This is an optimization exercise on Yosys and OpenROAD, whose aim is small area, not a production implementation.
At most, simulation tests tie the RTL to the original design; equivalence was not proved.
The series may have gaps, and a smaller design here may also do less where the tests do not look.
The RTL of runs 2 to 6 and 8 was laid out without a check of its function.
Power and IR drop assume default switching activity.

## flow/config.mk

```make
export PLATFORM = sky130hd
export DESIGN_NAME = UART_CONTROLLER
export DESIGN_NICKNAME = UART_CONTROLLER
export VERILOG_FILES = /design/flow/design.v
export SDC_FILE = /design/flow/constraint.sdc
export NUM_CORES = 4
export LEC_CHECK = 0
export CAP_MARGIN = 20
export CORE_MARGIN = 2
export CORE_UTILIZATION = 40
export SLEW_MARGIN = 20
```

## flow/constraint.sdc

```tcl
create_clock -name core_clock -period 10.0 [get_ports {clk}]
set_input_delay 2.0000 -clock core_clock [delete_from_list [all_inputs] [get_ports {clk}]]
set_output_delay 2.0000 -clock core_clock [all_outputs]
set_load 0.01 [all_outputs]
```

## flow/design.v

```verilog
module UART_RECEIVER 
  #(
    parameter WORD_SIZE = 8,
    parameter CLOCK_FREQ = 50000000,
    parameter BAUD_RATE = 1250000
  )
  (
    input wire clk,
    input wire rst,
    input wire rx,
    output reg[WORD_SIZE-1:0] data_read,
    output reg rx_avbl_i  
  );
  wire baud; 
  localparam BAUD_LIMIT = CLOCK_FREQ / BAUD_RATE;
  localparam QTR_BAUD = BAUD_LIMIT / 4;
  localparam THR_QTR_BAUD = BAUD_LIMIT * 4 / 5;
  reg[15:0] baud_counter;
  assign baud = (baud_counter == 0);
  wire qtr_baud, thr_qtr_baud;
  assign qtr_baud = (baud_counter == QTR_BAUD);
  assign thr_qtr_baud = (baud_counter == THR_QTR_BAUD);
  reg[2:0] STATE;
  localparam IDLE = 0;
  localparam START = 1;
  localparam WAIT = 2;
  localparam LISTEN = 3;
  localparam STOP = 4;
  localparam SECONDWAIT = 5;
  reg[$clog2(WORD_SIZE)-1:0] bit_counter;
  wire negedge_rx; reg prev_rx;
  assign negedge_rx = (prev_rx && ~rx);
  always @ (posedge clk) begin
    if (rst) begin
      STATE <= IDLE;
      bit_counter <= 0;
      rx_avbl_i <= 0;
      baud_counter <= 0;
    end else if (STATE != IDLE) begin
      if (baud_counter == BAUD_LIMIT) begin
        baud_counter <= 0;
      end else begin
        baud_counter <= (baud_counter + 1);
      end
    end else begin
      baud_counter <= 0;
    end
    if (baud && ~rst) begin
      case (STATE) 
        IDLE: begin 
          if (negedge_rx) begin  
            STATE <= START;
            baud_counter <= 1;  
          end
        end
        START: begin
          STATE <= WAIT;
        end
        WAIT: begin 
        end
        LISTEN: begin 
          data_read[WORD_SIZE-1-bit_counter] <= rx;  
          if (bit_counter == (WORD_SIZE-1)) begin
            bit_counter <= 0;
            STATE <= STOP;
          end else begin
            bit_counter <= (bit_counter + 1);
          end
        end
        STOP: begin 
          if (rx) begin  
            rx_avbl_i <= 1;
          end else begin
            rx_avbl_i <= 0;
          end
          STATE <= SECONDWAIT;
        end
        default: begin
          STATE <= IDLE;
        end
      endcase
    end else if (qtr_baud) begin
      case (STATE)
        WAIT: begin
          STATE <= LISTEN;
          baud_counter <= 0;
        end
        default: begin
        end
      endcase
    end else if (thr_qtr_baud) begin
      case (STATE)
        SECONDWAIT: begin
          STATE <= IDLE;  
        end
      endcase
    end
    if (rx_avbl_i) begin
      rx_avbl_i <= 0;
    end
    prev_rx <= rx;
  end
endmodule
module UART_TRANSMITTER
  #(
    parameter WORD_SIZE = 8,
    parameter CLOCK_FREQ = 50000000,
    parameter BAUD_RATE = 1250000
  )
  (
    input wire clk,
    input wire rst,
    input wire[WORD_SIZE-1:0] data_send,
    input wire tx_send_i,
    output reg tx_avbl_i,
    output reg tx
  );
  wire baud; 
  localparam BAUD_LIMIT = CLOCK_FREQ / BAUD_RATE;
  localparam TWO_BAUD_LIMIT = 2 * BAUD_LIMIT;  
  reg[15:0] baud_counter;
  assign baud = (baud_counter == 0);
  reg[$clog2(WORD_SIZE)-1:0] bit_counter;
  reg[1:0] STATE;
  localparam IDLE = 0;
  localparam START = 1;
  localparam TRANSMIT = 2;
  localparam DONE = 3;
  always @ (posedge clk) begin
    if (rst) begin
      baud_counter <= 0;
    end else begin
      case (STATE)
        IDLE: begin
          if (baud || baud_counter == TWO_BAUD_LIMIT) begin
            baud_counter <= 0;
          end else begin
            baud_counter <= (baud_counter + 1);
          end
        end
        START: begin
          if (baud_counter == BAUD_LIMIT) begin
            baud_counter <= 0;
          end else begin
            baud_counter <= (baud_counter + 1);
          end
        end
        TRANSMIT: begin
          if (baud_counter == BAUD_LIMIT) begin
            baud_counter <= 0;
          end else begin
            baud_counter <= (baud_counter + 1);
          end
        end
        DONE: begin
          if (baud_counter == BAUD_LIMIT) begin
            baud_counter <= 0;
          end else begin
            baud_counter <= (baud_counter + 1);
          end
        end
      endcase
    end
  end
  always @ (posedge clk) begin
    if (rst) begin
      STATE <= IDLE;
      bit_counter <= 0;
      tx <= 1;
    end else begin
      case (STATE) 
        IDLE: begin 
          if (baud) begin
            if (tx_send_i) begin
              STATE <= START;
            end
            tx <= 1;
          end
        end
        START: begin
          tx <= 0;
          STATE <= TRANSMIT;
        end
        TRANSMIT: begin 
          if (baud) begin
            tx <= data_send[WORD_SIZE-bit_counter-1];
            if (bit_counter == (WORD_SIZE-1)) begin
              bit_counter <= 0;
              STATE <= DONE;
            end else begin
              bit_counter <= (bit_counter + 1);
              STATE <= TRANSMIT;
            end
        end
        end
        DONE: begin
          if (baud) begin
            tx <= 1;
            STATE <= IDLE;
          end
        end
      endcase
    end
  end
  always @ (posedge clk) begin
    if (rst) begin
      tx_avbl_i <= 0;
    end else begin
      case (STATE) 
        IDLE: begin 
          if (baud && ~tx_send_i) begin
            tx_avbl_i <= 1;
          end else begin
            tx_avbl_i <= 0;
          end
        end
        default: begin
          tx_avbl_i <= 0;
        end
      endcase
    end
  end
endmodule
module UART_CONTROLLER 
  #(
    parameter rx_RING_SIZE =15,
    parameter tx_RING_SIZE = 15,
    parameter WORD_SIZE = 8
  )
  (
    input wire clk,
    input wire rst,
    input wire[WORD_SIZE-1:0] data_in,
    input wire write_nic,  
    input wire read_nic,  
    input wire rx,
    output reg[WORD_SIZE-1:0] data_out,
    output reg read_nic_i,  
    output wire tx
  );
  wire rx_data_i; wire[WORD_SIZE-1:0] rx_data;  
  reg tx_data_i; reg[WORD_SIZE-1:0] tx_data;  
  wire tx_avbl_i;
  reg[WORD_SIZE-1:0] rx_ring_buffer[rx_RING_SIZE-1:0];  
  reg[$clog2(rx_RING_SIZE)-1:0] rx_ring_size;  
  reg[$clog2(rx_RING_SIZE)-1:0] rx_read_ptr;  
  reg[$clog2(rx_RING_SIZE)-1:0] rx_write_ptr;  
  reg[WORD_SIZE-1:0] tx_ring_buffer[tx_RING_SIZE-1:0];  
  reg[$clog2(tx_RING_SIZE)-1:0] tx_ring_size;  
  reg[$clog2(tx_RING_SIZE)-1:0] tx_read_ptr;  
  reg[$clog2(tx_RING_SIZE)-1:0] tx_write_ptr;  
  UART_RECEIVER uart_receiver(
    .clk(clk), 
    .rst(rst), 
    .rx(rx), 
    .data_read(rx_data),
    .rx_avbl_i(rx_data_i)
  );
  UART_TRANSMITTER uart_transmitter(
    .clk(clk), 
    .rst(rst), 
    .data_send(tx_data),
    .tx_send_i(tx_data_i),
    .tx_avbl_i(tx_avbl_i),
    .tx(tx)
  );
  always @ (posedge clk) begin
    if (rst) begin
      rx_ring_size <= 0;
      rx_read_ptr <= 0;
      rx_write_ptr <= 0;
      read_nic_i <= 0;
      data_out <= 0;
    end else begin
      if (rx_data_i) begin  
        rx_ring_buffer[rx_write_ptr] <= rx_data;
        if (rx_write_ptr == (rx_RING_SIZE-1)) begin
          rx_write_ptr <= 0;
        end else begin
          rx_write_ptr <= (rx_write_ptr + 1);
        end
        if (rx_ring_size != rx_RING_SIZE) begin
          rx_ring_size = (rx_ring_size + 1);
        end else begin 
          if (rx_read_ptr == (rx_RING_SIZE-1)) begin
            rx_read_ptr <= 0;
          end else begin
            rx_read_ptr <= (rx_read_ptr + 1);
          end
        end
      end
      if (rx_ring_size >= 1 && ~read_nic_i && ~read_nic) begin
        read_nic_i <= 1;
      end else begin
        read_nic_i <= 0;
      end
      if (read_nic) begin
        data_out <= rx_ring_buffer[rx_read_ptr];
        if (rx_read_ptr == (rx_RING_SIZE - 1)) begin
          rx_read_ptr <= 0;
        end else begin
          rx_read_ptr <= (rx_read_ptr + 1);
        end
        rx_ring_size <= (rx_ring_size - 1);
      end
    end
  end
  always @ (posedge clk) begin
    if (rst) begin 
      tx_ring_size <= 0;
      tx_read_ptr <= 0;
      tx_write_ptr <= 0;
      tx_data_i <= 0;
    end else begin 
      if (tx_ring_size >= 1 && tx_avbl_i && ~tx_data_i) begin
        tx_data <= tx_ring_buffer[tx_read_ptr];
        tx_data_i <= 1;
        tx_ring_size = (tx_ring_size - 1);
        if (tx_read_ptr == (tx_RING_SIZE-1)) begin
          tx_read_ptr <= 0;
        end else begin
          tx_read_ptr <= (tx_read_ptr + 1);
        end
      end else begin
        tx_data_i <= 0;
      end
      if (write_nic) begin
        tx_ring_buffer[tx_write_ptr] <= data_in;
        if (tx_write_ptr == (tx_RING_SIZE - 1)) begin
          tx_write_ptr <= 0;
        end else begin
          tx_write_ptr <= (tx_write_ptr + 1);
        end
        if (tx_ring_size != tx_RING_SIZE) begin
          tx_ring_size <= (tx_ring_size + 1);
        end else begin
          if (tx_read_ptr == (tx_RING_SIZE - 1)) begin
            tx_read_ptr <= 0;
          end else begin
            tx_read_ptr <= (tx_read_ptr + 1);
          end
        end
      end
    end
  end
endmodule
```

## flow/run.sh

```bash
#!/bin/bash
# synth_recipe.tcl (not shown) runs the flow's synth.tcl, then flattens the netlist and writes it again
# the make line also repeats each setting of config.mk as NAME=value (left out here)
make -C /OpenROAD-flow-scripts/flow DESIGN_CONFIG=/design/flow/config.mk WORK_HOME=/design/flow/orfs CLKGATE_MAP_FILE= SYNTH_SCRIPT=/design/flow/synth_recipe.tcl finish
```

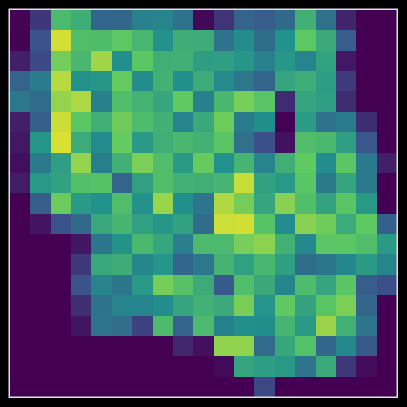
*Local utilization, run 1*
Scale: 2 px per micron. 19 x 19 tiles, from dark purple (low) to yellow (high), 0 to 100% covered.
- fullest tile: 94%
- emptiest ninth of the die: south-west
- nearly empty tiles: 21%
- densest ninth of the die: centre
- tiles over 75% full: 10%
- mean over tiles: 42%

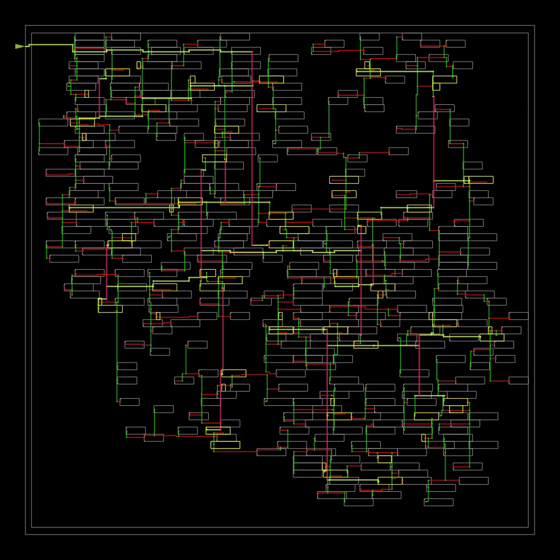
*Clock wiring as the flow saved it, run 1*
flip-flop and latch count: 337
maximum clock skew at final layout: 24.7 ps
worst-skew pair later-pin latency: 520 ps
total number of clock tree sinks: 337

==> summary.txt, run 1 <==
Routing:
- In the routed layout, each cell is associated on average with a via count of 5.34.
- The detail route stage leaves a number of antenna-violating nets equal to 0.
- The routed layout has 8103 vias.
- The post-route DRC violation count is 0.
- After detailed routing, the average wire length per cell comes to 18.2 microns.
- After the first detailed-routing iteration, the DRC count stood at 459.
- Before antenna repair, the detailed router went through 4 iterations.
- The final layout contains routed wiring with a total length of 27600 microns.

Logic synthesis:
- After synthesis, the share of cell area in mux cells is 0.105.
- By area, the combinational part of the netlist is dominated by simple AND/OR/NAND/NOR gates.
- Summing every instance area after synthesis gives 14300 sq um.
- The proportion of synthesized flip-flops having asynchronous set or reset is 0.
- The area share of the largest cell type after synthesis is 0.537.
- The number of distinct standard cells referenced by the synthesized netlist is 70.
- Of the total synthesized cell area, the portion taken by AND, OR, NAND and NOR gates is 0.107.
- Averaged over all synthesized cells, the footprint is ~14 sq um.
- Yosys printed 3 warnings.
- The sequential element share of the synthesized area is 0.650.
- The complex-gate fraction of the synthesized area is 0.0699.
- After synthesis, the most frequently instantiated cells are edfxtp_1, nor2_1, dfxtp_1, nand2_1, mux4_2.
- The post-synthesis share of cell area spent on full adders, half adders and majority gates is 0.0227.
- By area the synthesized netlist is led by edfxtp_1, dfxtp_1, mux4_2.
- The xor and xnor fraction of the mapped netlist area is 0.0196.
- By instance count, the leading cell after synthesis is edfxtp_1.
- The number of flops mapped to enable cells by yosys is between 200 and 300.
- Counting flops and latches in the post-synthesis netlist gives 337.
- Synthesis produced 1016 cells.
- Of all cell types, the one taking the most synthesized area is edfxtp_1.

Clocking:
- The number of buffers inserted by post-CTS setup repair is 0.
- Post-CTS repair changed the size of 0 cells.
- The longest clock path from root to sink contains 3 buffers.
- TritonCTS built the clock tree.
- The level count of the clock H-tree is 2.
- The clock slew seen by the registers of the worst setup and hold paths is 60 ps.
- The root buffer cell chosen for the clock tree is clkbuf_16.
- The total of hold buffers inserted after clock tree synthesis is 0.

Flow run:
- Across the run, the number of max-cap violations was 0.

Power and ir drop:
- The share of total power dissipated in combinational logic is 0.148.
- The power per cell area is 211 nW/um^2.
- The power after layout is 3.41 mW.
- VDD sags by at most 0.112 mV.
- The group drawing the most power is sequential cells.
- Cell internal power was estimated by the tool at 2.56 mW.
- The switching portion of total power is 0.249.
- Of the total power, registers draw 0.468.
- The switching power of the nets is around 0.85 mW.
- Sequential cells consume a total of 1.59 mW.
- The leakage power summed over all cells is 5.20 nW.
- Of the total power, the clock network draws 0.384.
- The power in combinational cells is roughly 0.5 mW.
- The clock distribution power is between 1 and 1.5 mW.

Worst setup path:
- The kind of cell with the highest combined delay along the critical path is simple AND/OR/NAND/NOR gates.
- Setup slack on the worst reg-to-reg path comes out at just over 7000 ps.
- STA puts the critical path data arrival time at 3980 ps.
- Counting buffers and inverters, the worst setup path is 4 cells deep.
- The endpoint identified for the worst register-to-register timing path is tx_read_ptr[1].
- For the worst setup path, the data required time is 10130 ps.
- The worst setup path endpoint is tx_ring_buffer[6][7].
- The worst register-to-register path has a depth of 11.
- The type of the worst setup path is input pin to flip-flop.
- The type of origin of the critical path is an input pin.
- The worst setup path is captured at a flip-flop.
- The startpoint of the worst setup timing path is write_nic.
- The signal on the critical path passes through clkdlybuf4s50_1 > inv_1 > or3_1 > nor2_1.
- The highest fanout seen on the critical path is 11.
- The worst register-to-register path begins at tx_ring_size[1].
- The number of buffers and inverters on the critical path is 2.

Hold path:
- The worst hold path cell count is 1.
- The worst min-delay path startpoint is read_nic_i.
- The worst min-delay path endpoint is read_nic_i.
- The worst hold path belongs to the class flip-flop to flip-flop.

Final layout:
- The layout overhead on the synthesized area is 12.7%.
- The number of standard cells in the layout, taps in and fillers out is about 1500.
- The library cell used most frequently in the layout, excluding fill and tap cells, is edfxtp_1.
- The top cell types in the final layout, fill and taps aside, are edfxtp_1, nor2_1, dfxtp_1.
- The net count of the finished layout is 1069.
- The number of antenna diodes in the final layout is 0.
- Once layout is complete, the utilization of the core stands at 0.456.

Timing:
- At the pin with the least slew margin, the transition time is 1040 ps.
- The count of final setup violators is 0.
- The final period utilization is 0.385.
- The hold violation total from the final report was 0.
- The shortest period the worst path allows is 3850 ps.
- The relative slew slack is 0.304.
- On the final layout, the worst hold slack is 454 ps.
- Setup repair after global routing left no endpoint under its margin.
- For this run, the top clock speed supported by timing is 260 MHz.
- The number of pins with negative max-slew slack in the final report is 0.

Floorplanning:
- The area of the placeable core is between 30000 and 40000 sq um.
- The die boundary width is 193 microns.
- The die extent in y is 193 microns.
- The die area is 37300 sq um.
- Pin placement for this block handled 23 I/O pins.
- In this run the core area contains 69 standard-cell rows.
- The initial standard-cell utilization of the core is 0.405.

Placed design:
- After legalization and detailed placement, the total HPWL measured 16900 microns.
- The port buffer count is 22.
- The number of placed instances, taps included, is 1453.
- The final estimated routing congestion in global placement is 0.777.

GRT:
- The initial antenna violation count is 0.
- For this run the aggregate overflow at the end of global routing stands at 0.
- Across every metal layer, demand over resource in global routing totals 0.148.
- The maximum number of pins on one net before global-route repair is 47.
- The number of global-route vias before repair came to 8056.

Outcome:
- The flow ran to the end and the layout has no timing, DRC or antenna violations.
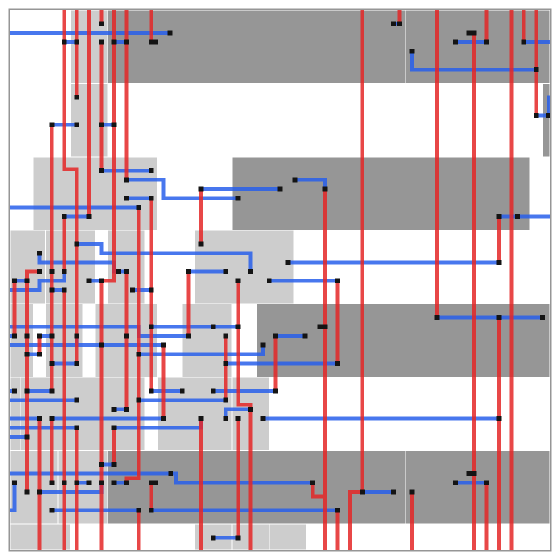
*Layout detail, run 1*
Region (87, 48) to (107, 68) microns. Cells in grey, sequential cells in the stronger grey; small squares are vias.
- red: met2
- blue: met1
- sequential cells in the window: 4
- netlist names of flops here include: `uart_receiver.data_read` (4)
- most frequent: edfxtp_1 (4), nand3_1 (3)
- cells with their middle in the window: 19

-- run 1: flip-flops by register name (all words and copies together), names as in the netlist, 4 cells and up --
signal and cells:
tx_ring_size 4, rx_write_ptr 4, tx_data 8, tx_write_ptr 4, tx_read_ptr 4, rx_ring_size 4, rx_ring_buffer 120, rx_read_ptr 4
tx_ring_buffer 120, data_out 8, uart_receiver.baud_counter 16, uart_transmitter.baud_counter 16, uart_receiver.data_read 8
-- run 1: per-layer routing --
metal	track usage	vias up	part of all wire	wire, microns
met2	0.242	144	0.48	13200
met1	0.206	4036	0.47	12900
met4	0.0416	0	0.020	539
met3	0.0223	38	0.037	1020
li1	-	3885	-	-
met5	0	-	0	0
-- run 1: per-stage QoR --
step	instance area [sq um]	worst slack [ps]
2_1_floorplan	14300	6270
3_3_place_gp	14900	5480
3_5_place_dp	15000	5370
4_1_cts	16100	5890
5_1_grt	16100	6000
6_report	16100	6150
-- run 1: cell type report --
class,instances,area (sq um)
clock buffers,47,972
clock inverters,18,199
fillers,3155,19300
inverters,28,105
multi-input cells,595,4690
flip-flops and latches,337,9310
well taps,461,577
repair buffers,32,290
==> run 2: a larger rewrite; changed files in full <==
==> flow/design.v <==
module UART_RECEIVER
  #(
    parameter WORD_SIZE = 8,
    parameter CLOCK_FREQ = 50000000,
    parameter BAUD_RATE = 1250000
  )
  (
    input wire clk,
    input wire rst,
    input wire rx,
    output reg[WORD_SIZE-1:0] data_read,
    output reg rx_avbl_i
  );
  localparam BAUD_LIMIT = CLOCK_FREQ / BAUD_RATE;
  localparam QTR_BAUD = BAUD_LIMIT / 4;
  localparam THR_QTR_BAUD = BAUD_LIMIT * 4 / 5;
  reg[5:0] baud_counter;    
  wire baud = (baud_counter == 0);
  wire qtr_baud = (baud_counter == QTR_BAUD);
  wire thr_qtr_baud = (baud_counter == THR_QTR_BAUD);
  reg[2:0] STATE;
  localparam IDLE = 0;
  localparam START = 1;
  localparam WAIT = 2;
  localparam LISTEN = 3;
  localparam STOP = 4;
  localparam SECONDWAIT = 5;
  reg[2:0] bit_counter;
  reg prev_rx;
  wire negedge_rx = (prev_rx && ~rx);
  always @ (posedge clk) begin
    if (rst) begin
      STATE <= IDLE;
      bit_counter <= 0;
      rx_avbl_i <= 0;
      baud_counter <= 0;
    end else if (STATE != IDLE) begin
      if (baud_counter == BAUD_LIMIT) begin
        baud_counter <= 0;
      end else begin
        baud_counter <= (baud_counter + 1);
      end
    end else begin
      baud_counter <= 0;
    end
    if (baud && ~rst) begin
      case (STATE)
        IDLE: begin
          if (negedge_rx) begin
            STATE <= START;
            baud_counter <= 1;
          end
        end
        START: begin
          STATE <= WAIT;
        end
        WAIT: begin
        end
        LISTEN: begin
          data_read <= {data_read[WORD_SIZE-2:0], rx};
          if (bit_counter == (WORD_SIZE-1)) begin
            bit_counter <= 0;
            STATE <= STOP;
          end else begin
            bit_counter <= (bit_counter + 1);
          end
        end
        STOP: begin
          if (rx) begin
            rx_avbl_i <= 1;
          end else begin
            rx_avbl_i <= 0;
          end
          STATE <= SECONDWAIT;
        end
        default: begin
          STATE <= IDLE;
        end
      endcase
    end else if (qtr_baud) begin
      case (STATE)
        WAIT: begin
          STATE <= LISTEN;
          baud_counter <= 0;
        end
        default: begin
        end
      endcase
    end else if (thr_qtr_baud) begin
      case (STATE)
        SECONDWAIT: begin
          STATE <= IDLE;
        end
      endcase
    end
    if (rx_avbl_i) begin
      rx_avbl_i <= 0;
    end
    prev_rx <= rx;
  end
endmodule
module UART_TRANSMITTER
  #(
    parameter WORD_SIZE = 8,
    parameter CLOCK_FREQ = 50000000,
    parameter BAUD_RATE = 1250000
  )
  (
    input wire clk,
    input wire rst,
    input wire[WORD_SIZE-1:0] data_send,
    input wire tx_send_i,
    output reg tx_avbl_i,
    output reg tx
  );
  wire baud; 
  localparam BAUD_LIMIT = CLOCK_FREQ / BAUD_RATE;
  localparam TWO_BAUD_LIMIT = 2 * BAUD_LIMIT;  
  reg[6:0] baud_counter;    
  assign baud = (baud_counter == 0);
  reg[$clog2(WORD_SIZE)-1:0] bit_counter;
  reg[1:0] STATE;
  localparam IDLE = 0;
  localparam START = 1;
  localparam TRANSMIT = 2;
  localparam DONE = 3;
  always @ (posedge clk) begin
    if (rst) begin
      baud_counter <= 0;
    end else begin
      case (STATE)
        IDLE: begin
          if (baud || baud_counter == TWO_BAUD_LIMIT) begin
            baud_counter <= 0;
          end else begin
            baud_counter <= (baud_counter + 1);
          end
        end
        START: begin
          if (baud_counter == BAUD_LIMIT) begin
            baud_counter <= 0;
          end else begin
            baud_counter <= (baud_counter + 1);
          end
        end
        TRANSMIT: begin
          if (baud_counter == BAUD_LIMIT) begin
            baud_counter <= 0;
          end else begin
            baud_counter <= (baud_counter + 1);
          end
        end
        DONE: begin
          if (baud_counter == BAUD_LIMIT) begin
            baud_counter <= 0;
          end else begin
            baud_counter <= (baud_counter + 1);
          end
        end
      endcase
    end
  end
  always @ (posedge clk) begin
    if (rst) begin
      STATE <= IDLE;
      bit_counter <= 0;
      tx <= 1;
    end else begin
      case (STATE) 
        IDLE: begin 
          if (baud) begin
            if (tx_send_i) begin
              STATE <= START;
            end
            tx <= 1;
          end
        end
        START: begin
          tx <= 0;
          STATE <= TRANSMIT;
        end
        TRANSMIT: begin 
          if (baud) begin
            tx <= data_send[WORD_SIZE-bit_counter-1];
            if (bit_counter == (WORD_SIZE-1)) begin
              bit_counter <= 0;
              STATE <= DONE;
            end else begin
              bit_counter <= (bit_counter + 1);
              STATE <= TRANSMIT;
            end
        end
        end
        DONE: begin
          if (baud) begin
            tx <= 1;
            STATE <= IDLE;
          end
        end
      endcase
    end
  end
  always @ (posedge clk) begin
    if (rst) begin
      tx_avbl_i <= 0;
    end else begin
      case (STATE) 
        IDLE: begin 
          if (baud && ~tx_send_i) begin
            tx_avbl_i <= 1;
          end else begin
            tx_avbl_i <= 0;
          end
        end
        default: begin
          tx_avbl_i <= 0;
        end
      endcase
    end
  end
endmodule
module UART_CONTROLLER
  #(
    parameter rx_RING_SIZE =15,
    parameter tx_RING_SIZE = 15,
    parameter WORD_SIZE = 8
  )
  (
    input wire clk,
    input wire rst,
    input wire[WORD_SIZE-1:0] data_in,
    input wire write_nic,
    input wire read_nic,
    input wire rx,
    output reg[WORD_SIZE-1:0] data_out,
    output reg read_nic_i,
    output wire tx
  );
  wire rx_data_i; wire[WORD_SIZE-1:0] rx_data;
  reg tx_data_i; reg[WORD_SIZE-1:0] tx_data;
  wire tx_avbl_i;
  UART_RECEIVER uart_receiver(
    .clk(clk),
    .rst(rst),
    .rx(rx),
    .data_read(rx_data),
    .rx_avbl_i(rx_data_i)
  );
  UART_TRANSMITTER uart_transmitter(
    .clk(clk),
    .rst(rst),
    .data_send(tx_data),
    .tx_send_i(tx_data_i),
    .tx_avbl_i(tx_avbl_i),
    .tx(tx)
  );
  reg[WORD_SIZE-1:0] rx_q[0:14];    
  reg[3:0] rx_ring_size;
  reg[3:0] rx_dist;                 
  integer i;
  always @ (posedge clk) begin
    if (rx_data_i) begin
      rx_q[0] <= rx_data;
      for (i = 1; i < 15; i = i + 1) rx_q[i] <= rx_q[i-1];
    end
  end
  reg[WORD_SIZE-1:0] rx_head;
  always @* begin
    case (rx_dist)
      4'd0: rx_head = rx_q[14];
      4'd1: rx_head = rx_q[0];
      4'd2: rx_head = rx_q[1];
      4'd3: rx_head = rx_q[2];
      4'd4: rx_head = rx_q[3];
      4'd5: rx_head = rx_q[4];
      4'd6: rx_head = rx_q[5];
      4'd7: rx_head = rx_q[6];
      4'd8: rx_head = rx_q[7];
      4'd9: rx_head = rx_q[8];
      4'd10: rx_head = rx_q[9];
      4'd11: rx_head = rx_q[10];
      4'd12: rx_head = rx_q[11];
      4'd13: rx_head = rx_q[12];
      default: rx_head = rx_q[13];
    endcase
  end
  wire rx_full = (rx_ring_size == 4'd15);
  wire[3:0] rx_size1 = (rx_data_i && !rx_full) ? rx_ring_size + 4'd1 : rx_ring_size;
  wire rx_inc = rx_data_i;
  wire rx_dec = read_nic | (rx_data_i & rx_full);
  always @ (posedge clk) begin
    if (rst) begin
      rx_ring_size <= 0;
      rx_dist <= 0;
      read_nic_i <= 0;
      data_out <= 0;
    end else begin
      read_nic_i <= (rx_size1 != 0) && !read_nic_i && !read_nic;
      rx_ring_size <= read_nic ? rx_size1 - 4'd1 : rx_size1;
      if (rx_inc && !rx_dec)
        rx_dist <= (rx_dist == 4'd14) ? 4'd0 : rx_dist + 4'd1;
      else if (rx_dec && !rx_inc)
        rx_dist <= (rx_dist == 4'd0) ? 4'd14 : rx_dist - 4'd1;
      if (read_nic) data_out <= rx_head;
    end
  end
  reg[WORD_SIZE-1:0] tx_q[0:14];    
  reg[3:0] tx_ring_size;
  always @ (posedge clk) begin
    if (write_nic) begin
      tx_q[0] <= data_in;
      for (i = 1; i < 15; i = i + 1) tx_q[i] <= tx_q[i-1];
    end
  end
  reg[WORD_SIZE-1:0] tx_head;
  always @* begin
    case (tx_ring_size)
      4'd1: tx_head = tx_q[0];
      4'd2: tx_head = tx_q[1];
      4'd3: tx_head = tx_q[2];
      4'd4: tx_head = tx_q[3];
      4'd5: tx_head = tx_q[4];
      4'd6: tx_head = tx_q[5];
      4'd7: tx_head = tx_q[6];
      4'd8: tx_head = tx_q[7];
      4'd9: tx_head = tx_q[8];
      4'd10: tx_head = tx_q[9];
      4'd11: tx_head = tx_q[10];
      4'd12: tx_head = tx_q[11];
      4'd13: tx_head = tx_q[12];
      4'd14: tx_head = tx_q[13];
      default: tx_head = tx_q[14];
    endcase
  end
  wire take = (tx_ring_size != 0) && tx_avbl_i && !tx_data_i;
  wire[3:0] tx_size1 = take ? tx_ring_size - 4'd1 : tx_ring_size;
  always @ (posedge clk) begin
    if (take) tx_data <= tx_head;
    if (rst) begin
      tx_ring_size <= 0;
      tx_data_i <= 0;
    end else begin
      tx_data_i <= take;
      tx_ring_size <= (write_nic && tx_size1 != 4'd15) ? tx_size1 + 4'd1 : tx_size1;
    end
  end
endmodule
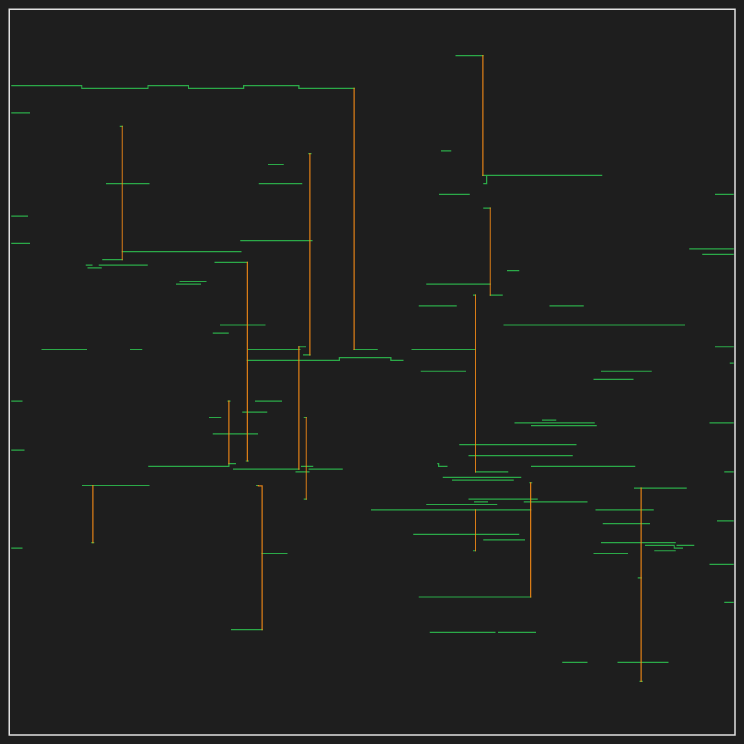
*Signal wires by layer, run 2*
Scale: 4 px per micron. Two of the layers only.
- green: met3 (wire length 1110 microns)
- orange: met4 (wire length 499 microns)

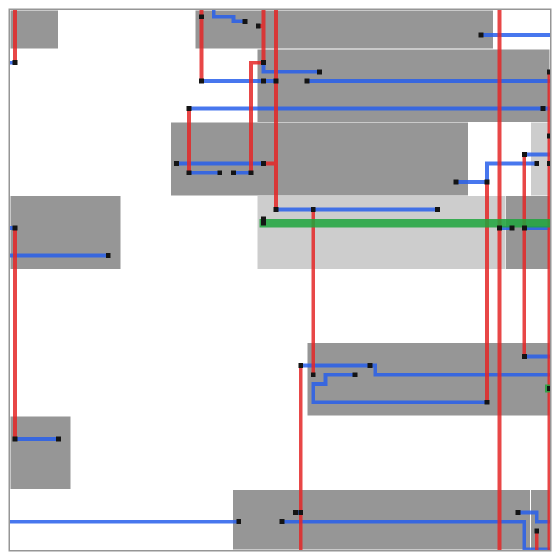
*Layout detail, run 2*
Region (81, 44) to (101, 64) microns. Cells in grey, sequential cells in the stronger grey; small squares are vias.
- green: met3
- red: met2
- blue: met1
- netlist names of flops here include: `rx_q` (5)
- cells with their middle in the window: 7
- sequential cells in the window: 5
- most frequent: edfxtp_1 (5), nand2_1 (1), clkbuf_16 (1)

==> run 2 against run 1 <==
Setup slack improved by 430 ps. Critical path depth fell by 3. Via count fell by 9.7%. Global-route usage fell by 0.34 points. Cell count fell by 14%. Total power fell by 0.39%. Routed wire length fell by 14%. Synthesized cell count fell by 15%. Sequential share of layout area rose by 3.7 points. Area after synthesis fell by 12%. Maximum frequency rose by 13%.
==> summary.txt, run 2 <==
Power and ir drop:
- Internal power comes to 2.44 mW.
- The share of total power dissipated in the clock network is 0.352.
- Summed over all cells, the static leakage comes to 4.70 nW.
- The switching portion of total power is 0.281.
- The part of the power in combinational logic is 0.203.
- The power after layout is around 3.4 mW.
- Summed over all nets, the switching power comes to 0.955 mW.
- The maximum VDD drop is 0.121 mV.
- Dividing total power by cell area gives a power density of 240 nW/um^2.
- The sequential cell fraction of total power is 0.446.

Timing:
- The final period utilization is 0.342.
- For this run, the top clock speed supported by timing is 292 MHz.
- After layout, the minimum clock period comes to 3420 ps.
- On the final layout, the worst clock skew is 23.0 ps.
- The hold violation total from the final report is 0.
- The count of final setup violators is 0.
- Setup repair after global routing left no endpoint under its margin.
- After routing, the total negative slack on setup checks comes to 0 ps.
- For the pin with the worst max-slew slack, the measured transition is 921 ps.
- The number of pins with negative max-slew slack in the final report is 0.
- In this run the tightest slew margin relative to its limit is 0.386.

Clocking:
- The number of buffers created by CTS is 34.
- The clock slew seen by the registers of the worst setup and hold paths is 60 ps.
- The clock insertion delay at the later pin of the skew report is 520 ps.
- The level count of the clock H-tree is 2.
- The library cell used as clock root buffer is clkbuf_16.
- The number of gates resized after CTS is 0.
- The clock passes through at most 3 buffers.
- The number of clock sinks is between 300 and 400.
- The total of hold buffers inserted after clock tree synthesis is 0.
- The number of buffers inserted by post-CTS setup repair is 0.
- TritonCTS built the clock tree.

Worst setup path:
- The highest fanout seen on the critical path is 2.
- STA classifies the critical path endpoint as a primary output.
- The endpoint identified for the worst register-to-register timing path is tx_ring_size[3].
- The slack of the worst reg-to-reg path is 7370 ps.
- Following the worst setup path forward leads to its endpoint at data_out[4].
- The total number of cells along the worst setup path is 1.
- Counting both buffers and inverters, the worst setup path holds a total of 1.
- On the critical path the largest part of the delay comes from buffers and inverters.
- The peak per-stage delay on the critical path is 550 ps.
- The worst setup path is launched from a flip-flop.
- The critical path in this run is classified as flip-flop to primary output.
- The required arrival time at the worst endpoint is roughly 8000 ps.
- The worst register-to-register path has a depth of 9.
- The critical path goes through clkdlybuf4s50_1.
- Tracing the worst setup path back leads to its startpoint at data_out[4].
- STA puts the critical path data arrival time at ~1400 ps.
- The worst register-to-register path begins at tx_ring_size[0].
- For this design, the slowest cell found on the critical path is clkdlybuf4s50_1.

Logic synthesis:
- The number of distinct standard cells referenced by the synthesized netlist is 74.
- The dominant combinational cell family by area after synthesis is compound AO/OA/AOI/OAI gates.
- For this run, the leading register cell type out of synthesis is edfxtp_1.
- Of the post-synthesis cell area, the dominant cell type holds 0.613.
- The mux cell area share after synthesis is 0.0268.
- Of the total synthesized cell area, the portion taken by XOR and XNOR cells is 0.00977.
- A synthesized cell averages 14.5 sq um.
- The share of the Yosys chip area taken by registers is 0.693.
- The number of flops mapped to enable cells by yosys is 256.
- The share of synthesized cell area in and, or, nand and nor gates is 0.0796.
- Among all cell types in the netlist, the one instantiated most often is edfxtp_1.
- The complex-gate fraction of the synthesized area came to 0.133.
- Of all flip-flops after synthesis, the portion carrying an async set or reset was 0.
- The total of warnings raised by yosys is 5.
- Synthesis produced 867 cells.
- Ranked by total cell area, the synthesized netlist is headed by edfxtp_1, dfxtp_1, ha_1.
- The largest area contributor in the synthesized netlist is edfxtp_1.
- The mapped cell area is 12500 sq um.
- Ranked by instance count, the synthesized netlist is headed by edfxtp_1, dfxtp_1, nor2_1, nand2_1, a21oi_1.
- Of the total synthesized cell area, the portion taken by full adders, half adders and majority gates is 0.0289.
- The flop and latch count out of synthesis is 306.

Outcome:
- The run finished with no timing, DRC or antenna violations.

Floorplanning:
- The floorplan step set the die height to 181 microns.
- The placement row count is 64.
- The die is 181 microns wide.
- The region available for standard cell placement spans 30700 sq um.
- The I/O pin count is 23.
- The initial standard-cell utilization of the core is 0.408.
- The die covers around 33000 sq um.

Placed design:
- The port buffer count is 22.
- The placed instances occupy a cell area of 13100 sq um.
- At the end of routability-driven placement, the weighted congestion stood at 0.723.
- The HPWL reported at the end of detailed placement is about 14000 microns.

Final layout:
- Leaving out fill and tap cells, the most frequent cells in the layout are edfxtp_1, nor2_1, dfxtp_1.
- Leaving out fill and tap cells, the most frequent cell in the layout is edfxtp_1.
- Once layout is done, the placed cells without fillers occupy 14200 sq um.
- The area growth from synthesis to layout is 12.9%.
- The net total in the final layout is 932.
- In the final layout, the registers with the most flip-flops are rx_q: 120 flops, tx_q: 120 flops.
- The final antenna diode count is 0.
- At the end of the flow the core is filled with cells to 0.461.
- In the final layout, the share of cells above drive strength 1 is 0.0962.

Routing:
- The average wire per standard cell is 18.1 microns.
- The routed layout has 7321 vias.
- For this block, the initial DRC count from the detailed router was 595.
- The average vias per placed instance is 5.58.
- The count of nets left with antenna violations after detail routing is 0.
- For this block, the routed nets add up to 23800 microns of wire.
- The post-route DRC violation count is 0.
- The count of TritonRoute iterations in the first routing pass is 5.

Hold path:
- The worst min-delay path endpoint is tx_q[10][5].
- The path class of the tightest hold or removal check is flip-flop to flip-flop.
- The worst hold path cell count is 0.
- The worst hold path begins at tx_q[9][5].

GRT:
- The number of global-route vias before repair is 7126.
- The initial antenna violation count is 0.
- The overall routing resource usage is 0.145.
- The wire length of the first global-routing pass is 38600 microns.
- The global route total overflow is 0.
- The maximum number of pins on one net before global-route repair is 92.

Flow run:
- The count of maximum capacitance violations is 0.
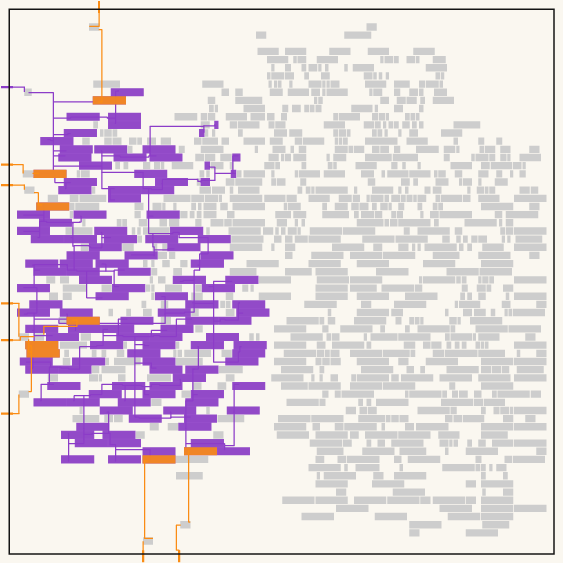
*I/O nets highlighted, run 2*
Scale: 3 px per micron.
- purple: `write_nic` (direction input; edge west; end cells 126; buffers 2; wire 1110 microns)
- orange: `data_in` (direction input; edge 5 west, 2 south, 1 north; end cells 8; buffers 8; wire 196 microns)

run 2: cells by family after synthesis:
logic type | Yosys count
AOI/OAI and AO/OA | 230
xor gates and xnor gates | 14
adders and majority gates | 29
buffers and inverters | 74
DFF | 306
muxes | 25
and+or+nand+nor | 189
run 2: power groups by stage:
stage          clock (mW)  sequential (mW)  combinational (mW)
6_report             1.19             1.51               0.688
2_1_floorplan           0             1.53               0.530
5_1_grt              1.28             1.53               0.767
3_3_place_gp            0             1.54               0.692
3_5_place_dp            0             1.54               0.696
4_1_cts              1.23             1.52               0.697
run 2: through the flow:
stage               setup WS, ps  cells  hold WS (ps)
detailed placement          6110   1250           432
global placement            6140   1250           416
floorplan                   5530    867           400
CTS                         6530   1311           433
finish                      6580   1311           432
global route                6370   1311           443
run 2: final cells by class:
class,count,area [sq um]
fill,2759,16600
sequential,306,8690
multi-input combinational,487,3480
clock buffer,40,873
tap,396,495
timing repair buffer,37,334
clock inverter,21,193
inverter,24,90.1
run 2: layer usage:
metal  share of wire  vias to the layer above  track usage
li1                -                     3475            -
met1            0.48                     3632        0.207
met2            0.45                      176        0.226
met3           0.047                       38       0.0248
met4           0.021                        0       0.0455
met5               0                        -            0
==> run 3: changes to the inputs <==
--- a/flow/config.mk
+++ b/flow/config.mk
@@ -9,3 +9,5 @@
 export CORE_MARGIN = 2
 export CORE_UTILIZATION = 40
+export CTS_BUF_LIST = sky130_fd_sc_hd__clkbuf_4
+export HOLD_SLACK_MARGIN = 0
 export SLEW_MARGIN = 20
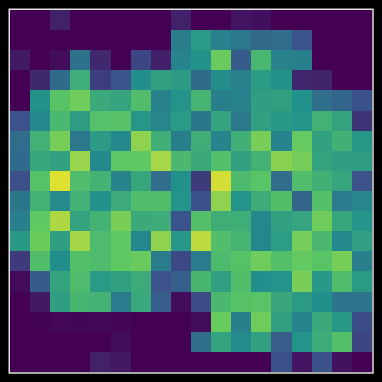
*Local utilization, run 3*
Scale: 2 px per micron. 18 x 18 tiles, from dark purple (low) to yellow (high), 0 to 100% covered.
- tiles over 75% full: 9.6%
- fullest tile: 95%
- mean over tiles: 42%
- nearly empty tiles: 19%
fin util: 0.458
placeable core area: 30700 sq um
Initial Utilization: 0.408

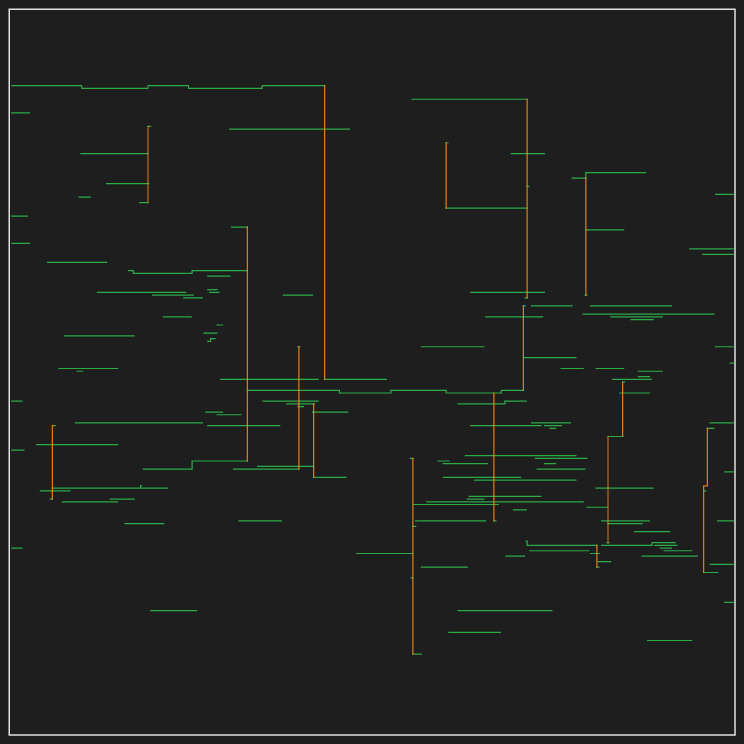
*Signal wires by layer, run 3*
Scale: 4 px per micron. Two of the layers only.
- orange: met4 (wire length 498 microns)
- green: met3 (wire length 1500 microns)
total via count after detailed routing: 7654
Final Routed Wirelength: 24300 microns
Routed wire per std cell: 17.4 microns
overall track demand over capacity in global routing: 0.149

==> run 3 against run 2 <==
Highest routed layer unchanged. Still clean on timing, DRC and antenna. First-iteration DRC count up 19%. Critical endpoint unchanged. Clock skew up 48 ps. Combinational power about the same. Sequential cell count unchanged. Critical path type unchanged. Largest cell class unchanged. Routed wire length up 2.0%. Largest power group unchanged.
==> summary.txt, run 3 <==
Clocking:
- Clock-pin slew was measured on the worst setup and hold paths at 70 ps.
- The number of clock sinks is 306.
- Hold repair after CTS inserted 0 buffers.
- The number of buffers created by CTS is 83.
- The number of buffers inserted by post-CTS setup repair is 0.
- Clock latency on the worst-skew pair, taken at its later pin, is around 740 ps.
- The number of gates resized after CTS is 0.
- The H-tree generated during clock tree synthesis spans 3 levels.
- The number of buffers on the longest clock path is 3.
- In this run the clock root is driven by a clkbuf_4.
- The clock tree from TritonCTS is done.

Final layout:
- The post-layout instance area is 14100 sq um.
- Relative to the synthesized area, the layout overhead comes to 12.4%.
- The largest registers in the layout are rx_q: 120 flops, tx_q: 120 flops.
- The library cells used most frequently in the layout, excluding fill and tap cells, are edfxtp_1, clkbuf_4, nor2_1.
- Of the cells placed in the final design, the portion with a size suffix greater than 1 is 0.169.
- The net total in the final layout is ~980.
- The count of cells in the finished layout, fillers not included, comes to 1392.

Worst setup path:
- The cell type group with the largest total delay on the critical path is buffers and inverters.
- The reg-to-reg startpoint is tx_ring_size[0].
- The worst setup path is launched from a flip-flop.
- In this run the critical register-to-register path is captured at tx_ring_size[3].
- The slack of the worst reg-to-reg path is 7350 ps.
- Along the worst path, the maximum fanout reaches 2.
- The peak per-stage delay on the critical path is 550 ps.
- The critical path in this run is classified as flip-flop to primary output.
- The cell with the largest stage delay on the worst path is clkdlybuf4s50_1.
- Together, buffers and inverters on the worst path number 1.
- The kind of end point of the critical path is a primary output.
- For the worst setup path, the data required time is around 8000 ps.
- The arrival time of the worst setup path is 1620 ps.
- The path depth of the worst reg2reg path is 9.
- Walking the worst path, the cells encountered are clkdlybuf4s50_1.

Outcome:
- The flow ran to the end and the layout has no timing, DRC or antenna violations.

Power and ir drop:
- Of the total power, registers draw 0.465.
- For this design the ratio of total power to cell area is 231 nW/um^2.
- The group drawing the most power is sequential cells.
- In this run the power spent charging and discharging nets is 0.975 mW.
- Power comes to 3.26 mW.
- Of the total power, the share spent switching nets is 0.299.
- The power in combinational cells is 0.689 mW.
- The analysis attributes to cell leakage a power of 4.77 nW.
- Summed over all sequential cells, the power is 1.51 mW.
- The part of the power in combinational logic is 0.212.
- The clock distribution power is 1.05 mW.
- The maximum VDD drop is around 0.098 mV.
- The internal power consumption is 2.28 mW.
- The portion of total power attributed to the clock network is 0.323.

Logic synthesis:
- The share of synthesized area in the top cell type comes to 0.613.
- Among all cell types in the netlist, the one instantiated most often is edfxtp_1.
- The largest area contributor in the synthesized netlist is edfxtp_1.
- Counting instances in the post-synthesis netlist gives the leading cell types as edfxtp_1, dfxtp_1, nor2_1, nand2_1, a21oi_1.
- The sequential element share of the synthesized area is 0.693.
- By area the synthesized netlist is led by edfxtp_1, dfxtp_1, ha_1.
- The cell count after synthesis is just under 900.
- The flop and latch count out of synthesis is 306.
- The total of warnings raised by yosys is 5.
- The post-synthesis area per instance is 14.5 sq um.
- The mapped cell area is 12500 sq um.
- Of all flip-flops after synthesis, the portion carrying an async set or reset was 0.
- In this run, synthesis inferred 256 flip-flops with an integrated enable.

Timing:
- In the finished design, the share of the clock period the worst path needs comes to 0.362.
- Setup repair after global routing left no endpoint under its margin.
- The final setup TNS is 0 ps.
- The worst pin sits at a relative slew slack of 0.376.
- The number of pins with negative max-slew slack in the final report is 0.
- Setup violations remaining at the end of the flow were counted as 0.
- Hold is met by 423 ps.
- The setup slack of the critical path after layout is 6380 ps.
- The clock period could shrink to 3620 ps.
- For the pin with the worst max-slew slack, the measured transition is 936 ps.

GRT:
- The number of global-route vias before repair is around 7500.
- The global-route met2 utilization is 0.227.
- In this run the most used layer during global routing was met2.
- Entering global routing, the biggest net connects 92 pins.
- The wire length of the first global-routing pass is 39500 microns.
- The initial antenna violation count is 1.
- After global routing the overflow that remains totals 0.
- In the global route stage, met3 resource usage came out at 0.0367.

Routing:
- The average vias per placed instance is 5.50.
- The count of TritonRoute iterations in the first routing pass is 5.
- The initial DRC count is 709.
- The amount of wire on met2 after detailed routing is 11000 microns.
- For this block, wires on met1 add up to 11200 microns.
- The met3 layer wire length in the routed design is roughly 1500 microns.
- In this run the top signal layer used is met4.
- The post-route DRC violation count is 0.
- The count of nets left with antenna violations once routing finished came out at 0.

Flow run:
- The count of maximum capacitance violations is 0.

Hold path:
- The worst min-delay path endpoint is rx_q[8][2].
- The worst hold path cell count is 0.
- The startpoint identified for the worst hold timing path is rx_q[7][2].
- The worst min-delay path class is flip-flop to flip-flop.

Floorplanning:
- The placement row count is between 60 and 70.
- The die extent in y is 181 microns.
- The die boundary width is 181 microns.
- The die area is 32800 sq um.

Placed design:
- The placement-stage worst setup slack is 6110 ps.
- The wire-length estimate of the detail-placed layout is 13600 microns.
- The number of placed instances, taps included, is 1250.
- Routability-driven placement finished with a final weighted congestion of 0.723.
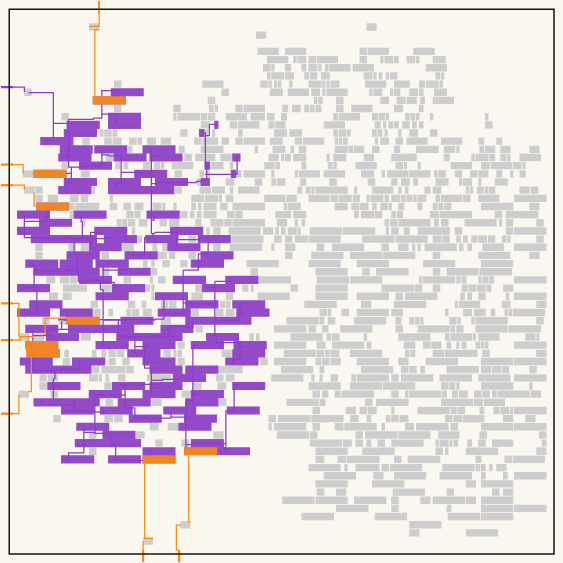
*I/O nets highlighted, run 3*
Scale: 3 px per micron.
- purple: `write_nic` (direction input; edge west; end cells 126; buffers 2; wire 1040 microns)
- orange: `data_in` (direction input; edge 5 west, 2 south, 1 north; end cells 8; buffers 8; wire 196 microns)
number of top-level pins: 23
IO Port Bufs: 22

## run 3: cell count changes in the layout (fill, tap and decap cells not counted), sizes merged
cell      delta
clkinvlp     +2
clkbuf      +79
bufinv       -3
diode        +1
clkinv       +2
## run 3: kinds of logic (layout without fill, tap and decap cells)
group           after synthesis  after routing  synth area share
flops                       306            306             0.693
compound gates              230            230             0.133
simple gates                189            189            0.0796
buf+inv                      74            202            0.0297
fa+ha+maj                    29             29            0.0289
mux                          25             25            0.0268
xor+xnor                     14             14           0.00977
other cells                   0              1                 0
## run 3: worst max path at each step
stage                       startpoint          end  slack, ps  cells after the start
2_1_floorplan  uart_receiver.rx_avbl_i   rx_dist[2]       5530                      7
3_3_place_gp                  read_nic   rx_dist[0]       6140                      8
3_5_place_dp                  read_nic   rx_dist[2]       6110                      8
4_1_cts                    data_out[4]  data_out[4]       6270                      1
5_1_grt                    data_out[4]  data_out[4]       6280                      1
6_report                   data_out[4]  data_out[4]       6380                      1
## run 3: area by class of cell
class	count	area, sq um
inverters	24	90.1
fillers	2798	16700
diodes	1	2.50
clock inverters	22	103
multi-input cells	487	3480
repair buffers	37	334
well taps	396	495
flip-flops and latches	306	8690
clock buffers	119	893
--- run 4 (changed files replaced; the others as in run 3) ---
==> flow/design.v <==
module uart_aoi222(input wire a1, a2, b1, b2, c1, c2, output wire y);
  assign y = ~((a1 & a2) | (b1 & b2) | (c1 & c2));
endmodule
module uart_nand4(input wire a, b, c, d, output wire y);
  assign y = ~(a & b & c & d);
endmodule
module uart_orn(input wire a, b, output wire y);
  assign y = a | ~b;
endmodule
module uart_nor2(input wire a, b, output wire y);
  assign y = ~(a | b);
endmodule
module uart_predec(input wire a1, a0, kill, output wire[3:0] n);
  assign n[0] = kill | a1 | a0;
  assign n[1] = kill | a1 | ~a0;
  assign n[2] = kill | ~a1 | a0;
  assign n[3] = kill | ~(a1 & a0);
endmodule
module uart_dec15 #(parameter [59:0] CODE = 60'h0)
  (input wire[3:0] a, input wire kill, output wire[14:0] s);
  wire[3:0] nl, nh;
  uart_predec pl(.a1(a[1]), .a0(a[0]), .kill(1'b0), .n(nl));
  uart_predec ph(.a1(a[3]), .a0(a[2]), .kill(kill), .n(nh));
  genvar k;
  for (k = 0; k < 15; k = k + 1) begin : g
    uart_nor2 u(.a(nl[CODE[4*k +: 2]]), .b(nh[CODE[4*k+2 +: 2]]), .y(s[k]));
  end
endmodule
module uart_aomux15(input wire[14:0] s, input wire[14:0] d, output wire y);
  wire[4:0] t;
  wire u;
  uart_aoi222 m0(.a1(s[0]), .a2(d[0]), .b1(s[1]), .b2(d[1]), .c1(s[2]), .c2(d[2]), .y(t[0]));
  uart_aoi222 m1(.a1(s[3]), .a2(d[3]), .b1(s[4]), .b2(d[4]), .c1(s[5]), .c2(d[5]), .y(t[1]));
  uart_aoi222 m2(.a1(s[6]), .a2(d[6]), .b1(s[7]), .b2(d[7]), .c1(s[8]), .c2(d[8]), .y(t[2]));
  uart_aoi222 m3(.a1(s[9]), .a2(d[9]), .b1(s[10]), .b2(d[10]), .c1(s[11]), .c2(d[11]), .y(t[3]));
  uart_aoi222 m4(.a1(s[12]), .a2(d[12]), .b1(s[13]), .b2(d[13]), .c1(s[14]), .c2(d[14]), .y(t[4]));
  uart_nand4 n0(.a(t[0]), .b(t[1]), .c(t[2]), .d(t[3]), .y(u));
  uart_orn o0(.a(u), .b(t[4]), .y(y));
endmodule
module UART_RECEIVER
  #(
    parameter WORD_SIZE = 8,
    parameter CLOCK_FREQ = 50000000,
    parameter BAUD_RATE = 1250000
  )
  (
    input wire clk,
    input wire rst,
    input wire rx,
    output reg[WORD_SIZE-1:0] data_read,
    output reg rx_avbl_i
  );
  localparam[3:0] IDLE = 4'd0;
  localparam[3:0] START = 4'd1;
  localparam[3:0] WAIT = 4'd2;
  localparam[3:0] SECONDWAIT = 4'd3;
  localparam[3:0] STOP = 4'd4;
  localparam[3:0] L0 = 4'd8;       
  localparam[3:0] L7 = 4'd15;
  reg[3:0] phase;
  reg[5:0] baud_counter;    
  reg prev_rx;
  wire c_zero = (baud_counter == 0);
  wire c_last = baud_counter[5] & baud_counter[3];    
  wire c_qtr = baud_counter[3] & baud_counter[1];     
  wire c_thr = baud_counter[5];                       
  wire negedge_rx = prev_rx & ~rx;
  always @ (posedge clk) begin
    prev_rx <= rx;
    if (phase[3] && c_zero)
      data_read <= {data_read[WORD_SIZE-2:0], rx};
    if (rst) begin
      phase <= (phase == WAIT && baud_counter == 6'd10) ? L0 : IDLE;
      baud_counter <= 0;
      rx_avbl_i <= 0;
    end else begin
      rx_avbl_i <= (phase == STOP) && c_zero && rx;
      if (phase == IDLE)
        baud_counter <= (c_zero && negedge_rx) ? 6'd1 : 6'd0;
      else if (c_last || (phase == WAIT && c_qtr))
        baud_counter <= 0;
      else
        baud_counter <= baud_counter + 6'd1;
      case (phase)
        IDLE: if (c_zero && negedge_rx) phase <= START;
        START: if (c_zero) phase <= WAIT;
        WAIT: if (c_qtr) phase <= L0;
        STOP: if (c_zero) phase <= SECONDWAIT;
        SECONDWAIT: if (c_thr) phase <= IDLE;
        L7: if (c_zero) phase <= STOP;
        default: if (c_zero) phase <= phase + 4'd1;    
      endcase
    end
  end
endmodule
module UART_TRANSMITTER
  #(
    parameter WORD_SIZE = 8,
    parameter CLOCK_FREQ = 50000000,
    parameter BAUD_RATE = 1250000
  )
  (
    input wire clk,
    input wire rst,
    input wire[WORD_SIZE-1:0] data_send,
    input wire tx_send_i,
    output reg tx_avbl_i,
    output wire tx
  );
  localparam BAUD_LIMIT = CLOCK_FREQ / BAUD_RATE;    
  localparam[3:0] READY = 4'd0;
  localparam[3:0] START = 4'd1;
  localparam[3:0] B0    = 4'd2;
  localparam[3:0] GAP_A = 4'd4;
  localparam[3:0] GAP_B = 4'd5;
  localparam[3:0] B1    = 4'd8;     
  localparam[3:0] B8    = 4'd15;
  reg[3:0] phase;
  reg[5:0] baud_counter;    
  wire c_zero = (baud_counter == 0);
  wire c_last = baud_counter[5] & baud_counter[3];    
  always @ (posedge clk) begin
    if (rst) begin
      phase <= READY;
      baud_counter <= 0;
      tx_avbl_i <= 0;
    end else begin
      tx_avbl_i <= (phase == READY) && !tx_send_i;
      if (phase == READY)
        baud_counter <= 0;
      else if (c_last)
        baud_counter <= (phase == GAP_A) ? 6'd1 : 6'd0;
      else
        baud_counter <= baud_counter + 6'd1;
      case (phase)
        READY: if (tx_send_i) phase <= START;
        START: phase <= B0;
        B0:    if (c_zero) phase <= B1;
        GAP_A: if (c_last) phase <= GAP_B;
        GAP_B: if (c_last) phase <= READY;
        B8:    if (c_zero) phase <= GAP_A;
        default: if (c_zero) phase <= phase + 4'd1;    
      endcase
    end
  end
  wire[2:0] bit_sel = phase[2:0];
  wire data_bit = data_send[WORD_SIZE-1-bit_sel];
  assign tx = phase[3] ? data_bit : (phase != B0);
endmodule
module UART_CONTROLLER
  #(
    parameter rx_RING_SIZE =15,
    parameter tx_RING_SIZE = 15,
    parameter WORD_SIZE = 8
  )
  (
    input wire clk,
    input wire rst,
    input wire[WORD_SIZE-1:0] data_in,
    input wire write_nic,
    input wire read_nic,
    input wire rx,
    output reg[WORD_SIZE-1:0] data_out,
    output reg read_nic_i,
    output wire tx
  );
  wire rx_data_i; wire[WORD_SIZE-1:0] rx_data;
  reg tx_data_i; reg[WORD_SIZE-1:0] tx_data;
  wire tx_avbl_i;
  UART_RECEIVER uart_receiver(
    .clk(clk),
    .rst(rst),
    .rx(rx),
    .data_read(rx_data),
    .rx_avbl_i(rx_data_i)
  );
  UART_TRANSMITTER uart_transmitter(
    .clk(clk),
    .rst(rst),
    .data_send(tx_data),
    .tx_send_i(tx_data_i),
    .tx_avbl_i(tx_avbl_i),
    .tx(tx)
  );
  integer i;
  genvar b;
  reg[WORD_SIZE-1:0] rx_q[0:14];    
  reg[3:0] rx_ring_size;
  reg[3:0] rx_dist;                 
  always @ (posedge clk) begin
    if (rx_data_i) begin
      rx_q[0] <= rx_data;
      for (i = 1; i < 15; i = i + 1) rx_q[i] <= rx_q[i-1];
    end
  end
  wire[14:0] rx_sel;
  wire[WORD_SIZE-1:0] rx_head;
  uart_dec15 #(.CODE({4'd0, 4'd14, 4'd13, 4'd12, 4'd11, 4'd10, 4'd9, 4'd8,
                      4'd7, 4'd6, 4'd5, 4'd4, 4'd3, 4'd2, 4'd1}))
    rx_decode(.a(rx_dist), .kill(rst), .s(rx_sel));
  for (b = 0; b < WORD_SIZE; b = b + 1) begin : g_rx_mux
    uart_aomux15 m(.s(rx_sel),
      .d({rx_q[14][b], rx_q[13][b], rx_q[12][b], rx_q[11][b], rx_q[10][b],
          rx_q[9][b], rx_q[8][b], rx_q[7][b], rx_q[6][b], rx_q[5][b],
          rx_q[4][b], rx_q[3][b], rx_q[2][b], rx_q[1][b], rx_q[0][b]}),
      .y(rx_head[b]));
  end
  always @ (posedge clk) begin
    if (read_nic || rst) data_out <= rx_head;
  end
  wire rx_full = (rx_ring_size == 4'd15);
  wire[3:0] rx_size1 = (rx_data_i && !rx_full) ? rx_ring_size + 4'd1 : rx_ring_size;
  wire rx_inc = rx_data_i;
  wire rx_dec = read_nic | (rx_data_i & rx_full);
  always @ (posedge clk) begin
    if (rst) begin
      rx_ring_size <= 0;
      rx_dist <= 0;
      read_nic_i <= 0;
    end else begin
      read_nic_i <= (rx_size1 != 0) && !read_nic_i && !read_nic;
      rx_ring_size <= read_nic ? rx_size1 - 4'd1 : rx_size1;
      if (rx_inc && !rx_dec)
        rx_dist <= (rx_dist == 4'd14) ? 4'd0 : rx_dist + 4'd1;
      else if (rx_dec && !rx_inc)
        rx_dist <= (rx_dist == 4'd0) ? 4'd14 : rx_dist - 4'd1;
    end
  end
  reg[WORD_SIZE-1:0] tx_q[0:14];    
  reg[3:0] tx_ring_size;
  always @ (posedge clk) begin
    if (write_nic) begin
      tx_q[0] <= data_in;
      for (i = 1; i < 15; i = i + 1) tx_q[i] <= tx_q[i-1];
    end
  end
  wire[14:0] tx_sel;
  wire[WORD_SIZE-1:0] tx_head;
  uart_dec15 #(.CODE({4'd15, 4'd14, 4'd13, 4'd12, 4'd11, 4'd10, 4'd9, 4'd8,
                      4'd7, 4'd6, 4'd5, 4'd4, 4'd3, 4'd2, 4'd1}))
    tx_decode(.a(tx_ring_size), .kill(1'b0), .s(tx_sel));
  for (b = 0; b < WORD_SIZE; b = b + 1) begin : g_tx_mux
    uart_aomux15 m(.s(tx_sel),
      .d({tx_q[14][b], tx_q[13][b], tx_q[12][b], tx_q[11][b], tx_q[10][b],
          tx_q[9][b], tx_q[8][b], tx_q[7][b], tx_q[6][b], tx_q[5][b],
          tx_q[4][b], tx_q[3][b], tx_q[2][b], tx_q[1][b], tx_q[0][b]}),
      .y(tx_head[b]));
  end
  wire take = (tx_ring_size != 0) && tx_avbl_i && !tx_data_i;
  wire[3:0] tx_size1 = take ? tx_ring_size - 4'd1 : tx_ring_size;
  always @ (posedge clk) begin
    if (take) tx_data <= tx_head;
    if (rst) begin
      tx_ring_size <= 0;
      tx_data_i <= 0;
    end else begin
      tx_data_i <= take;
      tx_ring_size <= (write_nic && tx_size1 != 4'd15) ? tx_size1 + 4'd1 : tx_size1;
    end
  end
endmodule
==> flow/config.mk <==
export PLATFORM = sky130hd
export DESIGN_NAME = UART_CONTROLLER
export DESIGN_NICKNAME = UART_CONTROLLER
export VERILOG_FILES = /design/flow/design.v
export SDC_FILE = /design/flow/constraint.sdc
export NUM_CORES = 4
export LEC_CHECK = 0
export CAP_MARGIN = 20
export CORE_MARGIN = 2
export CORE_UTILIZATION = 40
export CTS_BUF_LIST = sky130_fd_sc_hd__clkbuf_8
export CTS_CLUSTER_DIAMETER = 60
export CTS_CLUSTER_SIZE = 16
export SLEW_MARGIN = 20
export SYNTH_HIERARCHICAL = 1
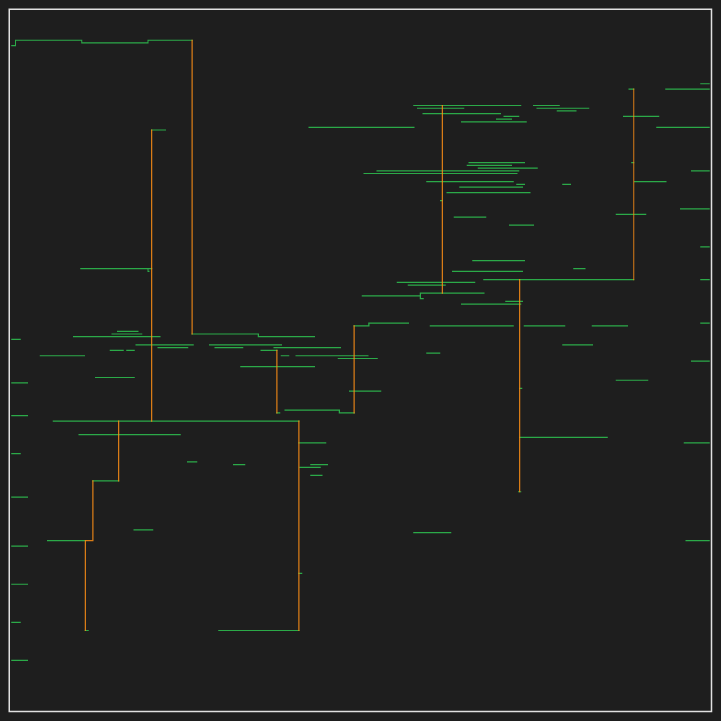
*Signal wires by layer, run 4*
Scale: 4 px per micron. Two of the layers only.
- green: met3 (wire length 1140 microns)
- orange: met4 (wire length 438 microns)

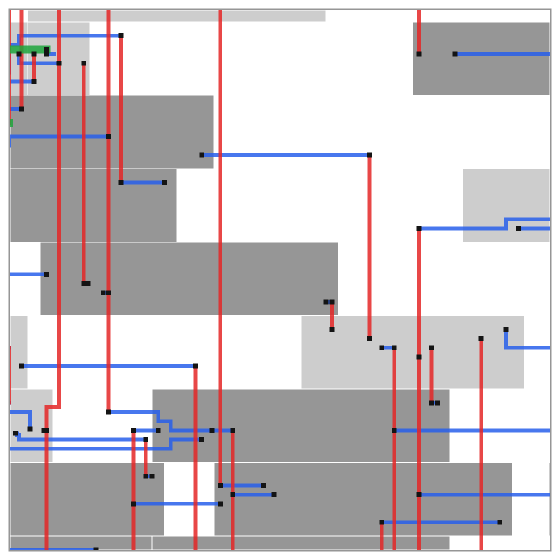
*Layout detail, run 4*
Region (78, 43) to (98, 63) microns. Cells in grey, sequential cells in the stronger grey; small squares are vias.
- blue: met1
- red: met2
- green: met3
- most frequent: edfxtp_1 (6)
- cells with their middle in the window: 10
- sequential cells in the window: 7
- netlist names of flops here include: `tx_data` (4), `tx_q` (2)

==> run 4 against run 3 <==
Still clean. Clock-buffer cell count decreased by 92. Maximum frequency decreased by 17%. Cell count decreased by 16%. Total power decreased by 15%. Synthesized cell count decreased by 18%. Combinational power decreased by 38%. Sequential power increased by 7%. Routed wire length decreased by 15%. Clock skew decreased by 53 ps. Worst hold slack got worse by 2.0 ps. Register-to-register slack improved by 100 ps. Critical path type unchanged. Largest cell class unchanged.
==> summary.txt, run 4 <==
Logic synthesis:
- Of the synthesized area, sequential elements account for 0.743.
- The cell count after synthesis is between 700 and 800.
- Of the post-synthesis cell area, the dominant cell type holds 0.687.
- The total of warnings raised by yosys is 11.
- The most frequent cell after synthesis is edfxtp_1.
- The most used flip-flop cell after synthesis is edfxtp_1.
- The post-synthesis area per instance is 16.5 sq um.
- The number of flops mapped to enable cells by yosys is about 270.
- Yosys attributes the largest share of cell area to edfxtp_1, a222oi_1, dfxtp_1.
- The largest area contributor in the synthesized netlist is edfxtp_1.
- The number of different library cells used by synthesis comes to 70.
- By count the netlist is led by edfxtp_1, a222oi_1, nor2_1, dfxtp_1, nand2b_1.
- The mapped cell area is 11700 sq um.
- The flop and latch count out of synthesis is 301.
- The proportion of synthesized flip-flops having asynchronous set or reset is 0.

Routing:
- The total wire length after detailed routing is 20500 microns.
- In the routed layout, each cell is associated on average with a via count of 5.62.
- The routed layout has 6533 vias.
- The uppermost layer routed is met4.
- The amount of wire on met2 after detailed routing is about 9300 microns.
- Once detail routing completed, the nets flagged for antenna violations numbered 0.
- The pre-antenna-repair detailed-routing pass consisted of 8 iterations.
- In this run, the number of DRC markers left after iteration 0 of detailed routing was 900.
- The total routed wire length on the met1 layer is 9620 microns.
- The met3 layer wire length in the routed design is around 1100 microns.

Power and ir drop:
- The share of total power dissipated in the clock network is 0.266.
- The part of the power in combinational logic is 0.154.
- For this design the total switching power over the nets is 0.759 mW.
- VDD sags by at most 0.145 mV.
- Of all power groups, the one with the highest power is sequential cells.
- The power after layout is 2.77 mW.
- Of the total power, the share spent switching nets is 0.274.
- Sequential cells consume a total of approximately 1.6 mW.
- The clock network consumes a total of about 0.74 mW.
- Of the total power, registers draw 0.580.
- The power in combinational cells is 0.426 mW.
- Cell internal power was estimated by the tool at 2.01 mW.
- The leakage power summed over all cells is approximately 4.2 nW.

Floorplanning:
- The initial standard-cell utilization of the core is 0.407.
- In this run the core area contains slightly above 60 standard-cell rows.
- In this run the count of I/O pins placed on the die edge is 23.
- The total area inside the core boundary comes to 28800 sq um.
- The die boundary width is between 150 and 200 microns.
- The die area is 30700 sq um.
- From bottom edge to top edge, the die measures 175 microns.

GRT:
- For this run, global-route usage on met2 was measured as 0.205.
- The overall routing resource usage is 0.134.
- The wire length of the first global-routing pass is 34000 microns.
- The global route total overflow is 0.
- The initial antenna violation count is 0.
- The met1 layer usage reported by global route is 0.198.
- Entering global routing, the biggest net connects 92 pins.
- The global routing usage on met3 is 0.0220.
- The number of global-route vias before repair was roughly 6400.
- The layer with the highest usage after global routing is met2.

Final layout:
- The count of fill cells added during filler insertion is 2497.
- In the final layout, the registers with the most flip-flops are rx_q: 120 flops, tx_q: 120 flops.
- After routing the design area is 13000 sq um.
- The final antenna diode count is 0.
- The final layout contains 796 nets.
- In the layout the commonest cells are edfxtp_1, a222oi_1, nor2_1.
- The layout cell share with drive strength beyond 1 is 0.0770.
- The commonest non-fill, non-tap cell in the layout is edfxtp_1.
- Excluding fillers, the count of instances in the completed layout stands at around 1200.
- The end-of-flow core utilization is 0.451.
- From synthesis to final layout, the design area changed by 10.7%.

Worst setup path:
- The critical register-to-register path endpoint is tx_ring_size[0].
- Among all stages on the critical path, the largest delay is contributed by clkdlybuf4s50_1.
- Walking the worst path, the cells encountered are inv_1 > ha_1 > nand2b_1 > nor2_1 > a31oi_1 > clkdlybuf4s50_1.
- The critical path contains buffers and inverters numbering 2 combined.
- The cell type group with the largest total delay on the critical path is buffers and inverters.
- The reg-to-reg startpoint is tx_ring_size[0].
- The slack of the worst reg-to-reg path is 7450 ps.
- Of all nets on the critical path, the largest fanout is 7.
- The arrival time of the worst setup path is 2390 ps.
- The largest single stage delay on the critical path is 570 ps.
- The setup path with the least slack is of type flip-flop to primary output.
- The kind of end point of the critical path is a primary output.
- Counting cells, the worst reg-to-reg path comes to 7.
- The worst setup path endpoint is tx.
- In this run the worst setup path begins at uart_transmitter.phase[0].
- The required arrival time at the worst endpoint is around 8000 ps.
- The worst setup path is launched from a flip-flop.

Clocking:
- The clock insertion delay at the later pin of the skew report is roughly 560 ps.
- TritonCTS built the clock tree.
- The number of buffers inserted by post-CTS setup repair is 0.
- The number of gates resized after CTS is 0.
- The number of buffers created by CTS is 27.
- The clock passes through at most 3 buffers.
- The root buffer cell chosen for the clock tree is clkbuf_8.
- In this run the number of H-tree levels came out at 1.
- The clock slew seen by the registers of the worst setup and hold paths is ~90 ps.
- Buffers inserted to repair hold after CTS numbered 0.

Placed design:
- The port buffer count is 22.
- In this run, placement finished with an instance count of 1117.
- In this run the cell area measured after placement is around 12000 sq um.
- Prior to clock tree synthesis, the placed netlist has a worst setup slack of 5680 ps.
- At the end of routability-driven placement, the weighted congestion stood at 0.823.
- Once detailed placement completed, the half-perimeter wirelength came to roughly 13000 microns.

Outcome:
- The flow ran to the end and the layout has no timing, DRC or antenna violations.

Timing:
- The hold violation total from the final report is 0.
- Setup repair after global routing left no endpoint under its margin.
- The clock tree skew after final layout is 17.5 ps.
- Headroom to the max-slew limit came out at 0.420.
- Setup violations remaining at the end of the flow were counted as 0.
- The number of pins with negative max-slew slack in the final report came to 0.
- The pin slew with the least headroom to its limit is 867 ps.
- The final hold slack is 421 ps.
- Setup total negative slack on the finished layout was measured at 0 ps.
- The shortest period the worst path allows is roughly 4400 ps.
- Derived from the worst setup path, the maximum achievable clock frequency is approximately 230 MHz.
- Once routing completed, OpenROAD measured the worst setup slack at about 5600 ps.

Hold path:
- The worst min-delay path endpoint is read_nic_i.
- The worst min-delay path class is flip-flop to flip-flop.
- Along the worst hold path, the cell count comes to 1.

Flow run:
- The count of maximum capacitance violations is 0.
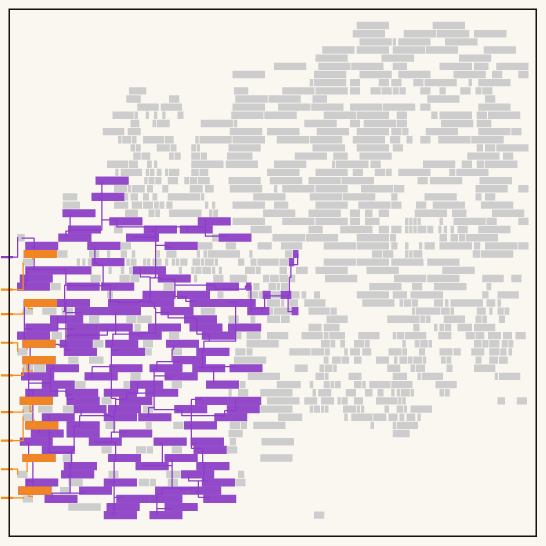
*I/O nets highlighted, run 4*
Scale: 3 px per micron.
- purple: `write_nic` (direction input; edge west; end cells 128; buffers 2; wire 1040 microns)
- orange: `data_in` (direction input; edge west; end cells 8; buffers 8; wire 87.0 microns)

==> run 4: cell count changes in the layout (fill, tap and decap cells not counted), sizes merged, moves of 18 or more <==
cell / before / now
o21ai: 36 / 7
a221oi: 19 / 0
a21oi: 41 / 14
a22oi: 22 / 0
a222oi: 17 / 81
nand2: 45 / 11
nand2b: 6 / 24
clkbuf: 119 / 27
==> run 4: final cells by class <==
| cell class | instances | area [sq um] | share of cell area |
|---|---|---|---|
| Timing Repair Buffer | 25 | 244 | 0.0188 |
| Clock buffer | 27 | 372 | 0.0287 |
| Sequential cell | 301 | 8710 | 0.672 |
| Tap cell | 384 | 480 | 0.0370 |
| Inverter | 17 | 63.8 | 0.00492 |
| Clock inverter | 19 | 190 | 0.0147 |
| Multi-Input combinational cell | 390 | 2910 | 0.224 |
==> run 4: cells by family after synthesis <==
| group | Yosys count | share of synthesized area |
|---|---|---|
| AOI/OAI and AO/OA | 150 | 0.115 |
| xor gates and xnor gates | 12 | 0.00897 |
| adders and majority gates | 21 | 0.0224 |
| buffers and inverters | 29 | 0.0118 |
| DFF | 301 | 0.743 |
| muxes | 8 | 0.0101 |
| other | 3 | 0.000961 |
| and+or+nand+nor | 187 | 0.0874 |
==> run 5: changes to the inputs <==
--- a/flow/config.mk
+++ b/flow/config.mk
@@ -9,7 +9,7 @@
 export CORE_MARGIN = 2
 export CORE_UTILIZATION = 40
-export CTS_BUF_LIST = sky130_fd_sc_hd__clkbuf_8
-export CTS_CLUSTER_DIAMETER = 60
-export CTS_CLUSTER_SIZE = 16
+export CTS_BUF_LIST = sky130_fd_sc_hd__clkbuf_16
+export CTS_CLUSTER_DIAMETER = 100
+export CTS_CLUSTER_SIZE = 30
 export SLEW_MARGIN = 20
 export SYNTH_HIERARCHICAL = 1
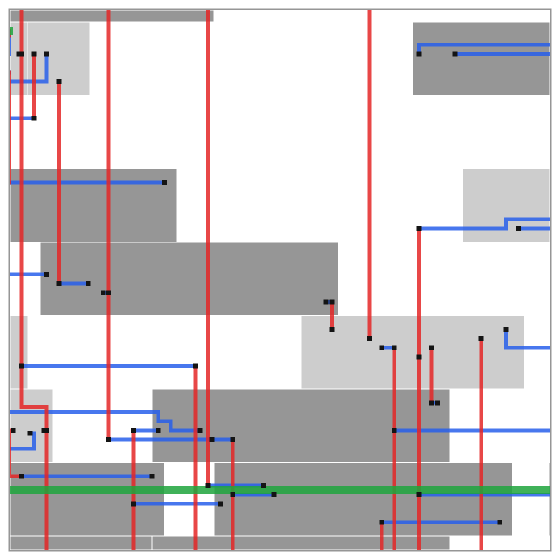
*Layout detail, run 5*
Region (78, 43) to (98, 63) microns. Cells in grey, sequential cells in the stronger grey; small squares are vias.
- green: met3
- red: met2
- blue: met1
- netlist names of flops here include: `tx_data` (3), `tx_q` (2)
- most frequent: edfxtp_1 (5)
- cells with their middle in the window: 9
- sequential cells in the window: 6

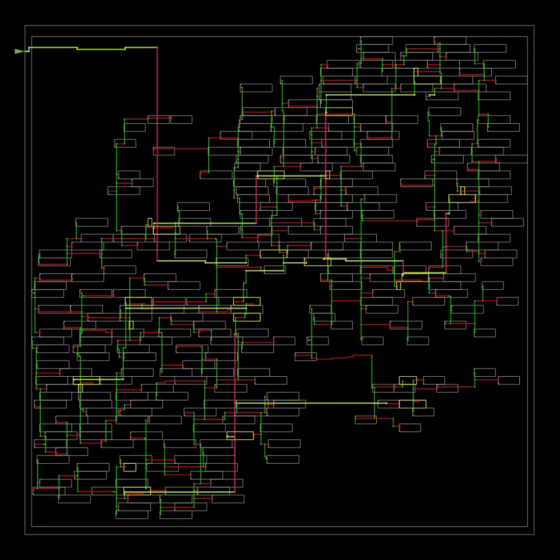
*Clock wiring as the flow saved it, run 5*
total number of clock tree sinks: 301
worst-skew pair later-pin latency: 490 ps
flip-flop and latch count: 301
power drawn by the clock network: 0.656 mW

==> run 5 against run 4 <==
Non-clock buffer count stayed put. Final area fell by 1.0%. Clock-buffer cell count down 12. Global-route usage shrank 0.16 points. Routed wire length down 0.67%. Core utilization is 0.46 points lower. Largest power group unchanged.
==> summary.txt, run 5 <==
Outcome:
- The flow ran to the end and the layout has no timing, DRC or antenna violations.

Final layout:
- The largest registers in the layout are rx_q: 120 flops, tx_q: 120 flops.
- The layout cell share with drive strength beyond 1 is 0.0515.
- The repair_antennas step left the layout with diodes totalling 0.
- The layout overhead on the synthesized area is 9.52%.
- The net total in the final layout is 783.
- The post-layout instance area is 12800 sq um.
- The count of fill cells added during filler insertion is between 2000 and 3000.
- The library cells used most frequently in the layout, excluding fill and tap cells, are edfxtp_1, a222oi_1, nor2_1.
- The end-of-flow core utilization is 0.446.
- Once layout is complete, the cells apart from fillers number between 1000 and 1500.
- The commonest non-fill, non-tap cell in the layout is edfxtp_1.

Power and ir drop:
- The power per cell area is 209 nW/um^2.
- Internal power comes to 1.97 mW.
- Across the VDD grid, the largest voltage drop is around 0.14 mV.
- Of all power groups, the one with the highest power is sequential cells.
- The share of total power dissipated in combinational logic is 0.158.
- Of the total power, the clock network draws 0.244.
- The power of the sequential group is 1.61 mW.
- Of the total power, the share spent switching nets is 0.266.
- For this design the static power due to leakage is 4.14 nW.
- Summed over all combinational cells, the power is ~0.43 mW.
- Overall power consumption after layout is estimated at 2.69 mW.
- The switching power of the nets is 0.715 mW.
- The sequential cell fraction of total power is 0.598.

Flow run:
- The tool flagged a number of max-cap violations equal to 0.

Logic synthesis:
- Of the total synthesized cell area, the portion taken by XOR and XNOR cells is 0.00897.
- The total of warnings raised by yosys is 11.
- The synthesized netlist occupies a cell area of between 10000 and 15000 sq um.
- The proportion of synthesized flip-flops having asynchronous set or reset is 0.
- Of the post-synthesis cell area, the part taken by muxes is 0.0101.
- The dominant combinational cell family by area after synthesis is compound AO/OA/AOI/OAI gates.
- The post-synthesis share of cell area spent on full adders, half adders and majority gates is 0.0224.
- The share of synthesized area in the top cell type comes to 0.687.
- The complex-gate fraction of the synthesized area is 0.115.
- In the synthesized netlist, the number of instances is 711.
- The dominant synthesized flop cell is edfxtp_1.
- After synthesis, the netlist uses 70 different library cells.
- The share of synthesized cell area in and, or, nand and nor gates is 0.0874.
- Of the synthesized area, sequential elements account for 0.743.
- Yosys attributes the largest share of cell area to edfxtp_1, a222oi_1, dfxtp_1.
- Dividing the synthesized area by the synthesized cell count gives 16.5 sq um.
- By count the netlist is led by edfxtp_1, a222oi_1, nor2_1, dfxtp_1, nand2b_1.
- The largest total area in the synthesized netlist belongs to edfxtp_1.
- The most frequent cell after synthesis is edfxtp_1.
- After synthesis the netlist holds a flip-flop and latch count of between 300 and 400.

Routing:
- The average vias per placed instance is about 5.7.
- After detailed routing, no signal wire sits above met4.
- The average wire per standard cell is 17.9 microns.
- The first TritonRoute pass finished after 6 iterations.
- Wires add up to 20400 microns.
- The initial DRC count is 959.
- The final route contains about 6500 vias.
- For this run, design rule violations remaining after detail routing come to 0.
- The count of nets left with antenna violations once routing finished came out at 0.
- Detailed routing placed a total of 9380 microns of wire on met2.
- For this block, wires on met1 add up to 9520 microns.
- The met3 layer wire length in the routed design is 1250 microns.

Floorplanning:
- The die area is 30700 sq um.
- After floorplanning, the core was divided into 62 placement rows.
- The area of the placeable core is roughly 29000 sq um.
- 23 I/O pins were placed.
- The die is 175 microns wide.
- The die extent in y is 175 microns.
- The initial standard-cell utilization of the core is 0.407.

Timing:
- On the final layout, the worst clock skew is 13.4 ps.
- The relative slew slack is 0.417.
- The shortest period the worst path allows is 4320 ps.
- The pin slew with the least headroom to its limit is just under 900 ps.
- The achievable frequency is 232 MHz.
- The tightest hold path in the finished design has a slack of 423 ps.
- The number of pins with negative max-slew slack in the final report is 0.
- Setup repair after global routing left no endpoint under its margin.
- Of the available clock period, the critical path in the final layout requires 0.432.
- Setup violations remaining at the end of the flow were counted as 0.
- The worst path meets setup with 5680 ps of slack.
- In the final timing run, aggregate negative setup slack is 0 ps.
- The hold violation total from the final report is 0.

Clocking:
- The level count of the clock H-tree is 1.
- Buffers inserted to repair hold after CTS numbered 0.
- The number of gates resized after CTS is 0.
- TritonCTS built the clock tree.
- Clock tree synthesis inserted a total of 14 buffers.
- Buffers added to address setup during post-CTS repair amount to 0.
- Clock-pin slew was measured on the worst setup and hold paths at approximately 110 ps.
- The longest clock path from root to sink contains 3 buffers.
- The root buffer cell chosen for the clock tree is clkbuf_16.

Placed design:
- Summing all placed instances gives a cell area of 12400 sq um.
- The HPWL reported at the end of detailed placement is 13500 microns.
- During placement, the flow inserted port buffers numbering 22.
- The placement-stage worst setup slack is approximately 5700 ps.
- After detailed placement, the design holds a cell count of 1117.
- At the end of routability-driven placement, the weighted congestion stood at 0.823.

GRT:
- The global route total overflow is 0.
- The number of global-route vias before repair is 6294.
- The overall routing resource usage is 0.132.
- Entering global routing, the biggest net connects 92 pins.
- The first global-routing pass estimated ~34000 microns of wire.
- The initial antenna violation count is 0.

Worst setup path:
- For the worst setup path, the data arrival time is 2320 ps.
- The type of the worst setup path is flip-flop to primary output.
- The slack of the worst reg-to-reg path is 7430 ps.
- In this run the worst setup path terminates at tx.
- The required arrival time at the worst endpoint is approximately 8000 ps.
- In this run the worst path has a maximum fanout of 7.
- The worst setup path is captured at a primary output.
- The path depth of the worst reg2reg path is 7.
- The worst setup path is launched from a flip-flop.
- The critical register-to-register path endpoint is tx_ring_size[0].
- Among all stages on the critical path, the largest delay is contributed by clkdlybuf4s50_1.
- On the worst path, the slowest cell contributes a delay of 570 ps.
- The critical path goes through inv_1 > ha_1 > nand2b_1 > nor2_1 > a31oi_1 > clkdlybuf4s50_1.
- The reg-to-reg startpoint is tx_ring_size[0].

Hold path:
- The worst min-delay path endpoint is read_nic_i.
- The startpoint identified for the worst hold timing path is read_nic_i.
- The worst min-delay path class is flip-flop to flip-flop.
- Along the worst hold path, the cell count comes to 1.
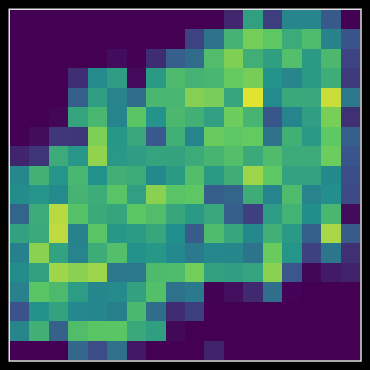
*Local utilization, run 5*
Scale: 2 px per micron. 18 x 18 tiles, from dark purple (low) to yellow (high), 0 to 100% covered.
- fullest tile: 96%
- densest ninth of the die: centre
- tiles over 75% full: 8.6%
- nearly empty tiles: 23%
- emptiest ninth of the die: north-west

-- run 5: cell counts after synthesis --
Identical to the previous run, type by type.
-- run 5: Yosys stat by module (local to each module, per instance), a selection --
module / cell area [sq um] / copies in the design
UART_CONTROLLER: 8720 / 1
UART_RECEIVER: 1020 / 1
UART_TRANSMITTER: 733 / 1
uart_aoi222: 10.0 / 80
uart_nand4: 6.26 / 16
uart_nor2: 3.75 / 30
uart_orn: 6.26 / 16
uart_predec: 31.3 / 4
-- run 5: final cells by class --
cell class	instances	area, sq um	share of cell area
clock inverters	9	53.8	0.00419
well taps	384	480	0.0374
flip-flops and latches	301	8710	0.679
multi-input cells	390	2910	0.227
inverters	17	63.8	0.00497
repair buffers	25	244	0.0190
clock buffers	15	375	0.0292
-- run 5: worst max-delay path, delay by kind of cell (launching register included) --
family	cells	cell delay (ps)
AO/OA/AOI/OAI	1	190
adder cells (fa/ha/maj)	1	230
buffers and inverters	2	700
flip-flops	1	510
AND/OR/NAND/NOR	2	210
-- run 5: metal layers --
metal  vias up  track usage
met2       204        0.208
met1      3259        0.195
met5         -            0
met3        15       0.0215
li1       3046            -
met4         0       0.0253
==> run 6: changes to the inputs <==
--- a/flow/config.mk
+++ b/flow/config.mk
@@ -9,5 +9,5 @@
 export CORE_MARGIN = 2
 export CORE_UTILIZATION = 40
-export CTS_BUF_LIST = sky130_fd_sc_hd__clkbuf_16
+export CTS_BUF_LIST = sky130_fd_sc_hd__clkbuf_8 sky130_fd_sc_hd__clkbuf_16
 export CTS_CLUSTER_DIAMETER = 100
 export CTS_CLUSTER_SIZE = 30
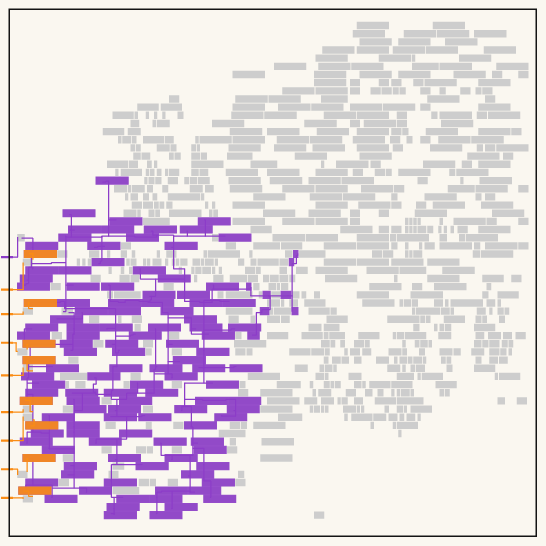
*I/O nets highlighted, run 6*
Scale: 3 px per micron.
- orange: `data_in` (direction input; edge west; end cells 8; buffers 8; wire 87.0 microns)
- purple: `write_nic` (direction input; edge west; end cells 128; buffers 2; wire 1050 microns)

==> run 6 against run 5 <==
Largest power group unchanged. Sequential power barely moved. Worst hold slack stayed put. Area after synthesis did not move. Via count unchanged. Maximum frequency is the same. Critical path depth unchanged. Critical endpoint unchanged. Setup slack unchanged.
==> summary.txt, run 6 <==
Worst setup path:
- STA classifies the critical path startpoint as a flip-flop.
- The slack of the worst reg-to-reg path is 7430 ps.
- In this run the worst path has a maximum fanout of 7.
- The required arrival time at the worst endpoint is 8000 ps.
- In this run the worst setup path begins at uart_transmitter.phase[0].
- On the critical path the largest part of the delay comes from buffers and inverters.
- The slowest stage of the critical path is the clkdlybuf4s50_1 cell.
- In this run the critical register-to-register path is launched from tx_ring_size[0].
- The critical path goes through inv_1 > ha_1 > nand2b_1 > nor2_1 > a31oi_1 > clkdlybuf4s50_1.
- Following the worst setup path forward leads to its endpoint at tx.
- The arrival time of the worst setup path is 2320 ps.
- On the worst path, the slowest cell contributes a delay of 570 ps.
- STA classifies the critical path endpoint as a primary output.
- The critical register-to-register path endpoint is tx_ring_size[0].
- The type of the worst setup path is flip-flop to primary output.
- Counting buffers and inverters, the worst setup path is 6 cells deep.

Final layout:
- The total number of multi-input combinational cells is 390.
- The layout cell share with drive strength beyond 1 is 0.0515.
- The biggest slice of the area belongs to sequential cells.
- In the final layout, the registers with the most flip-flops are rx_q: 120 flops, tx_q: 120 flops.
- Of the total standard cell area in the layout, the multi-input combinational portion is 0.227.
- 0 antenna diodes ended up in the layout.
- Counting plain and timing-repair buffers in the layout gives 25.
- The number of clock buffers in the layout is 15.
- The filler cells instantiated in the layout total ~2500.
- Summing all flip-flop and latch instances after layout gives 8710 sq um.
- The number of standard cells in the layout, taps in and fillers out is 1141.
- From synthesis to final layout, the design area changed by 9.52%.
- In the layout the commonest cells are edfxtp_1, a222oi_1, nor2_1.
- The end-of-flow core utilization is 0.446.
- In the final design database the tool counted slightly below 800 nets.
- The post-layout instance area is between 10000 and 15000 sq um.
- Of the total standard cell area in the layout, the sequential portion is 0.679.
- The area occupied by multi-input gates is between 2000 and 3000 sq um.
- The commonest non-fill, non-tap cell in the layout is edfxtp_1.
- The final layout contains a sequential cell count of 301.

GRT:
- The first global-routing pass estimated 33700 microns of wire.
- The number of global-route vias before repair was 6294.
- The initial antenna violation count is 0.
- The overall routing resource usage is 0.132.

Placed design:
- After legalization and detailed placement, the total HPWL measured 13500 microns.
- The number of cells after detailed placement is 1117.
- The area of placed instances is 12400 sq um.
- The final estimated routing congestion in global placement is 0.823.
- The port buffer count is 22.

Timing:
- Setup repair after global routing left no endpoint under its margin.
- After layout, the worst setup slack is between 5000 and 6000 ps.
- Adding up every negative setup slack in the final design gives 0 ps.
- The shortest period the worst path allows is 4320 ps.
- The hold violation total from the final report is 0.
- The count of final setup violators is 0.
- The relative slew slack is 0.417.
- The final hold slack is 423 ps.
- Between clock sinks in the finished design, the worst skew comes to 13.4 ps.

Logic synthesis:
- The number of distinct standard cells referenced by the synthesized netlist is 70.
- The most common cell in the synthesized netlist is edfxtp_1.
- By area the synthesized netlist is led by edfxtp_1, a222oi_1, dfxtp_1.
- Ranked by instance count, the synthesized netlist is headed by edfxtp_1, a222oi_1, nor2_1, dfxtp_1, nand2b_1.
- The flop and latch count out of synthesis is roughly 300.
- The mapped cell area is 11700 sq um.
- The cell count after synthesis came out at approximately 700.
- The number of flops mapped to enable cells by yosys is 268.
- The dominant synthesized flop cell is edfxtp_1.
- The post-synthesis area per instance is 16.5 sq um.
- The sequential element share of the synthesized area is 0.743.
- Of the post-synthesis cell area, the dominant cell type holds 0.687.

Clocking:
- The library cell used as clock root buffer is clkbuf_16.
- Counting every sink on the clock net gives between 300 and 400.
- The number of gates resized after CTS is 0.
- The number of buffers created by CTS is 14.
- The clock slew seen by the registers of the worst setup and hold paths is 110 ps.
- The clock tree from TritonCTS is done.
- The clock insertion delay at the later pin of the skew report is 490 ps.
- The total of hold buffers inserted after clock tree synthesis is 0.
- In this run the number of H-tree levels came out at 1.
- The clock passes through at most 3 buffers.
- The number of buffers inserted by post-CTS setup repair is 0.

Floorplanning:
- Pin placement for this block handled 23 I/O pins.
- The initial utilization of the core area, before any placement, comes to 0.407.
- The total area inside the core boundary comes to 28800 sq um.
- The die boundary width is around 180 microns.
- Tap insertion was completed with 384 tapcells.
- The die area is 30700 sq um.
- The die extent in y is around 180 microns.
- In this run the core area contains 62 standard-cell rows.

Hold path:
- The worst min-delay path class is flip-flop to flip-flop.
- The worst hold path terminates at read_nic_i.
- The worst hold path begins at read_nic_i.

Routing:
- The count of nets left with antenna violations after detail routing is 0.
- The final route contains 6524 vias.
- For this block, the routed nets add up to 20400 microns of wire.
- The count of TritonRoute iterations in the first routing pass is 6.
- Dividing the detail-routed via count by the number of cells gives 5.72.

Flow run:
- Across the run, the number of max-cap violations was 0.

Power and ir drop:
- The maximum VDD drop is 0.137 mV.
- The completed layout was analyzed and its total power is between 2 and 3 mW.

Outcome:
- The flow ran to the end and the layout has no timing, DRC or antenna violations.
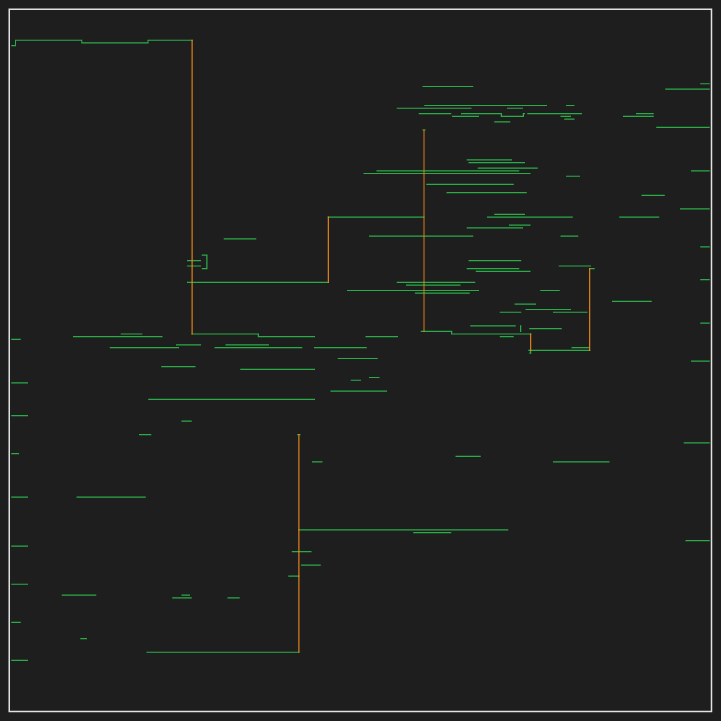
*Signal wires by layer, run 6*
Scale: 4 px per micron. Two of the layers only.
- orange: met4 (wire length 219 microns)
- green: met3 (wire length 1250 microns)

[run 6: cell counts in the layout (fill, tap and decap cells not counted)]
No cell type changed its count.
[run 6: cell families after synthesis]
logic type,count (synthesis),synth area share
buf+inv,29,0.0118
flops,301,0.743
simple gates,187,0.0874
other cells,3,0.000961
fa+ha+maj,21,0.0224
xor+xnor,12,0.00897
mux,8,0.0101
compound gates,150,0.115
[run 6: modules after synthesis, one instance, submodules excluded, a selection]
module,flip-flops and latches,copies in the design
UART_CONTROLLER,270,1
UART_TRANSMITTER,11,1
uart_orn,0,16
uart_nor2,0,30
UART_RECEIVER,20,1
uart_predec,0,4
uart_nand4,0,16
uart_aoi222,0,80
[run 6: routing by layer]
layer | track usage | wire (microns) | up-vias
met5 | 0 | 0 | -
met4 | 0.0253 | 218 | 0
met3 | 0.0215 | 1250 | 15
met2 | 0.208 | 9380 | 204
met1 | 0.195 | 9520 | 3259
li1 | - | - | 3046
[run 6: where the power goes]
part	internal, mW	switching, mW	leakage, nW	total (mW)
Combinational	0.191	0.234	1.10	0.425
Clock	0.282	0.374	0.232	0.656
Sequential	1.50	0.106	2.81	1.61
Total	1.97	0.715	4.14	2.69
--- run 7 (changed files replaced; the others as in run 6) ---
==> flow/design.v <==
module uart_aoi222(input wire a1, a2, b1, b2, c1, c2, output wire y);
  assign y = ~((a1 & a2) | (b1 & b2) | (c1 & c2));
endmodule
module uart_nand4(input wire a, b, c, d, output wire y);
  assign y = ~(a & b & c & d);
endmodule
module uart_orn(input wire a, b, output wire y);
  assign y = a | ~b;
endmodule
module uart_nor2(input wire a, b, output wire y);
  assign y = ~(a | b);
endmodule
module uart_predec(input wire a1, a0, kill, output wire[3:0] n);
  assign n[0] = kill | a1 | a0;
  assign n[1] = kill | a1 | ~a0;
  assign n[2] = kill | ~a1 | a0;
  assign n[3] = kill | ~(a1 & a0);
endmodule
module uart_dec15 #(parameter [59:0] CODE = 60'h0)
  (input wire[3:0] a, input wire kill, output wire[14:0] s);
  wire[3:0] nl, nh;
  uart_predec pl(.a1(a[1]), .a0(a[0]), .kill(1'b0), .n(nl));
  uart_predec ph(.a1(a[3]), .a0(a[2]), .kill(kill), .n(nh));
  genvar k;
  for (k = 0; k < 15; k = k + 1) begin : g
    uart_nor2 u(.a(nl[CODE[4*k +: 2]]), .b(nh[CODE[4*k+2 +: 2]]), .y(s[k]));
  end
endmodule
module uart_aomux15(input wire[14:0] s, input wire[14:0] d, output wire y);
  wire[4:0] t;
  wire u;
  uart_aoi222 m0(.a1(s[0]), .a2(d[0]), .b1(s[1]), .b2(d[1]), .c1(s[2]), .c2(d[2]), .y(t[0]));
  uart_aoi222 m1(.a1(s[3]), .a2(d[3]), .b1(s[4]), .b2(d[4]), .c1(s[5]), .c2(d[5]), .y(t[1]));
  uart_aoi222 m2(.a1(s[6]), .a2(d[6]), .b1(s[7]), .b2(d[7]), .c1(s[8]), .c2(d[8]), .y(t[2]));
  uart_aoi222 m3(.a1(s[9]), .a2(d[9]), .b1(s[10]), .b2(d[10]), .c1(s[11]), .c2(d[11]), .y(t[3]));
  uart_aoi222 m4(.a1(s[12]), .a2(d[12]), .b1(s[13]), .b2(d[13]), .c1(s[14]), .c2(d[14]), .y(t[4]));
  uart_nand4 n0(.a(t[0]), .b(t[1]), .c(t[2]), .d(t[3]), .y(u));
  uart_orn o0(.a(u), .b(t[4]), .y(y));
endmodule
module uart_g_inv(input wire a, output wire y); assign y = ~a; endmodule
module uart_g_nand2(input wire a, b, output wire y); assign y = ~(a & b); endmodule
module uart_g_and2(input wire a, b, output wire y); assign y = a & b; endmodule
module uart_g_or2(input wire a, b, output wire y); assign y = a | b; endmodule
module uart_g_orn2(input wire a, bn, output wire y); assign y = a | ~bn; endmodule
module uart_g_and3(input wire a, b, c, output wire y); assign y = a & b & c; endmodule
module uart_g_and3b(input wire an, b, c, output wire y); assign y = ~an & b & c; endmodule
module uart_g_nand3b(input wire an, b, c, output wire y); assign y = ~(~an & b & c); endmodule
module uart_g_or3(input wire a, b, c, output wire y); assign y = a | b | c; endmodule
module uart_g_or3b(input wire a, b, cn, output wire y); assign y = a | b | ~cn; endmodule
module uart_g_and4(input wire a, b, c, d, output wire y); assign y = a & b & c & d; endmodule
module uart_g_nand4(input wire a, b, c, d, output wire y); assign y = ~(a & b & c & d); endmodule
module uart_g_or4(input wire a, b, c, d, output wire y); assign y = a | b | c | d; endmodule
module uart_g_xor2(input wire a, b, output wire y); assign y = a ^ b; endmodule
module uart_g_xnor2(input wire a, b, output wire y); assign y = ~(a ^ b); endmodule
module uart_g_mux2i(input wire a0, a1, s, output wire y); assign y = ~(s ? a1 : a0); endmodule
module uart_updown4(input wire clk, rst, up, dn_n, output reg[3:0] q);
  wire[3:0] u, n, t, x, d;
  always @ (posedge clk) q <= d;
  assign u[0] = up;
  assign n[0] = dn_n;
  genvar i;
  for (i = 0; i < 4; i = i + 1) begin : g
    if (i > 0) begin : c
      uart_g_and2 ua(.a(u[i-1]), .b(q[i-1]), .y(u[i]));
      uart_g_or2 na(.a(n[i-1]), .b(q[i-1]), .y(n[i]));
    end
    uart_g_orn2 tg(.a(u[i]), .bn(n[i]), .y(t[i]));             
    uart_g_xnor2 xg(.a(q[i]), .b(t[i]), .y(x[i]));
    uart_nor2 rg(.a(rst), .b(x[i]), .y(d[i]));
  end
endmodule
module UART_RECEIVER
  #(
    parameter WORD_SIZE = 8,
    parameter CLOCK_FREQ = 50000000,
    parameter BAUD_RATE = 1250000
  )
  (
    input wire clk,
    input wire rst,
    input wire rx,
    output reg[WORD_SIZE-1:0] data_read,
    output reg rx_avbl_i
  );
  localparam[3:0] IDLE = 4'd0;
  localparam[3:0] START = 4'd1;
  localparam[3:0] WAIT = 4'd2;
  localparam[3:0] SECONDWAIT = 4'd3;
  localparam[3:0] STOP = 4'd4;
  localparam[3:0] L0 = 4'd8;       
  localparam[3:0] L7 = 4'd15;
  reg[3:0] phase;
  reg[5:0] baud_counter;    
  reg prev_rx;
  wire c_zero = (baud_counter == 0);
  wire c_last = baud_counter[5] & baud_counter[3];    
  wire c_qtr = baud_counter[3] & baud_counter[1];     
  wire c_thr = baud_counter[5];                       
  wire negedge_rx = prev_rx & ~rx;
  always @ (posedge clk) begin
    prev_rx <= rx;
    if (phase[3] && c_zero)
      data_read <= {data_read[WORD_SIZE-2:0], rx};
    if (rst) begin
      phase <= (phase == WAIT && baud_counter == 6'd10) ? L0 : IDLE;
      baud_counter <= 0;
      rx_avbl_i <= 0;
    end else begin
      rx_avbl_i <= (phase == STOP) && c_zero && rx;
      if (phase == IDLE)
        baud_counter <= (c_zero && negedge_rx) ? 6'd1 : 6'd0;
      else if (c_last || (phase == WAIT && c_qtr))
        baud_counter <= 0;
      else
        baud_counter <= baud_counter + 6'd1;
      case (phase)
        IDLE: if (c_zero && negedge_rx) phase <= START;
        START: if (c_zero) phase <= WAIT;
        WAIT: if (c_qtr) phase <= L0;
        STOP: if (c_zero) phase <= SECONDWAIT;
        SECONDWAIT: if (c_thr) phase <= IDLE;
        L7: if (c_zero) phase <= STOP;
        default: if (c_zero) phase <= phase + 4'd1;    
      endcase
    end
  end
endmodule
module UART_TRANSMITTER
  #(
    parameter WORD_SIZE = 8,
    parameter CLOCK_FREQ = 50000000,
    parameter BAUD_RATE = 1250000
  )
  (
    input wire clk,
    input wire rst,
    input wire[WORD_SIZE-1:0] data_send,
    input wire tx_send_i,
    output reg tx_avbl_i,
    output wire tx
  );
  localparam[3:0] GAP_A = 4'd0;
  localparam[3:0] GAP_B = 4'd1;
  localparam[3:0] READY = 4'd2;
  localparam[3:0] START = 4'd3;
  localparam[3:0] B0    = 4'd4;
  localparam[3:0] B8    = 4'd12;    
  reg[3:0] phase;
  reg[5:0] baud_counter;
  wire ready = (phase == READY);
  wire last = baud_counter[5] & baud_counter[3] & baud_counter[0];    
  wire adv = ready ? tx_send_i : last;
  wire to_gap = (phase == B8) || (phase == GAP_A);
  always @ (posedge clk) begin
    if (ready)
      baud_counter <= 6'd41;
    else if (last)
      baud_counter <= to_gap ? 6'd2 : 6'd1;
    else
      baud_counter <= baud_counter + 6'd1;
    if (rst)
      phase <= READY;
    else if (adv)
      phase <= (phase == B8) ? GAP_A : phase + 4'd1;
    tx_avbl_i <= !rst && ready && !tx_send_i;
  end
  wire in_data = (phase > B0) && (phase <= B8);
  reg data_bit;
  always @* begin
    case (phase[2:0])
      3'd5: data_bit = data_send[7];
      3'd6: data_bit = data_send[6];
      3'd7: data_bit = data_send[5];
      3'd0: data_bit = data_send[4];
      3'd1: data_bit = data_send[3];
      3'd2: data_bit = data_send[2];
      3'd3: data_bit = data_send[1];
      default: data_bit = data_send[0];
    endcase
  end
  assign tx = in_data ? data_bit : (phase != B0);
endmodule
module UART_CONTROLLER
  #(
    parameter rx_RING_SIZE =15,
    parameter tx_RING_SIZE = 15,
    parameter WORD_SIZE = 8
  )
  (
    input wire clk,
    input wire rst,
    input wire[WORD_SIZE-1:0] data_in,
    input wire write_nic,
    input wire read_nic,
    input wire rx,
    output reg[WORD_SIZE-1:0] data_out,
    output reg read_nic_i,
    output wire tx
  );
  wire rx_data_i; wire[WORD_SIZE-1:0] rx_data;
  reg tx_data_i; reg[WORD_SIZE-1:0] tx_data;
  wire tx_avbl_i;
  UART_RECEIVER uart_receiver(
    .clk(clk),
    .rst(rst),
    .rx(rx),
    .data_read(rx_data),
    .rx_avbl_i(rx_data_i)
  );
  UART_TRANSMITTER uart_transmitter(
    .clk(clk),
    .rst(rst),
    .data_send(tx_data),
    .tx_send_i(tx_data_i),
    .tx_avbl_i(tx_avbl_i),
    .tx(tx)
  );
  integer i;
  genvar b;
  reg[WORD_SIZE-1:0] rx_q[0:14];    
  always @ (posedge clk) begin
    if (rx_data_i) begin
      rx_q[0] <= rx_data;
      for (i = 1; i < 15; i = i + 1) rx_q[i] <= rx_q[i-1];
    end
  end
  wire[14:0] rx_sel;
  wire[WORD_SIZE-1:0] rx_head;
  uart_dec15 #(.CODE({4'd8, 4'd12, 4'd14, 4'd15, 4'd7, 4'd11, 4'd5, 4'd10, 4'd13, 4'd6, 4'd3, 4'd9, 4'd4, 4'd2, 4'd1}))
    rx_decode(.a(rx_dist), .kill(rst), .s(rx_sel));
  for (b = 0; b < WORD_SIZE; b = b + 1) begin : g_rx_mux
    uart_aomux15 m(.s(rx_sel),
      .d({rx_q[14][b], rx_q[13][b], rx_q[12][b], rx_q[11][b], rx_q[10][b],
          rx_q[9][b], rx_q[8][b], rx_q[7][b], rx_q[6][b], rx_q[5][b],
          rx_q[4][b], rx_q[3][b], rx_q[2][b], rx_q[1][b], rx_q[0][b]}),
      .y(rx_head[b]));
  end
  always @ (posedge clk) begin
    if (read_nic || rst) data_out <= rx_head;
  end
  wire[3:0] rx_ring_size, rx_dist;
  uart_rx_count rx_count(.clk(clk), .rst(rst), .rx_data_i(rx_data_i), .read_nic(read_nic),
    .rx_ring_size(rx_ring_size), .rx_dist(rx_dist));
  always @ (posedge clk) begin
    if (rst) read_nic_i <= 0;
    else read_nic_i <= (rx_ring_size != 0 || rx_data_i) && !read_nic_i && !read_nic;
  end
  reg[WORD_SIZE-1:0] tx_q[0:14];    
  wire[3:0] tx_ring_size;
  always @ (posedge clk) begin
    if (write_nic) begin
      tx_q[0] <= data_in;
      for (i = 1; i < 15; i = i + 1) tx_q[i] <= tx_q[i-1];
    end
  end
  wire[14:0] tx_sel;
  wire[WORD_SIZE-1:0] tx_head;
  uart_dec15 #(.CODE({4'd15, 4'd14, 4'd13, 4'd12, 4'd11, 4'd10, 4'd9, 4'd8,
                      4'd7, 4'd6, 4'd5, 4'd4, 4'd3, 4'd2, 4'd1}))
    tx_decode(.a(tx_ring_size), .kill(1'b0), .s(tx_sel));
  for (b = 0; b < WORD_SIZE; b = b + 1) begin : g_tx_mux
    uart_aomux15 m(.s(tx_sel),
      .d({tx_q[14][b], tx_q[13][b], tx_q[12][b], tx_q[11][b], tx_q[10][b],
          tx_q[9][b], tx_q[8][b], tx_q[7][b], tx_q[6][b], tx_q[5][b],
          tx_q[4][b], tx_q[3][b], tx_q[2][b], tx_q[1][b], tx_q[0][b]}),
      .y(tx_head[b]));
  end
  wire take, take_n, tx_data_i_d;
  uart_tx_count tx_count(.clk(clk), .rst(rst), .tx_avbl_i(tx_avbl_i), .tx_data_i(tx_data_i),
    .write_nic(write_nic), .tx_ring_size(tx_ring_size), .take(take), .take_n(take_n));
  uart_nor2 g_tdi(.a(rst), .b(take_n), .y(tx_data_i_d));
  always @ (posedge clk) begin
    if (take) tx_data <= tx_head;
    tx_data_i <= tx_data_i_d;
  end
endmodule
module uart_rx_count(input wire clk, rst, rx_data_i, read_nic, output wire[3:0] rx_ring_size, output reg[3:0] rx_dist);
  wire nfull, a, rn_n, up, size_dn_n, dist_dn_n, en;
  uart_g_nand4 g_nf(.a(rx_ring_size[0]), .b(rx_ring_size[1]), .c(rx_ring_size[2]), .d(rx_ring_size[3]), .y(nfull));
  uart_g_and2 g_a(.a(rx_data_i), .b(nfull), .y(a));                  
  uart_g_inv g_rn(.a(read_nic), .y(rn_n));
  uart_g_and2 g_up(.a(a), .b(rn_n), .y(up));
  uart_g_orn2 g_sd(.a(a), .bn(read_nic), .y(size_dn_n));
  uart_g_orn2 g_dd(.a(rx_data_i), .bn(read_nic), .y(dist_dn_n));
  uart_updown4 size_ctr(.clk(clk), .rst(rst), .up(up), .dn_n(size_dn_n), .q(rx_ring_size));
  wire fb_f, fb_b;
  wire[3:0] m, d;
  uart_g_xor2 g_ff(.a(rx_dist[3]), .b(rx_dist[2]), .y(fb_f));
  uart_g_xor2 g_fb(.a(rx_dist[0]), .b(rx_dist[3]), .y(fb_b));
  uart_g_mux2i m3(.a0(fb_b), .a1(rx_dist[2]), .s(up), .y(m[3]));
  uart_g_mux2i m2(.a0(rx_dist[3]), .a1(rx_dist[1]), .s(up), .y(m[2]));
  uart_g_mux2i m1(.a0(rx_dist[2]), .a1(rx_dist[0]), .s(up), .y(m[1]));
  uart_g_mux2i m0(.a0(rx_dist[1]), .a1(fb_f), .s(up), .y(m[0]));
  uart_g_orn2 r3(.a(rst), .bn(m[3]), .y(d[3]));
  uart_nor2 r2(.a(rst), .b(m[2]), .y(d[2]));
  uart_nor2 r1(.a(rst), .b(m[1]), .y(d[1]));
  uart_nor2 r0(.a(rst), .b(m[0]), .y(d[0]));
  uart_g_or3b g_en(.a(up), .b(rst), .cn(dist_dn_n), .y(en));
  always @ (posedge clk) if (en) rx_dist <= d;
endmodule
module uart_tx_count(input wire clk, rst, tx_avbl_i, tx_data_i, write_nic,
                     output wire[3:0] tx_ring_size, output wire take, take_n);
  wire nz, nfull, up, dn_n;
  uart_g_or4 g_nz(.a(tx_ring_size[0]), .b(tx_ring_size[1]), .c(tx_ring_size[2]), .d(tx_ring_size[3]), .y(nz));
  uart_g_nand4 g_nf(.a(tx_ring_size[0]), .b(tx_ring_size[1]), .c(tx_ring_size[2]), .d(tx_ring_size[3]), .y(nfull));
  uart_g_nand3b g_tk(.an(tx_data_i), .b(tx_avbl_i), .c(nz), .y(take_n));
  uart_g_inv g_t(.a(take_n), .y(take));
  uart_g_and3 g_up(.a(write_nic), .b(nfull), .c(take_n), .y(up));
  uart_g_or2 g_dn(.a(take_n), .b(write_nic), .y(dn_n));
  uart_updown4 size_ctr(.clk(clk), .rst(rst), .up(up), .dn_n(dn_n), .q(tx_ring_size));
endmodule
==> flow/config.mk <==
export PLATFORM = sky130hd
export DESIGN_NAME = UART_CONTROLLER
export DESIGN_NICKNAME = UART_CONTROLLER
export VERILOG_FILES = /design/flow/design.v
export SDC_FILE = /design/flow/constraint.sdc
export NUM_CORES = 4
export LEC_CHECK = 0
export CAP_MARGIN = 20
export CORE_MARGIN = 2
export CORE_UTILIZATION = 40
export CTS_BUF_LIST = sky130_fd_sc_hd__clkbuf_16
export CTS_CLUSTER_DIAMETER = 100
export CTS_CLUSTER_SIZE = 30
export SLEW_MARGIN = 20
export SYNTH_HIERARCHICAL = 1
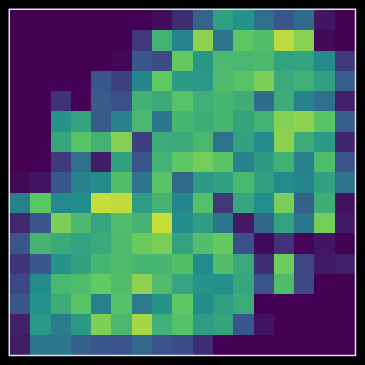
*Local utilization, run 7*
Scale: 2 px per micron. 17 x 17 tiles, from dark purple (low) to yellow (high), 0 to 100% covered.
- tiles over 75% full: 8.7%
- emptiest ninth of the die: north-west
- mean over tiles: 41%
- fullest tile: 91%
- nearly empty tiles: 19%

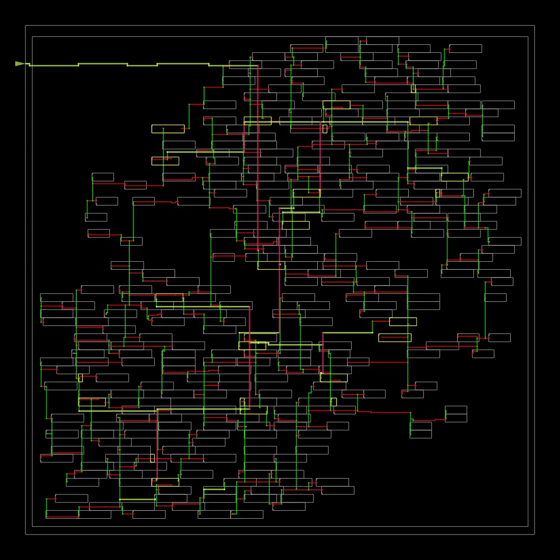
*Clock wiring as the flow saved it, run 7*
maximum clock skew at final layout: 34.9 ps
power drawn by the clock network: 0.684 mW
clkbuf count: 15
worst-skew pair later-pin latency: 500 ps
CTS Buf Count: 14

==> run 7 against run 6 <==
Routed wire length shrank 3.7%. Total power shrank 2.5%. Clock-buffer cell count is the same. Critical path depth grew 1. First-iteration DRC count shrank 10%. Sequential share of layout area grew 2.1 points. Area after synthesis shrank 3.2%. Sequential power is essentially flat. Still clean on timing, DRC and antenna. Combinational power shrank about 20%.
==> summary.txt, run 7 <==
Outcome:
- The run finished with no timing, DRC or antenna violations.

Worst setup path:
- The worst setup path endpoint is tx.
- The slowest stage of the critical path belongs to the cell dfxtp_1.
- By startpoint and endpoint, the worst setup path is classified as flip-flop to primary output.
- The peak per-stage delay on the critical path is 570 ps.
- The type of origin of the critical path is a flip-flop.
- Traced cell by cell, the critical path runs through inv_1 > ha_1 > or4_1 > a2bb2oi_1 > a221o_1 > o211ai_1 > clkdlybuf4s50_1.
- For the worst setup path, the data required time is roughly 8000 ps.
- The path depth of the worst reg2reg path is 9.
- The setup check on the worst reg-to-reg path leaves a slack of 7790 ps.
- The startpoint of the worst setup timing path is uart_transmitter.phase[2].
- The total number of cells along the worst setup path is 7.
- In this run the critical register-to-register path is launched from tx_count.size_ctr.q[1].
- In this design, the largest share of critical-path delay is due to buffers and inverters.

Timing:
- For the pin with the worst max-slew slack, the measured transition is 817 ps.
- In the finished design, the share of the clock period the worst path needs comes to 0.505.
- The routed design could run at a clock period as short as around 5100 ps.
- Setup violations remaining at the end of the flow were counted as 0.
- Setup total negative slack on the finished layout was measured at 0 ps.
- The hold violation total from the final report came to 0.
- The relative slew slack is 0.456.
- The achievable frequency is between 150 and 200 MHz.

Power and ir drop:
- The worst-case IR drop observed on VDD is 0.0989 mV.
- The portion of total power attributed to the clock network is 0.261.
- The sequential cell fraction of total power is 0.609.
- The power per cell area is 210 nW/um^2.
- For the sequential group, total power comes out at roughly 1.6 mW.
- Power attributed to combinational cells is 0.342 mW.
- Of the total power, the share spent switching nets is 0.252.
- Internal power comes to 1.96 mW.
- The switching power of the nets is 0.660 mW.
- The group drawing the most power is sequential cells.

Placed design:
- Summed over all nets, the half-perimeter wirelength after detailed placement is 13100 microns.
- The area of placed instances is 12000 sq um.
- Port buffering added 22 buffers.

Logic synthesis:
- After synthesis, the largest family of logic cells by area is compound AO/OA/AOI/OAI gates.
- In the synthesized netlist, the number of instances is 660.
- The largest area contributor in the synthesized netlist is edfxtp_1.
- In the synthesized netlist the async set-or-reset flop fraction comes to 0.
- The area share of the largest cell type after synthesis is 0.720.
- The flop and latch count out of synthesis is 301.
- For this run, the number of Yosys warnings is 13.
- After synthesis, the cell types taking the most area are edfxtp_1, a222oi_1, dfxtp_1.
- The dominant synthesized flop cell is edfxtp_1.
- Of the total synthesized cell area, the portion taken by XOR and XNOR cells is 0.0124.
- The commonest cells after synthesis are edfxtp_1, a222oi_1, nor2_1, dfxtp_1, nand2b_1.
- The post-synthesis share of cell area spent on full adders, half adders and majority gates is 0.0154.
- The complex-gate fraction of the synthesized area was 0.0956.

Final layout:
- The top cell types in the final layout, fill and taps aside, are edfxtp_1, a222oi_1, nor2_1.
- The library cell used most frequently in the layout, excluding fill and tap cells, is edfxtp_1.
- Relative to the synthesized area, the layout overhead comes to 10.2%.
- In the final design database the tool counted 729 nets.
- The largest registers in the layout are rx_q: 120 flops, tx_q: 120 flops.

Hold path:
- In this run the worst hold path is classified as flip-flop to flip-flop.

Routing:
- The initial DRC count is 863.
- The count of TritonRoute iterations in the first routing pass is 7.
- For this run, design rule violations remaining after detail routing come to 0.
- The count of nets left with antenna violations once routing finished came out at 0.

Clocking:
- For this design, the CTS-stage hold fixing added 0 buffers.
- The number of gates resized after CTS is 0.
- After clock tree synthesis, the clock-pin slew on the worst setup and hold paths is around 110 ps.
- The clock passes through at most 3 buffers.
- In this run the clock root is driven by a clkbuf_16.
- The number of clock sinks is 301.

GRT:
- The initial antenna violation count is 0.
- The wire length of the first global-routing pass is approximately 32000 microns.
- The maximum number of pins on one net before global-route repair is 93.
- The global route total overflow is 0.

Floorplanning:
- In this run the horizontal extent of the chip is 172 microns.
- The die covers 29700 sq um.
- Pin placement for this block handled 23 I/O pins.
- In this run the standard cell core region covers ~28000 sq um.
- The die is around 170 microns tall.
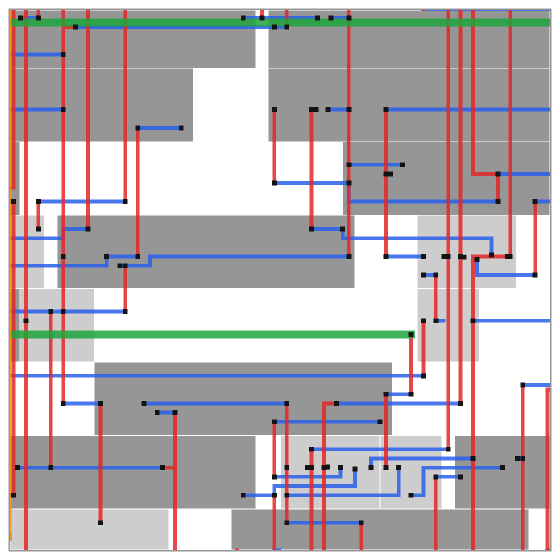
*Layout detail, run 7*
Region (76, 42) to (96, 62) microns. Cells in grey, sequential cells in the stronger grey; small squares are vias.
- red: met2
- orange: met4
- green: met3
- blue: met1
- netlist names of flops here include: `tx_q` (9)
- most frequent: edfxtp_1 (9), a222oi_1 (2), nand2b_1 (2)
- sequential cells in the window: 9
- cells with their middle in the window: 15

run 7: area by class of cell:
cell class	count	area (sq um)
Fill cell	2383	15400
Sequential cell	301	8750
Multi-Input combinational cell	346	2520
Tap cell	378	473
Clock buffer	15	375
Timing Repair Buffer	25	244
Clock inverter	9	87.6
Inverter	14	52.6
run 7: per-layer routing:
metal,GRT usage,share of wire,wire length (microns)
met3,0.0238,0.064,1270
met5,0,0,0
met4,0.0267,0.011,222
met1,0.188,0.45,8770
met2,0.217,0.48,9360
run 7: metrics by stage:
step	total power [mW]	hold slack [ps]	instances	util	setup WS (ps)
floorplan	1.86	400	669	-	5670
global placement	1.94	411	1064	0.432	5530
detailed placement	1.96	424	1064	0.432	5450
CTS	2.65	441	1088	0.449	4900
global route	2.75	459	1088	0.449	4820
finish	2.62	438	1088	0.449	4950
run 7: worst min-delay path by stage:
stage | startpoint | to | cells after the start
floorplan | uart_receiver.data_read[7] | rx_q[0][7] | 0
global placement | uart_receiver.data_read[7] | rx_q[0][7] | 0
detailed placement | read_nic_i | read_nic_i | 1
CTS | read_nic_i | read_nic_i | 1
global route | uart_receiver.data_read[0] | uart_receiver.data_read[1] | 0
finish | read_nic_i | read_nic_i | 1
==> run 8: changes to the inputs <==
--- a/flow/design.v
+++ b/flow/design.v
@@ -11,5 +11,11 @@
   assign y = ~(a | b);
 endmodule
-module uart_predec(input wire a1, a0, kill, output wire[3:0] n);
+module uart_predec(input wire a1, a0, output wire[3:0] n);
+  assign n[0] = a1 | a0;
+  assign n[1] = a1 | ~a0;
+  assign n[2] = ~a1 | a0;
+  assign n[3] = ~(a1 & a0);
+endmodule
+module uart_predec_k(input wire a1, a0, kill, output wire[3:0] n);
   assign n[0] = kill | a1 | a0;
   assign n[1] = kill | a1 | ~a0;
@@ -17,9 +23,13 @@
   assign n[3] = kill | ~(a1 & a0);
 endmodule
-module uart_dec15 #(parameter [59:0] CODE = 60'h0)
+module uart_dec15 #(parameter [59:0] CODE = 60'h0, parameter KILL = 0)
   (input wire[3:0] a, input wire kill, output wire[14:0] s);
   wire[3:0] nl, nh;
-  uart_predec pl(.a1(a[1]), .a0(a[0]), .kill(1'b0), .n(nl));
-  uart_predec ph(.a1(a[3]), .a0(a[2]), .kill(kill), .n(nh));
+  uart_predec pl(.a1(a[1]), .a0(a[0]), .n(nl));
+  if (KILL) begin : g_k
+    uart_predec_k ph(.a1(a[3]), .a0(a[2]), .kill(kill), .n(nh));
+  end else begin : g_n
+    uart_predec ph(.a1(a[3]), .a0(a[2]), .n(nh));
+  end
   genvar k;
   for (k = 0; k < 15; k = k + 1) begin : g
@@ -83,45 +93,37 @@
     output reg rx_avbl_i
   );
-  localparam[3:0] IDLE = 4'd0;
-  localparam[3:0] START = 4'd1;
-  localparam[3:0] WAIT = 4'd2;
-  localparam[3:0] SECONDWAIT = 4'd3;
   localparam[3:0] STOP = 4'd4;
-  localparam[3:0] L0 = 4'd8;       
-  localparam[3:0] L7 = 4'd15;
+  localparam[3:0] SECONDWAIT = 4'd5;
+  localparam[3:0] IDLE = 4'd6;
+  localparam[3:0] START = 4'd7;
+  localparam[3:0] WAIT = 4'd8;      
+  localparam[5:0] T1  = 6'b001100;
+  localparam[5:0] T9  = 6'b001001;
+  localparam[5:0] T31 = 6'b001101;
+  localparam[5:0] T40 = 6'b100111;
   reg[3:0] phase;
-  reg[5:0] baud_counter;    
+  reg[5:0] baud_counter;
   reg prev_rx;
-  wire c_zero = (baud_counter == 0);
-  wire c_last = baud_counter[5] & baud_counter[3];    
-  wire c_qtr = baud_counter[3] & baud_counter[1];     
-  wire c_thr = baud_counter[5];                       
-  wire negedge_rx = prev_rx & ~rx;
+  wire idle = (phase == IDLE);
+  wire last = (baud_counter[3:0] == 4'b1111);
+  wire adv = idle ? (prev_rx & ~rx) : last;
+  wire[5:0] step = {baud_counter[4:0], ~(baud_counter[5] ^ baud_counter[0])};
+  wire hold = (phase == WAIT) && (baud_counter == T40);
   always @ (posedge clk) begin
     prev_rx <= rx;
-    if (phase[3] && c_zero)
+    if (phase[3] && last)
       data_read <= {data_read[WORD_SIZE-2:0], rx};
+    if (idle)
+      baud_counter <= T1;
+    else if (last)
+      baud_counter <= (phase == START) ? T31 : (phase == STOP) ? T9 : T1;
+    else
+      baud_counter <= step;
     if (rst) begin
-      phase <= (phase == WAIT && baud_counter == 6'd10) ? L0 : IDLE;
-      baud_counter <= 0;
-      rx_avbl_i <= 0;
-    end else begin
-      rx_avbl_i <= (phase == STOP) && c_zero && rx;
-      if (phase == IDLE)
-        baud_counter <= (c_zero && negedge_rx) ? 6'd1 : 6'd0;
-      else if (c_last || (phase == WAIT && c_qtr))
-        baud_counter <= 0;
-      else
-        baud_counter <= baud_counter + 6'd1;
-      case (phase)
-        IDLE: if (c_zero && negedge_rx) phase <= START;
-        START: if (c_zero) phase <= WAIT;
-        WAIT: if (c_qtr) phase <= L0;
-        STOP: if (c_zero) phase <= SECONDWAIT;
-        SECONDWAIT: if (c_thr) phase <= IDLE;
-        L7: if (c_zero) phase <= STOP;
-        default: if (c_zero) phase <= phase + 4'd1;    
-      endcase
+      if (!hold) phase <= IDLE;
+    end else if (adv) begin
+      phase <= (phase == 4'd15) ? STOP : phase + 4'd1;
     end
+    rx_avbl_i <= !rst && (phase == STOP) && last && rx;
   end
 endmodule
@@ -140,44 +142,34 @@
     output wire tx
   );
-  localparam[3:0] GAP_A = 4'd0;
-  localparam[3:0] GAP_B = 4'd1;
-  localparam[3:0] READY = 4'd2;
-  localparam[3:0] START = 4'd3;
-  localparam[3:0] B0    = 4'd4;
-  localparam[3:0] B8    = 4'd12;    
+  localparam[3:0] GAP_A = 4'd3;
+  localparam[3:0] GAP_B = 4'd4;
+  localparam[3:0] READY = 4'd5;
+  localparam[3:0] START = 4'd6;
+  localparam[3:0] B0    = 4'd7;     
+  localparam[5:0] T1  = 6'b000001;
+  localparam[5:0] T3  = 6'b000111;
+  localparam[5:0] T41 = 6'b001011;
   reg[3:0] phase;
   reg[5:0] baud_counter;
   wire ready = (phase == READY);
-  wire last = baud_counter[5] & baud_counter[3] & baud_counter[0];    
+  wire gap_a = (phase == GAP_A);
+  wire last = (baud_counter[5:1] == 5'b00101);
   wire adv = ready ? tx_send_i : last;
-  wire to_gap = (phase == B8) || (phase == GAP_A);
+  wire[5:0] step = {baud_counter[4:0], baud_counter[5] ^ baud_counter[0]};
   always @ (posedge clk) begin
     if (ready)
-      baud_counter <= 6'd41;
+      baud_counter <= T41;
     else if (last)
-      baud_counter <= to_gap ? 6'd2 : 6'd1;
+      baud_counter <= gap_a ? T3 : T1;
     else
-      baud_counter <= baud_counter + 6'd1;
+      baud_counter <= step;
     if (rst)
       phase <= READY;
     else if (adv)
-      phase <= (phase == B8) ? GAP_A : phase + 4'd1;
+      phase <= (phase == 4'd15) ? GAP_A : phase + 4'd1;
     tx_avbl_i <= !rst && ready && !tx_send_i;
   end
-  wire in_data = (phase > B0) && (phase <= B8);
-  reg data_bit;
-  always @* begin
-    case (phase[2:0])
-      3'd5: data_bit = data_send[7];
-      3'd6: data_bit = data_send[6];
-      3'd7: data_bit = data_send[5];
-      3'd0: data_bit = data_send[4];
-      3'd1: data_bit = data_send[3];
-      3'd2: data_bit = data_send[2];
-      3'd3: data_bit = data_send[1];
-      default: data_bit = data_send[0];
-    endcase
-  end
-  assign tx = in_data ? data_bit : (phase != B0);
+  wire data_bit = data_send[WORD_SIZE-1-phase[2:0]];
+  assign tx = phase[3] ? data_bit : (phase != B0);
 endmodule
 module UART_CONTROLLER
@@ -227,5 +219,5 @@
   wire[14:0] rx_sel;
   wire[WORD_SIZE-1:0] rx_head;
-  uart_dec15 #(.CODE({4'd8, 4'd12, 4'd14, 4'd15, 4'd7, 4'd11, 4'd5, 4'd10, 4'd13, 4'd6, 4'd3, 4'd9, 4'd4, 4'd2, 4'd1}))
+  uart_dec15 #(.CODE({4'd8, 4'd12, 4'd14, 4'd15, 4'd7, 4'd11, 4'd5, 4'd10, 4'd13, 4'd6, 4'd3, 4'd9, 4'd4, 4'd2, 4'd1}), .KILL(1))
     rx_decode(.a(rx_dist), .kill(rst), .s(rx_sel));
   for (b = 0; b < WORD_SIZE; b = b + 1) begin : g_rx_mux
@@ -258,5 +250,5 @@
   uart_dec15 #(.CODE({4'd15, 4'd14, 4'd13, 4'd12, 4'd11, 4'd10, 4'd9, 4'd8,
                       4'd7, 4'd6, 4'd5, 4'd4, 4'd3, 4'd2, 4'd1}))
-    tx_decode(.a(tx_ring_size), .kill(1'b0), .s(tx_sel));
+    tx_decode(.a(tx_ring_size), .kill(rst), .s(tx_sel));
   for (b = 0; b < WORD_SIZE; b = b + 1) begin : g_tx_mux
     uart_aomux15 m(.s(tx_sel),
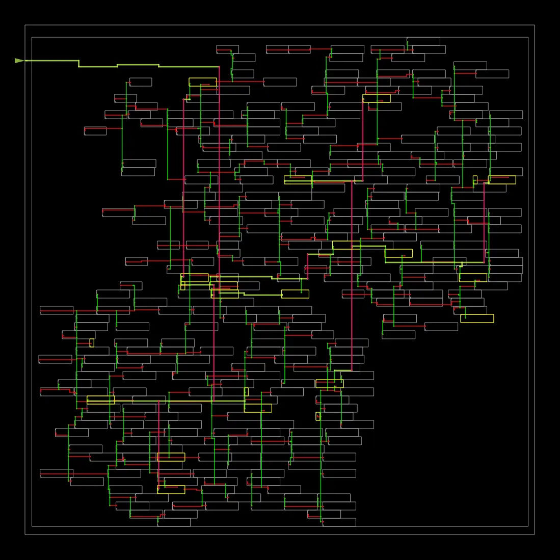
*Clock wiring as the flow saved it, run 8*
clkbuf count: 16
power drawn by the clock network: 0.666 mW
maximum clock skew at final layout: 27.4 ps

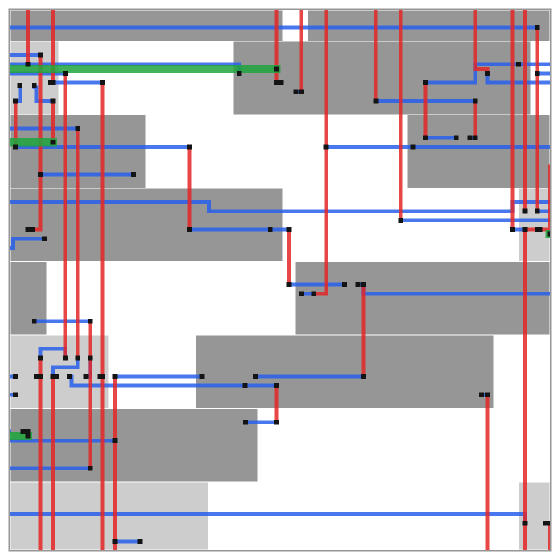
*Layout detail, run 8*
Region (75, 41) to (95, 61) microns. Cells in grey, sequential cells in the stronger grey; small squares are vias.
- red: met2
- green: met3
- blue: met1
- cells with their middle in the window: 8
- most frequent: edfxtp_1 (5)
- netlist names of flops here include: `tx_q` (5)
- sequential cells in the window: 5

==> run 8 against run 7 <==
Critical path type unchanged. Area after synthesis shrank 2.8%. Synthesized cell count shrank 7.7%. Via count shrank 5.9%. Core utilization shrank 0.058 points. Global-route usage is essentially flat. Critical endpoint unchanged. Largest power group unchanged. Non-clock buffer count is the same. Sequential share of layout area grew 2.2 points.
==> summary.txt, run 8 <==
GRT:
- The number of global-route vias before repair is 5777.
- In the global route stage, met3 resource usage came out at 0.0195.
- The layer with the highest usage after global routing is met2.
- The overall routing resource usage is 0.134.
- The initial antenna violation count is 0.
- The met1 layer usage reported by global route is 0.196.

Clocking:
- The clock insertion delay at the later pin of the skew report is 490 ps.
- The library cell used as clock root buffer is clkbuf_16.
- The tree built by TritonCTS fans out to 301 sinks.
- The number of buffers on the longest clock path is 3.
- After clock tree synthesis, the clock-pin slew on the worst setup and hold paths is 110 ps.
- Clock tree synthesis inserted a total of 14 buffers.
- TritonCTS built the clock tree.

Logic synthesis:
- edfxtp_1 takes more of the synthesized area than any other cell.
- The sequential element share of the synthesized area is 0.794.
- The area share of the largest cell type after synthesis is 0.741.
- Counting instances in the post-synthesis netlist gives the leading cell types as edfxtp_1, a222oi_1, nor2_1, nand2b_1, dfxtp_1.
- The mapped cell area is ~11000 sq um.
- Ranked by total cell area, the synthesized netlist is headed by edfxtp_1, a222oi_1, dfxtp_1.
- After synthesis, the netlist uses a little over 50 different library cells.
- During synthesis, Yosys emitted a total of 13 warnings.
- The most frequent cell after synthesis is edfxtp_1.
- The post-synthesis area per instance is between 15 and 20 sq um.
- After synthesis the netlist holds a flip-flop and latch count of 301.

Worst setup path:
- The path depth of the worst reg2reg path is 8.
- The startpoint of the worst setup timing path is uart_transmitter.phase[0].
- The peak per-stage delay on the critical path is roughly 570 ps.
- The number of buffers and inverters on the critical path is 1.
- The slowest stage of the critical path is the mux4_2 cell.
- The arrival time of the worst setup path is 2360 ps.
- The slack of the worst reg-to-reg path is 7700 ps.
- The worst setup path endpoint is tx.
- The critical path goes through mux4_2 > a21oi_1 > a21oi_1 > clkdlybuf4s50_1.
- Broken down by cell family, the worst path's largest delay share belongs to multiplexers.

Routing:
- The detailed router used layers up to and including met4.
- The total wire length after detailed routing is between 15000 and 20000 microns.
- The met3 layer wire length in the routed design is ~900 microns.
- Dividing the detail-routed via count by the number of cells gives 5.78.
- The initial DRC count is 988.
- In the final routing, the length of wire on met1 measures about 9000 microns.
- The via count is about 5800.

Placed design:
- The placement-stage worst setup slack is 5660 ps.
- The HPWL reported at the end of detailed placement is 12800 microns.
- The final estimated routing congestion in global placement is ~0.8.

Final layout:
- The post-layout instance area is 12100 sq um.
- By area, sequential cells come first.
- The design has 301 sequential cells.
- Summing all multi-input logic gate instances after layout gives 2220 sq um.
- In the final layout, flip-flops and latches occupy 8750 sq um.
- The data-path buffer share of cell area in the final layout is 0.0198.
- The area growth from synthesis to layout is 9.91%.
- The count of buffers not belonging to the clock network in the layout is 25.
- Non-clock inverters in the final layout number 7.
- The count of fill cells added during filler insertion is 2338.
- The largest registers in the layout are rx_q: 120 flops, tx_q: 120 flops.
- The commonest non-fill, non-tap cell in the layout is edfxtp_1.
- The count of cells in the finished layout, fillers not included, comes to ~1000.
- The multi-input logic portion of the cell area is 0.183.
- In the final design database the tool counted 665 nets.
- Of the total standard cell area in the layout, the sequential portion is 0.722.
- The end-of-flow core utilization is 0.448.

Power and ir drop:
- The maximum VDD drop is 0.114 mV.
- The switching power of the nets is between 0.6 and 0.7 mW.
- The internal power consumption is 1.92 mW.
- The power in combinational cells is roughly 0.34 mW.
- The power after layout is 2.54 mW.
- Of the total power, registers draw 0.605.
- The dominant power group in this design is sequential cells.

Timing:
- The achievable frequency is 229 MHz.
- Setup repair after global routing left no endpoint under its margin.
- The setup slack of the critical path after layout is 5640 ps.
- Headroom to the max-slew limit came out at 0.378.
- The final setup TNS is 0 ps.
- In the finished design, the share of the clock period the worst path needs comes to 0.436.
- The count of final setup violators is 0.
- The hold violation total from the final report is 0.

Floorplanning:
- The total area inside the core boundary comes to 27000 sq um.
- The floorplan step set the die width to 170 microns.
- The die extent in y is 170 microns.
- The die covers around 29000 sq um.
- The floorplan has 60 rows.
- 23 I/O pins were placed.

Flow run:
- Across the run, the number of max-cap violations was 0.

Hold path:
- The worst min-delay path class is flip-flop to flip-flop.

Outcome:
- The flow ran to the end and the layout has no timing, DRC or antenna violations.
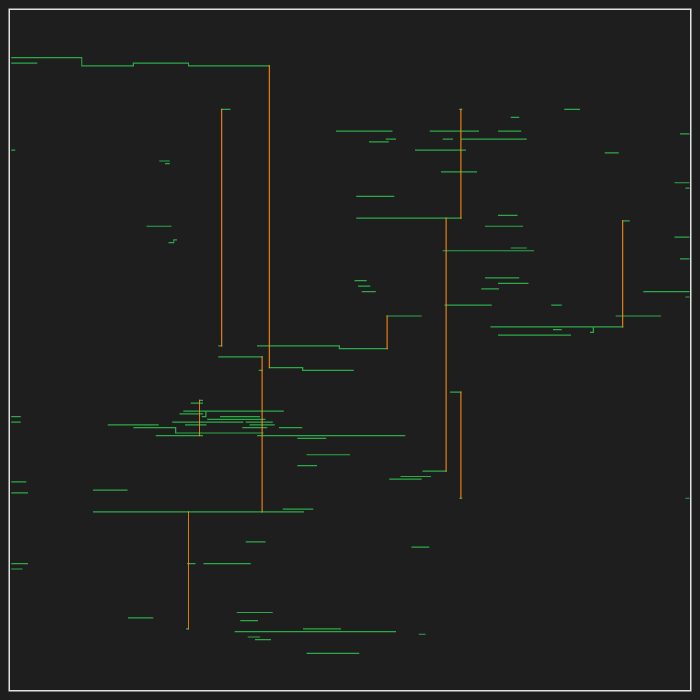
*Signal wires by layer, run 8*
Scale: 4 px per micron. Two of the layers only.
- orange: met4 (wire length 363 microns)
- green: met3 (wire length 903 microns)

run 8: kinds of logic (layout without fill, tap and decap cells):
logic type / count (synthesis) / count (layout) / synth area share
AO/OA/AOI/OAI: 104 / 104 / 0.0902
multiplexers: 8 / 8 / 0.00953
buffers and inverters: 10 / 54 / 0.00488
AND/OR/NAND/NOR: 169 / 169 / 0.0865
XOR/XNOR: 12 / 12 / 0.00953
adder cells (fa/ha/maj): 5 / 5 / 0.00568
flip-flops: 301 / 301 / 0.794
run 8: how the worst min path moves through the flow:
stage                                           from     endpoint  slack, ps  depth (start not counted)
final                     uart_receiver.data_read[7]   rx_q[0][7]        430                          0
after global routing                     rx_q[13][5]  rx_q[14][5]        450                          0
after CTS                 uart_receiver.data_read[7]   rx_q[0][7]        430                          0
after detailed placement  uart_receiver.data_read[7]   rx_q[0][7]        410                          0
after global placement    uart_receiver.data_read[7]   rx_q[0][7]        400                          0
after floorplan           uart_receiver.data_read[7]   rx_q[0][7]        400                          0

Setup slack of run 8, layout unchanged: 5.637 ns with ideal ports, 5.590 ns with driving cells assumed (clock clkbuf_16, inputs buf_2), 5.656 ns with port delays also shifted by the 0.528 ns mid clock arrival.
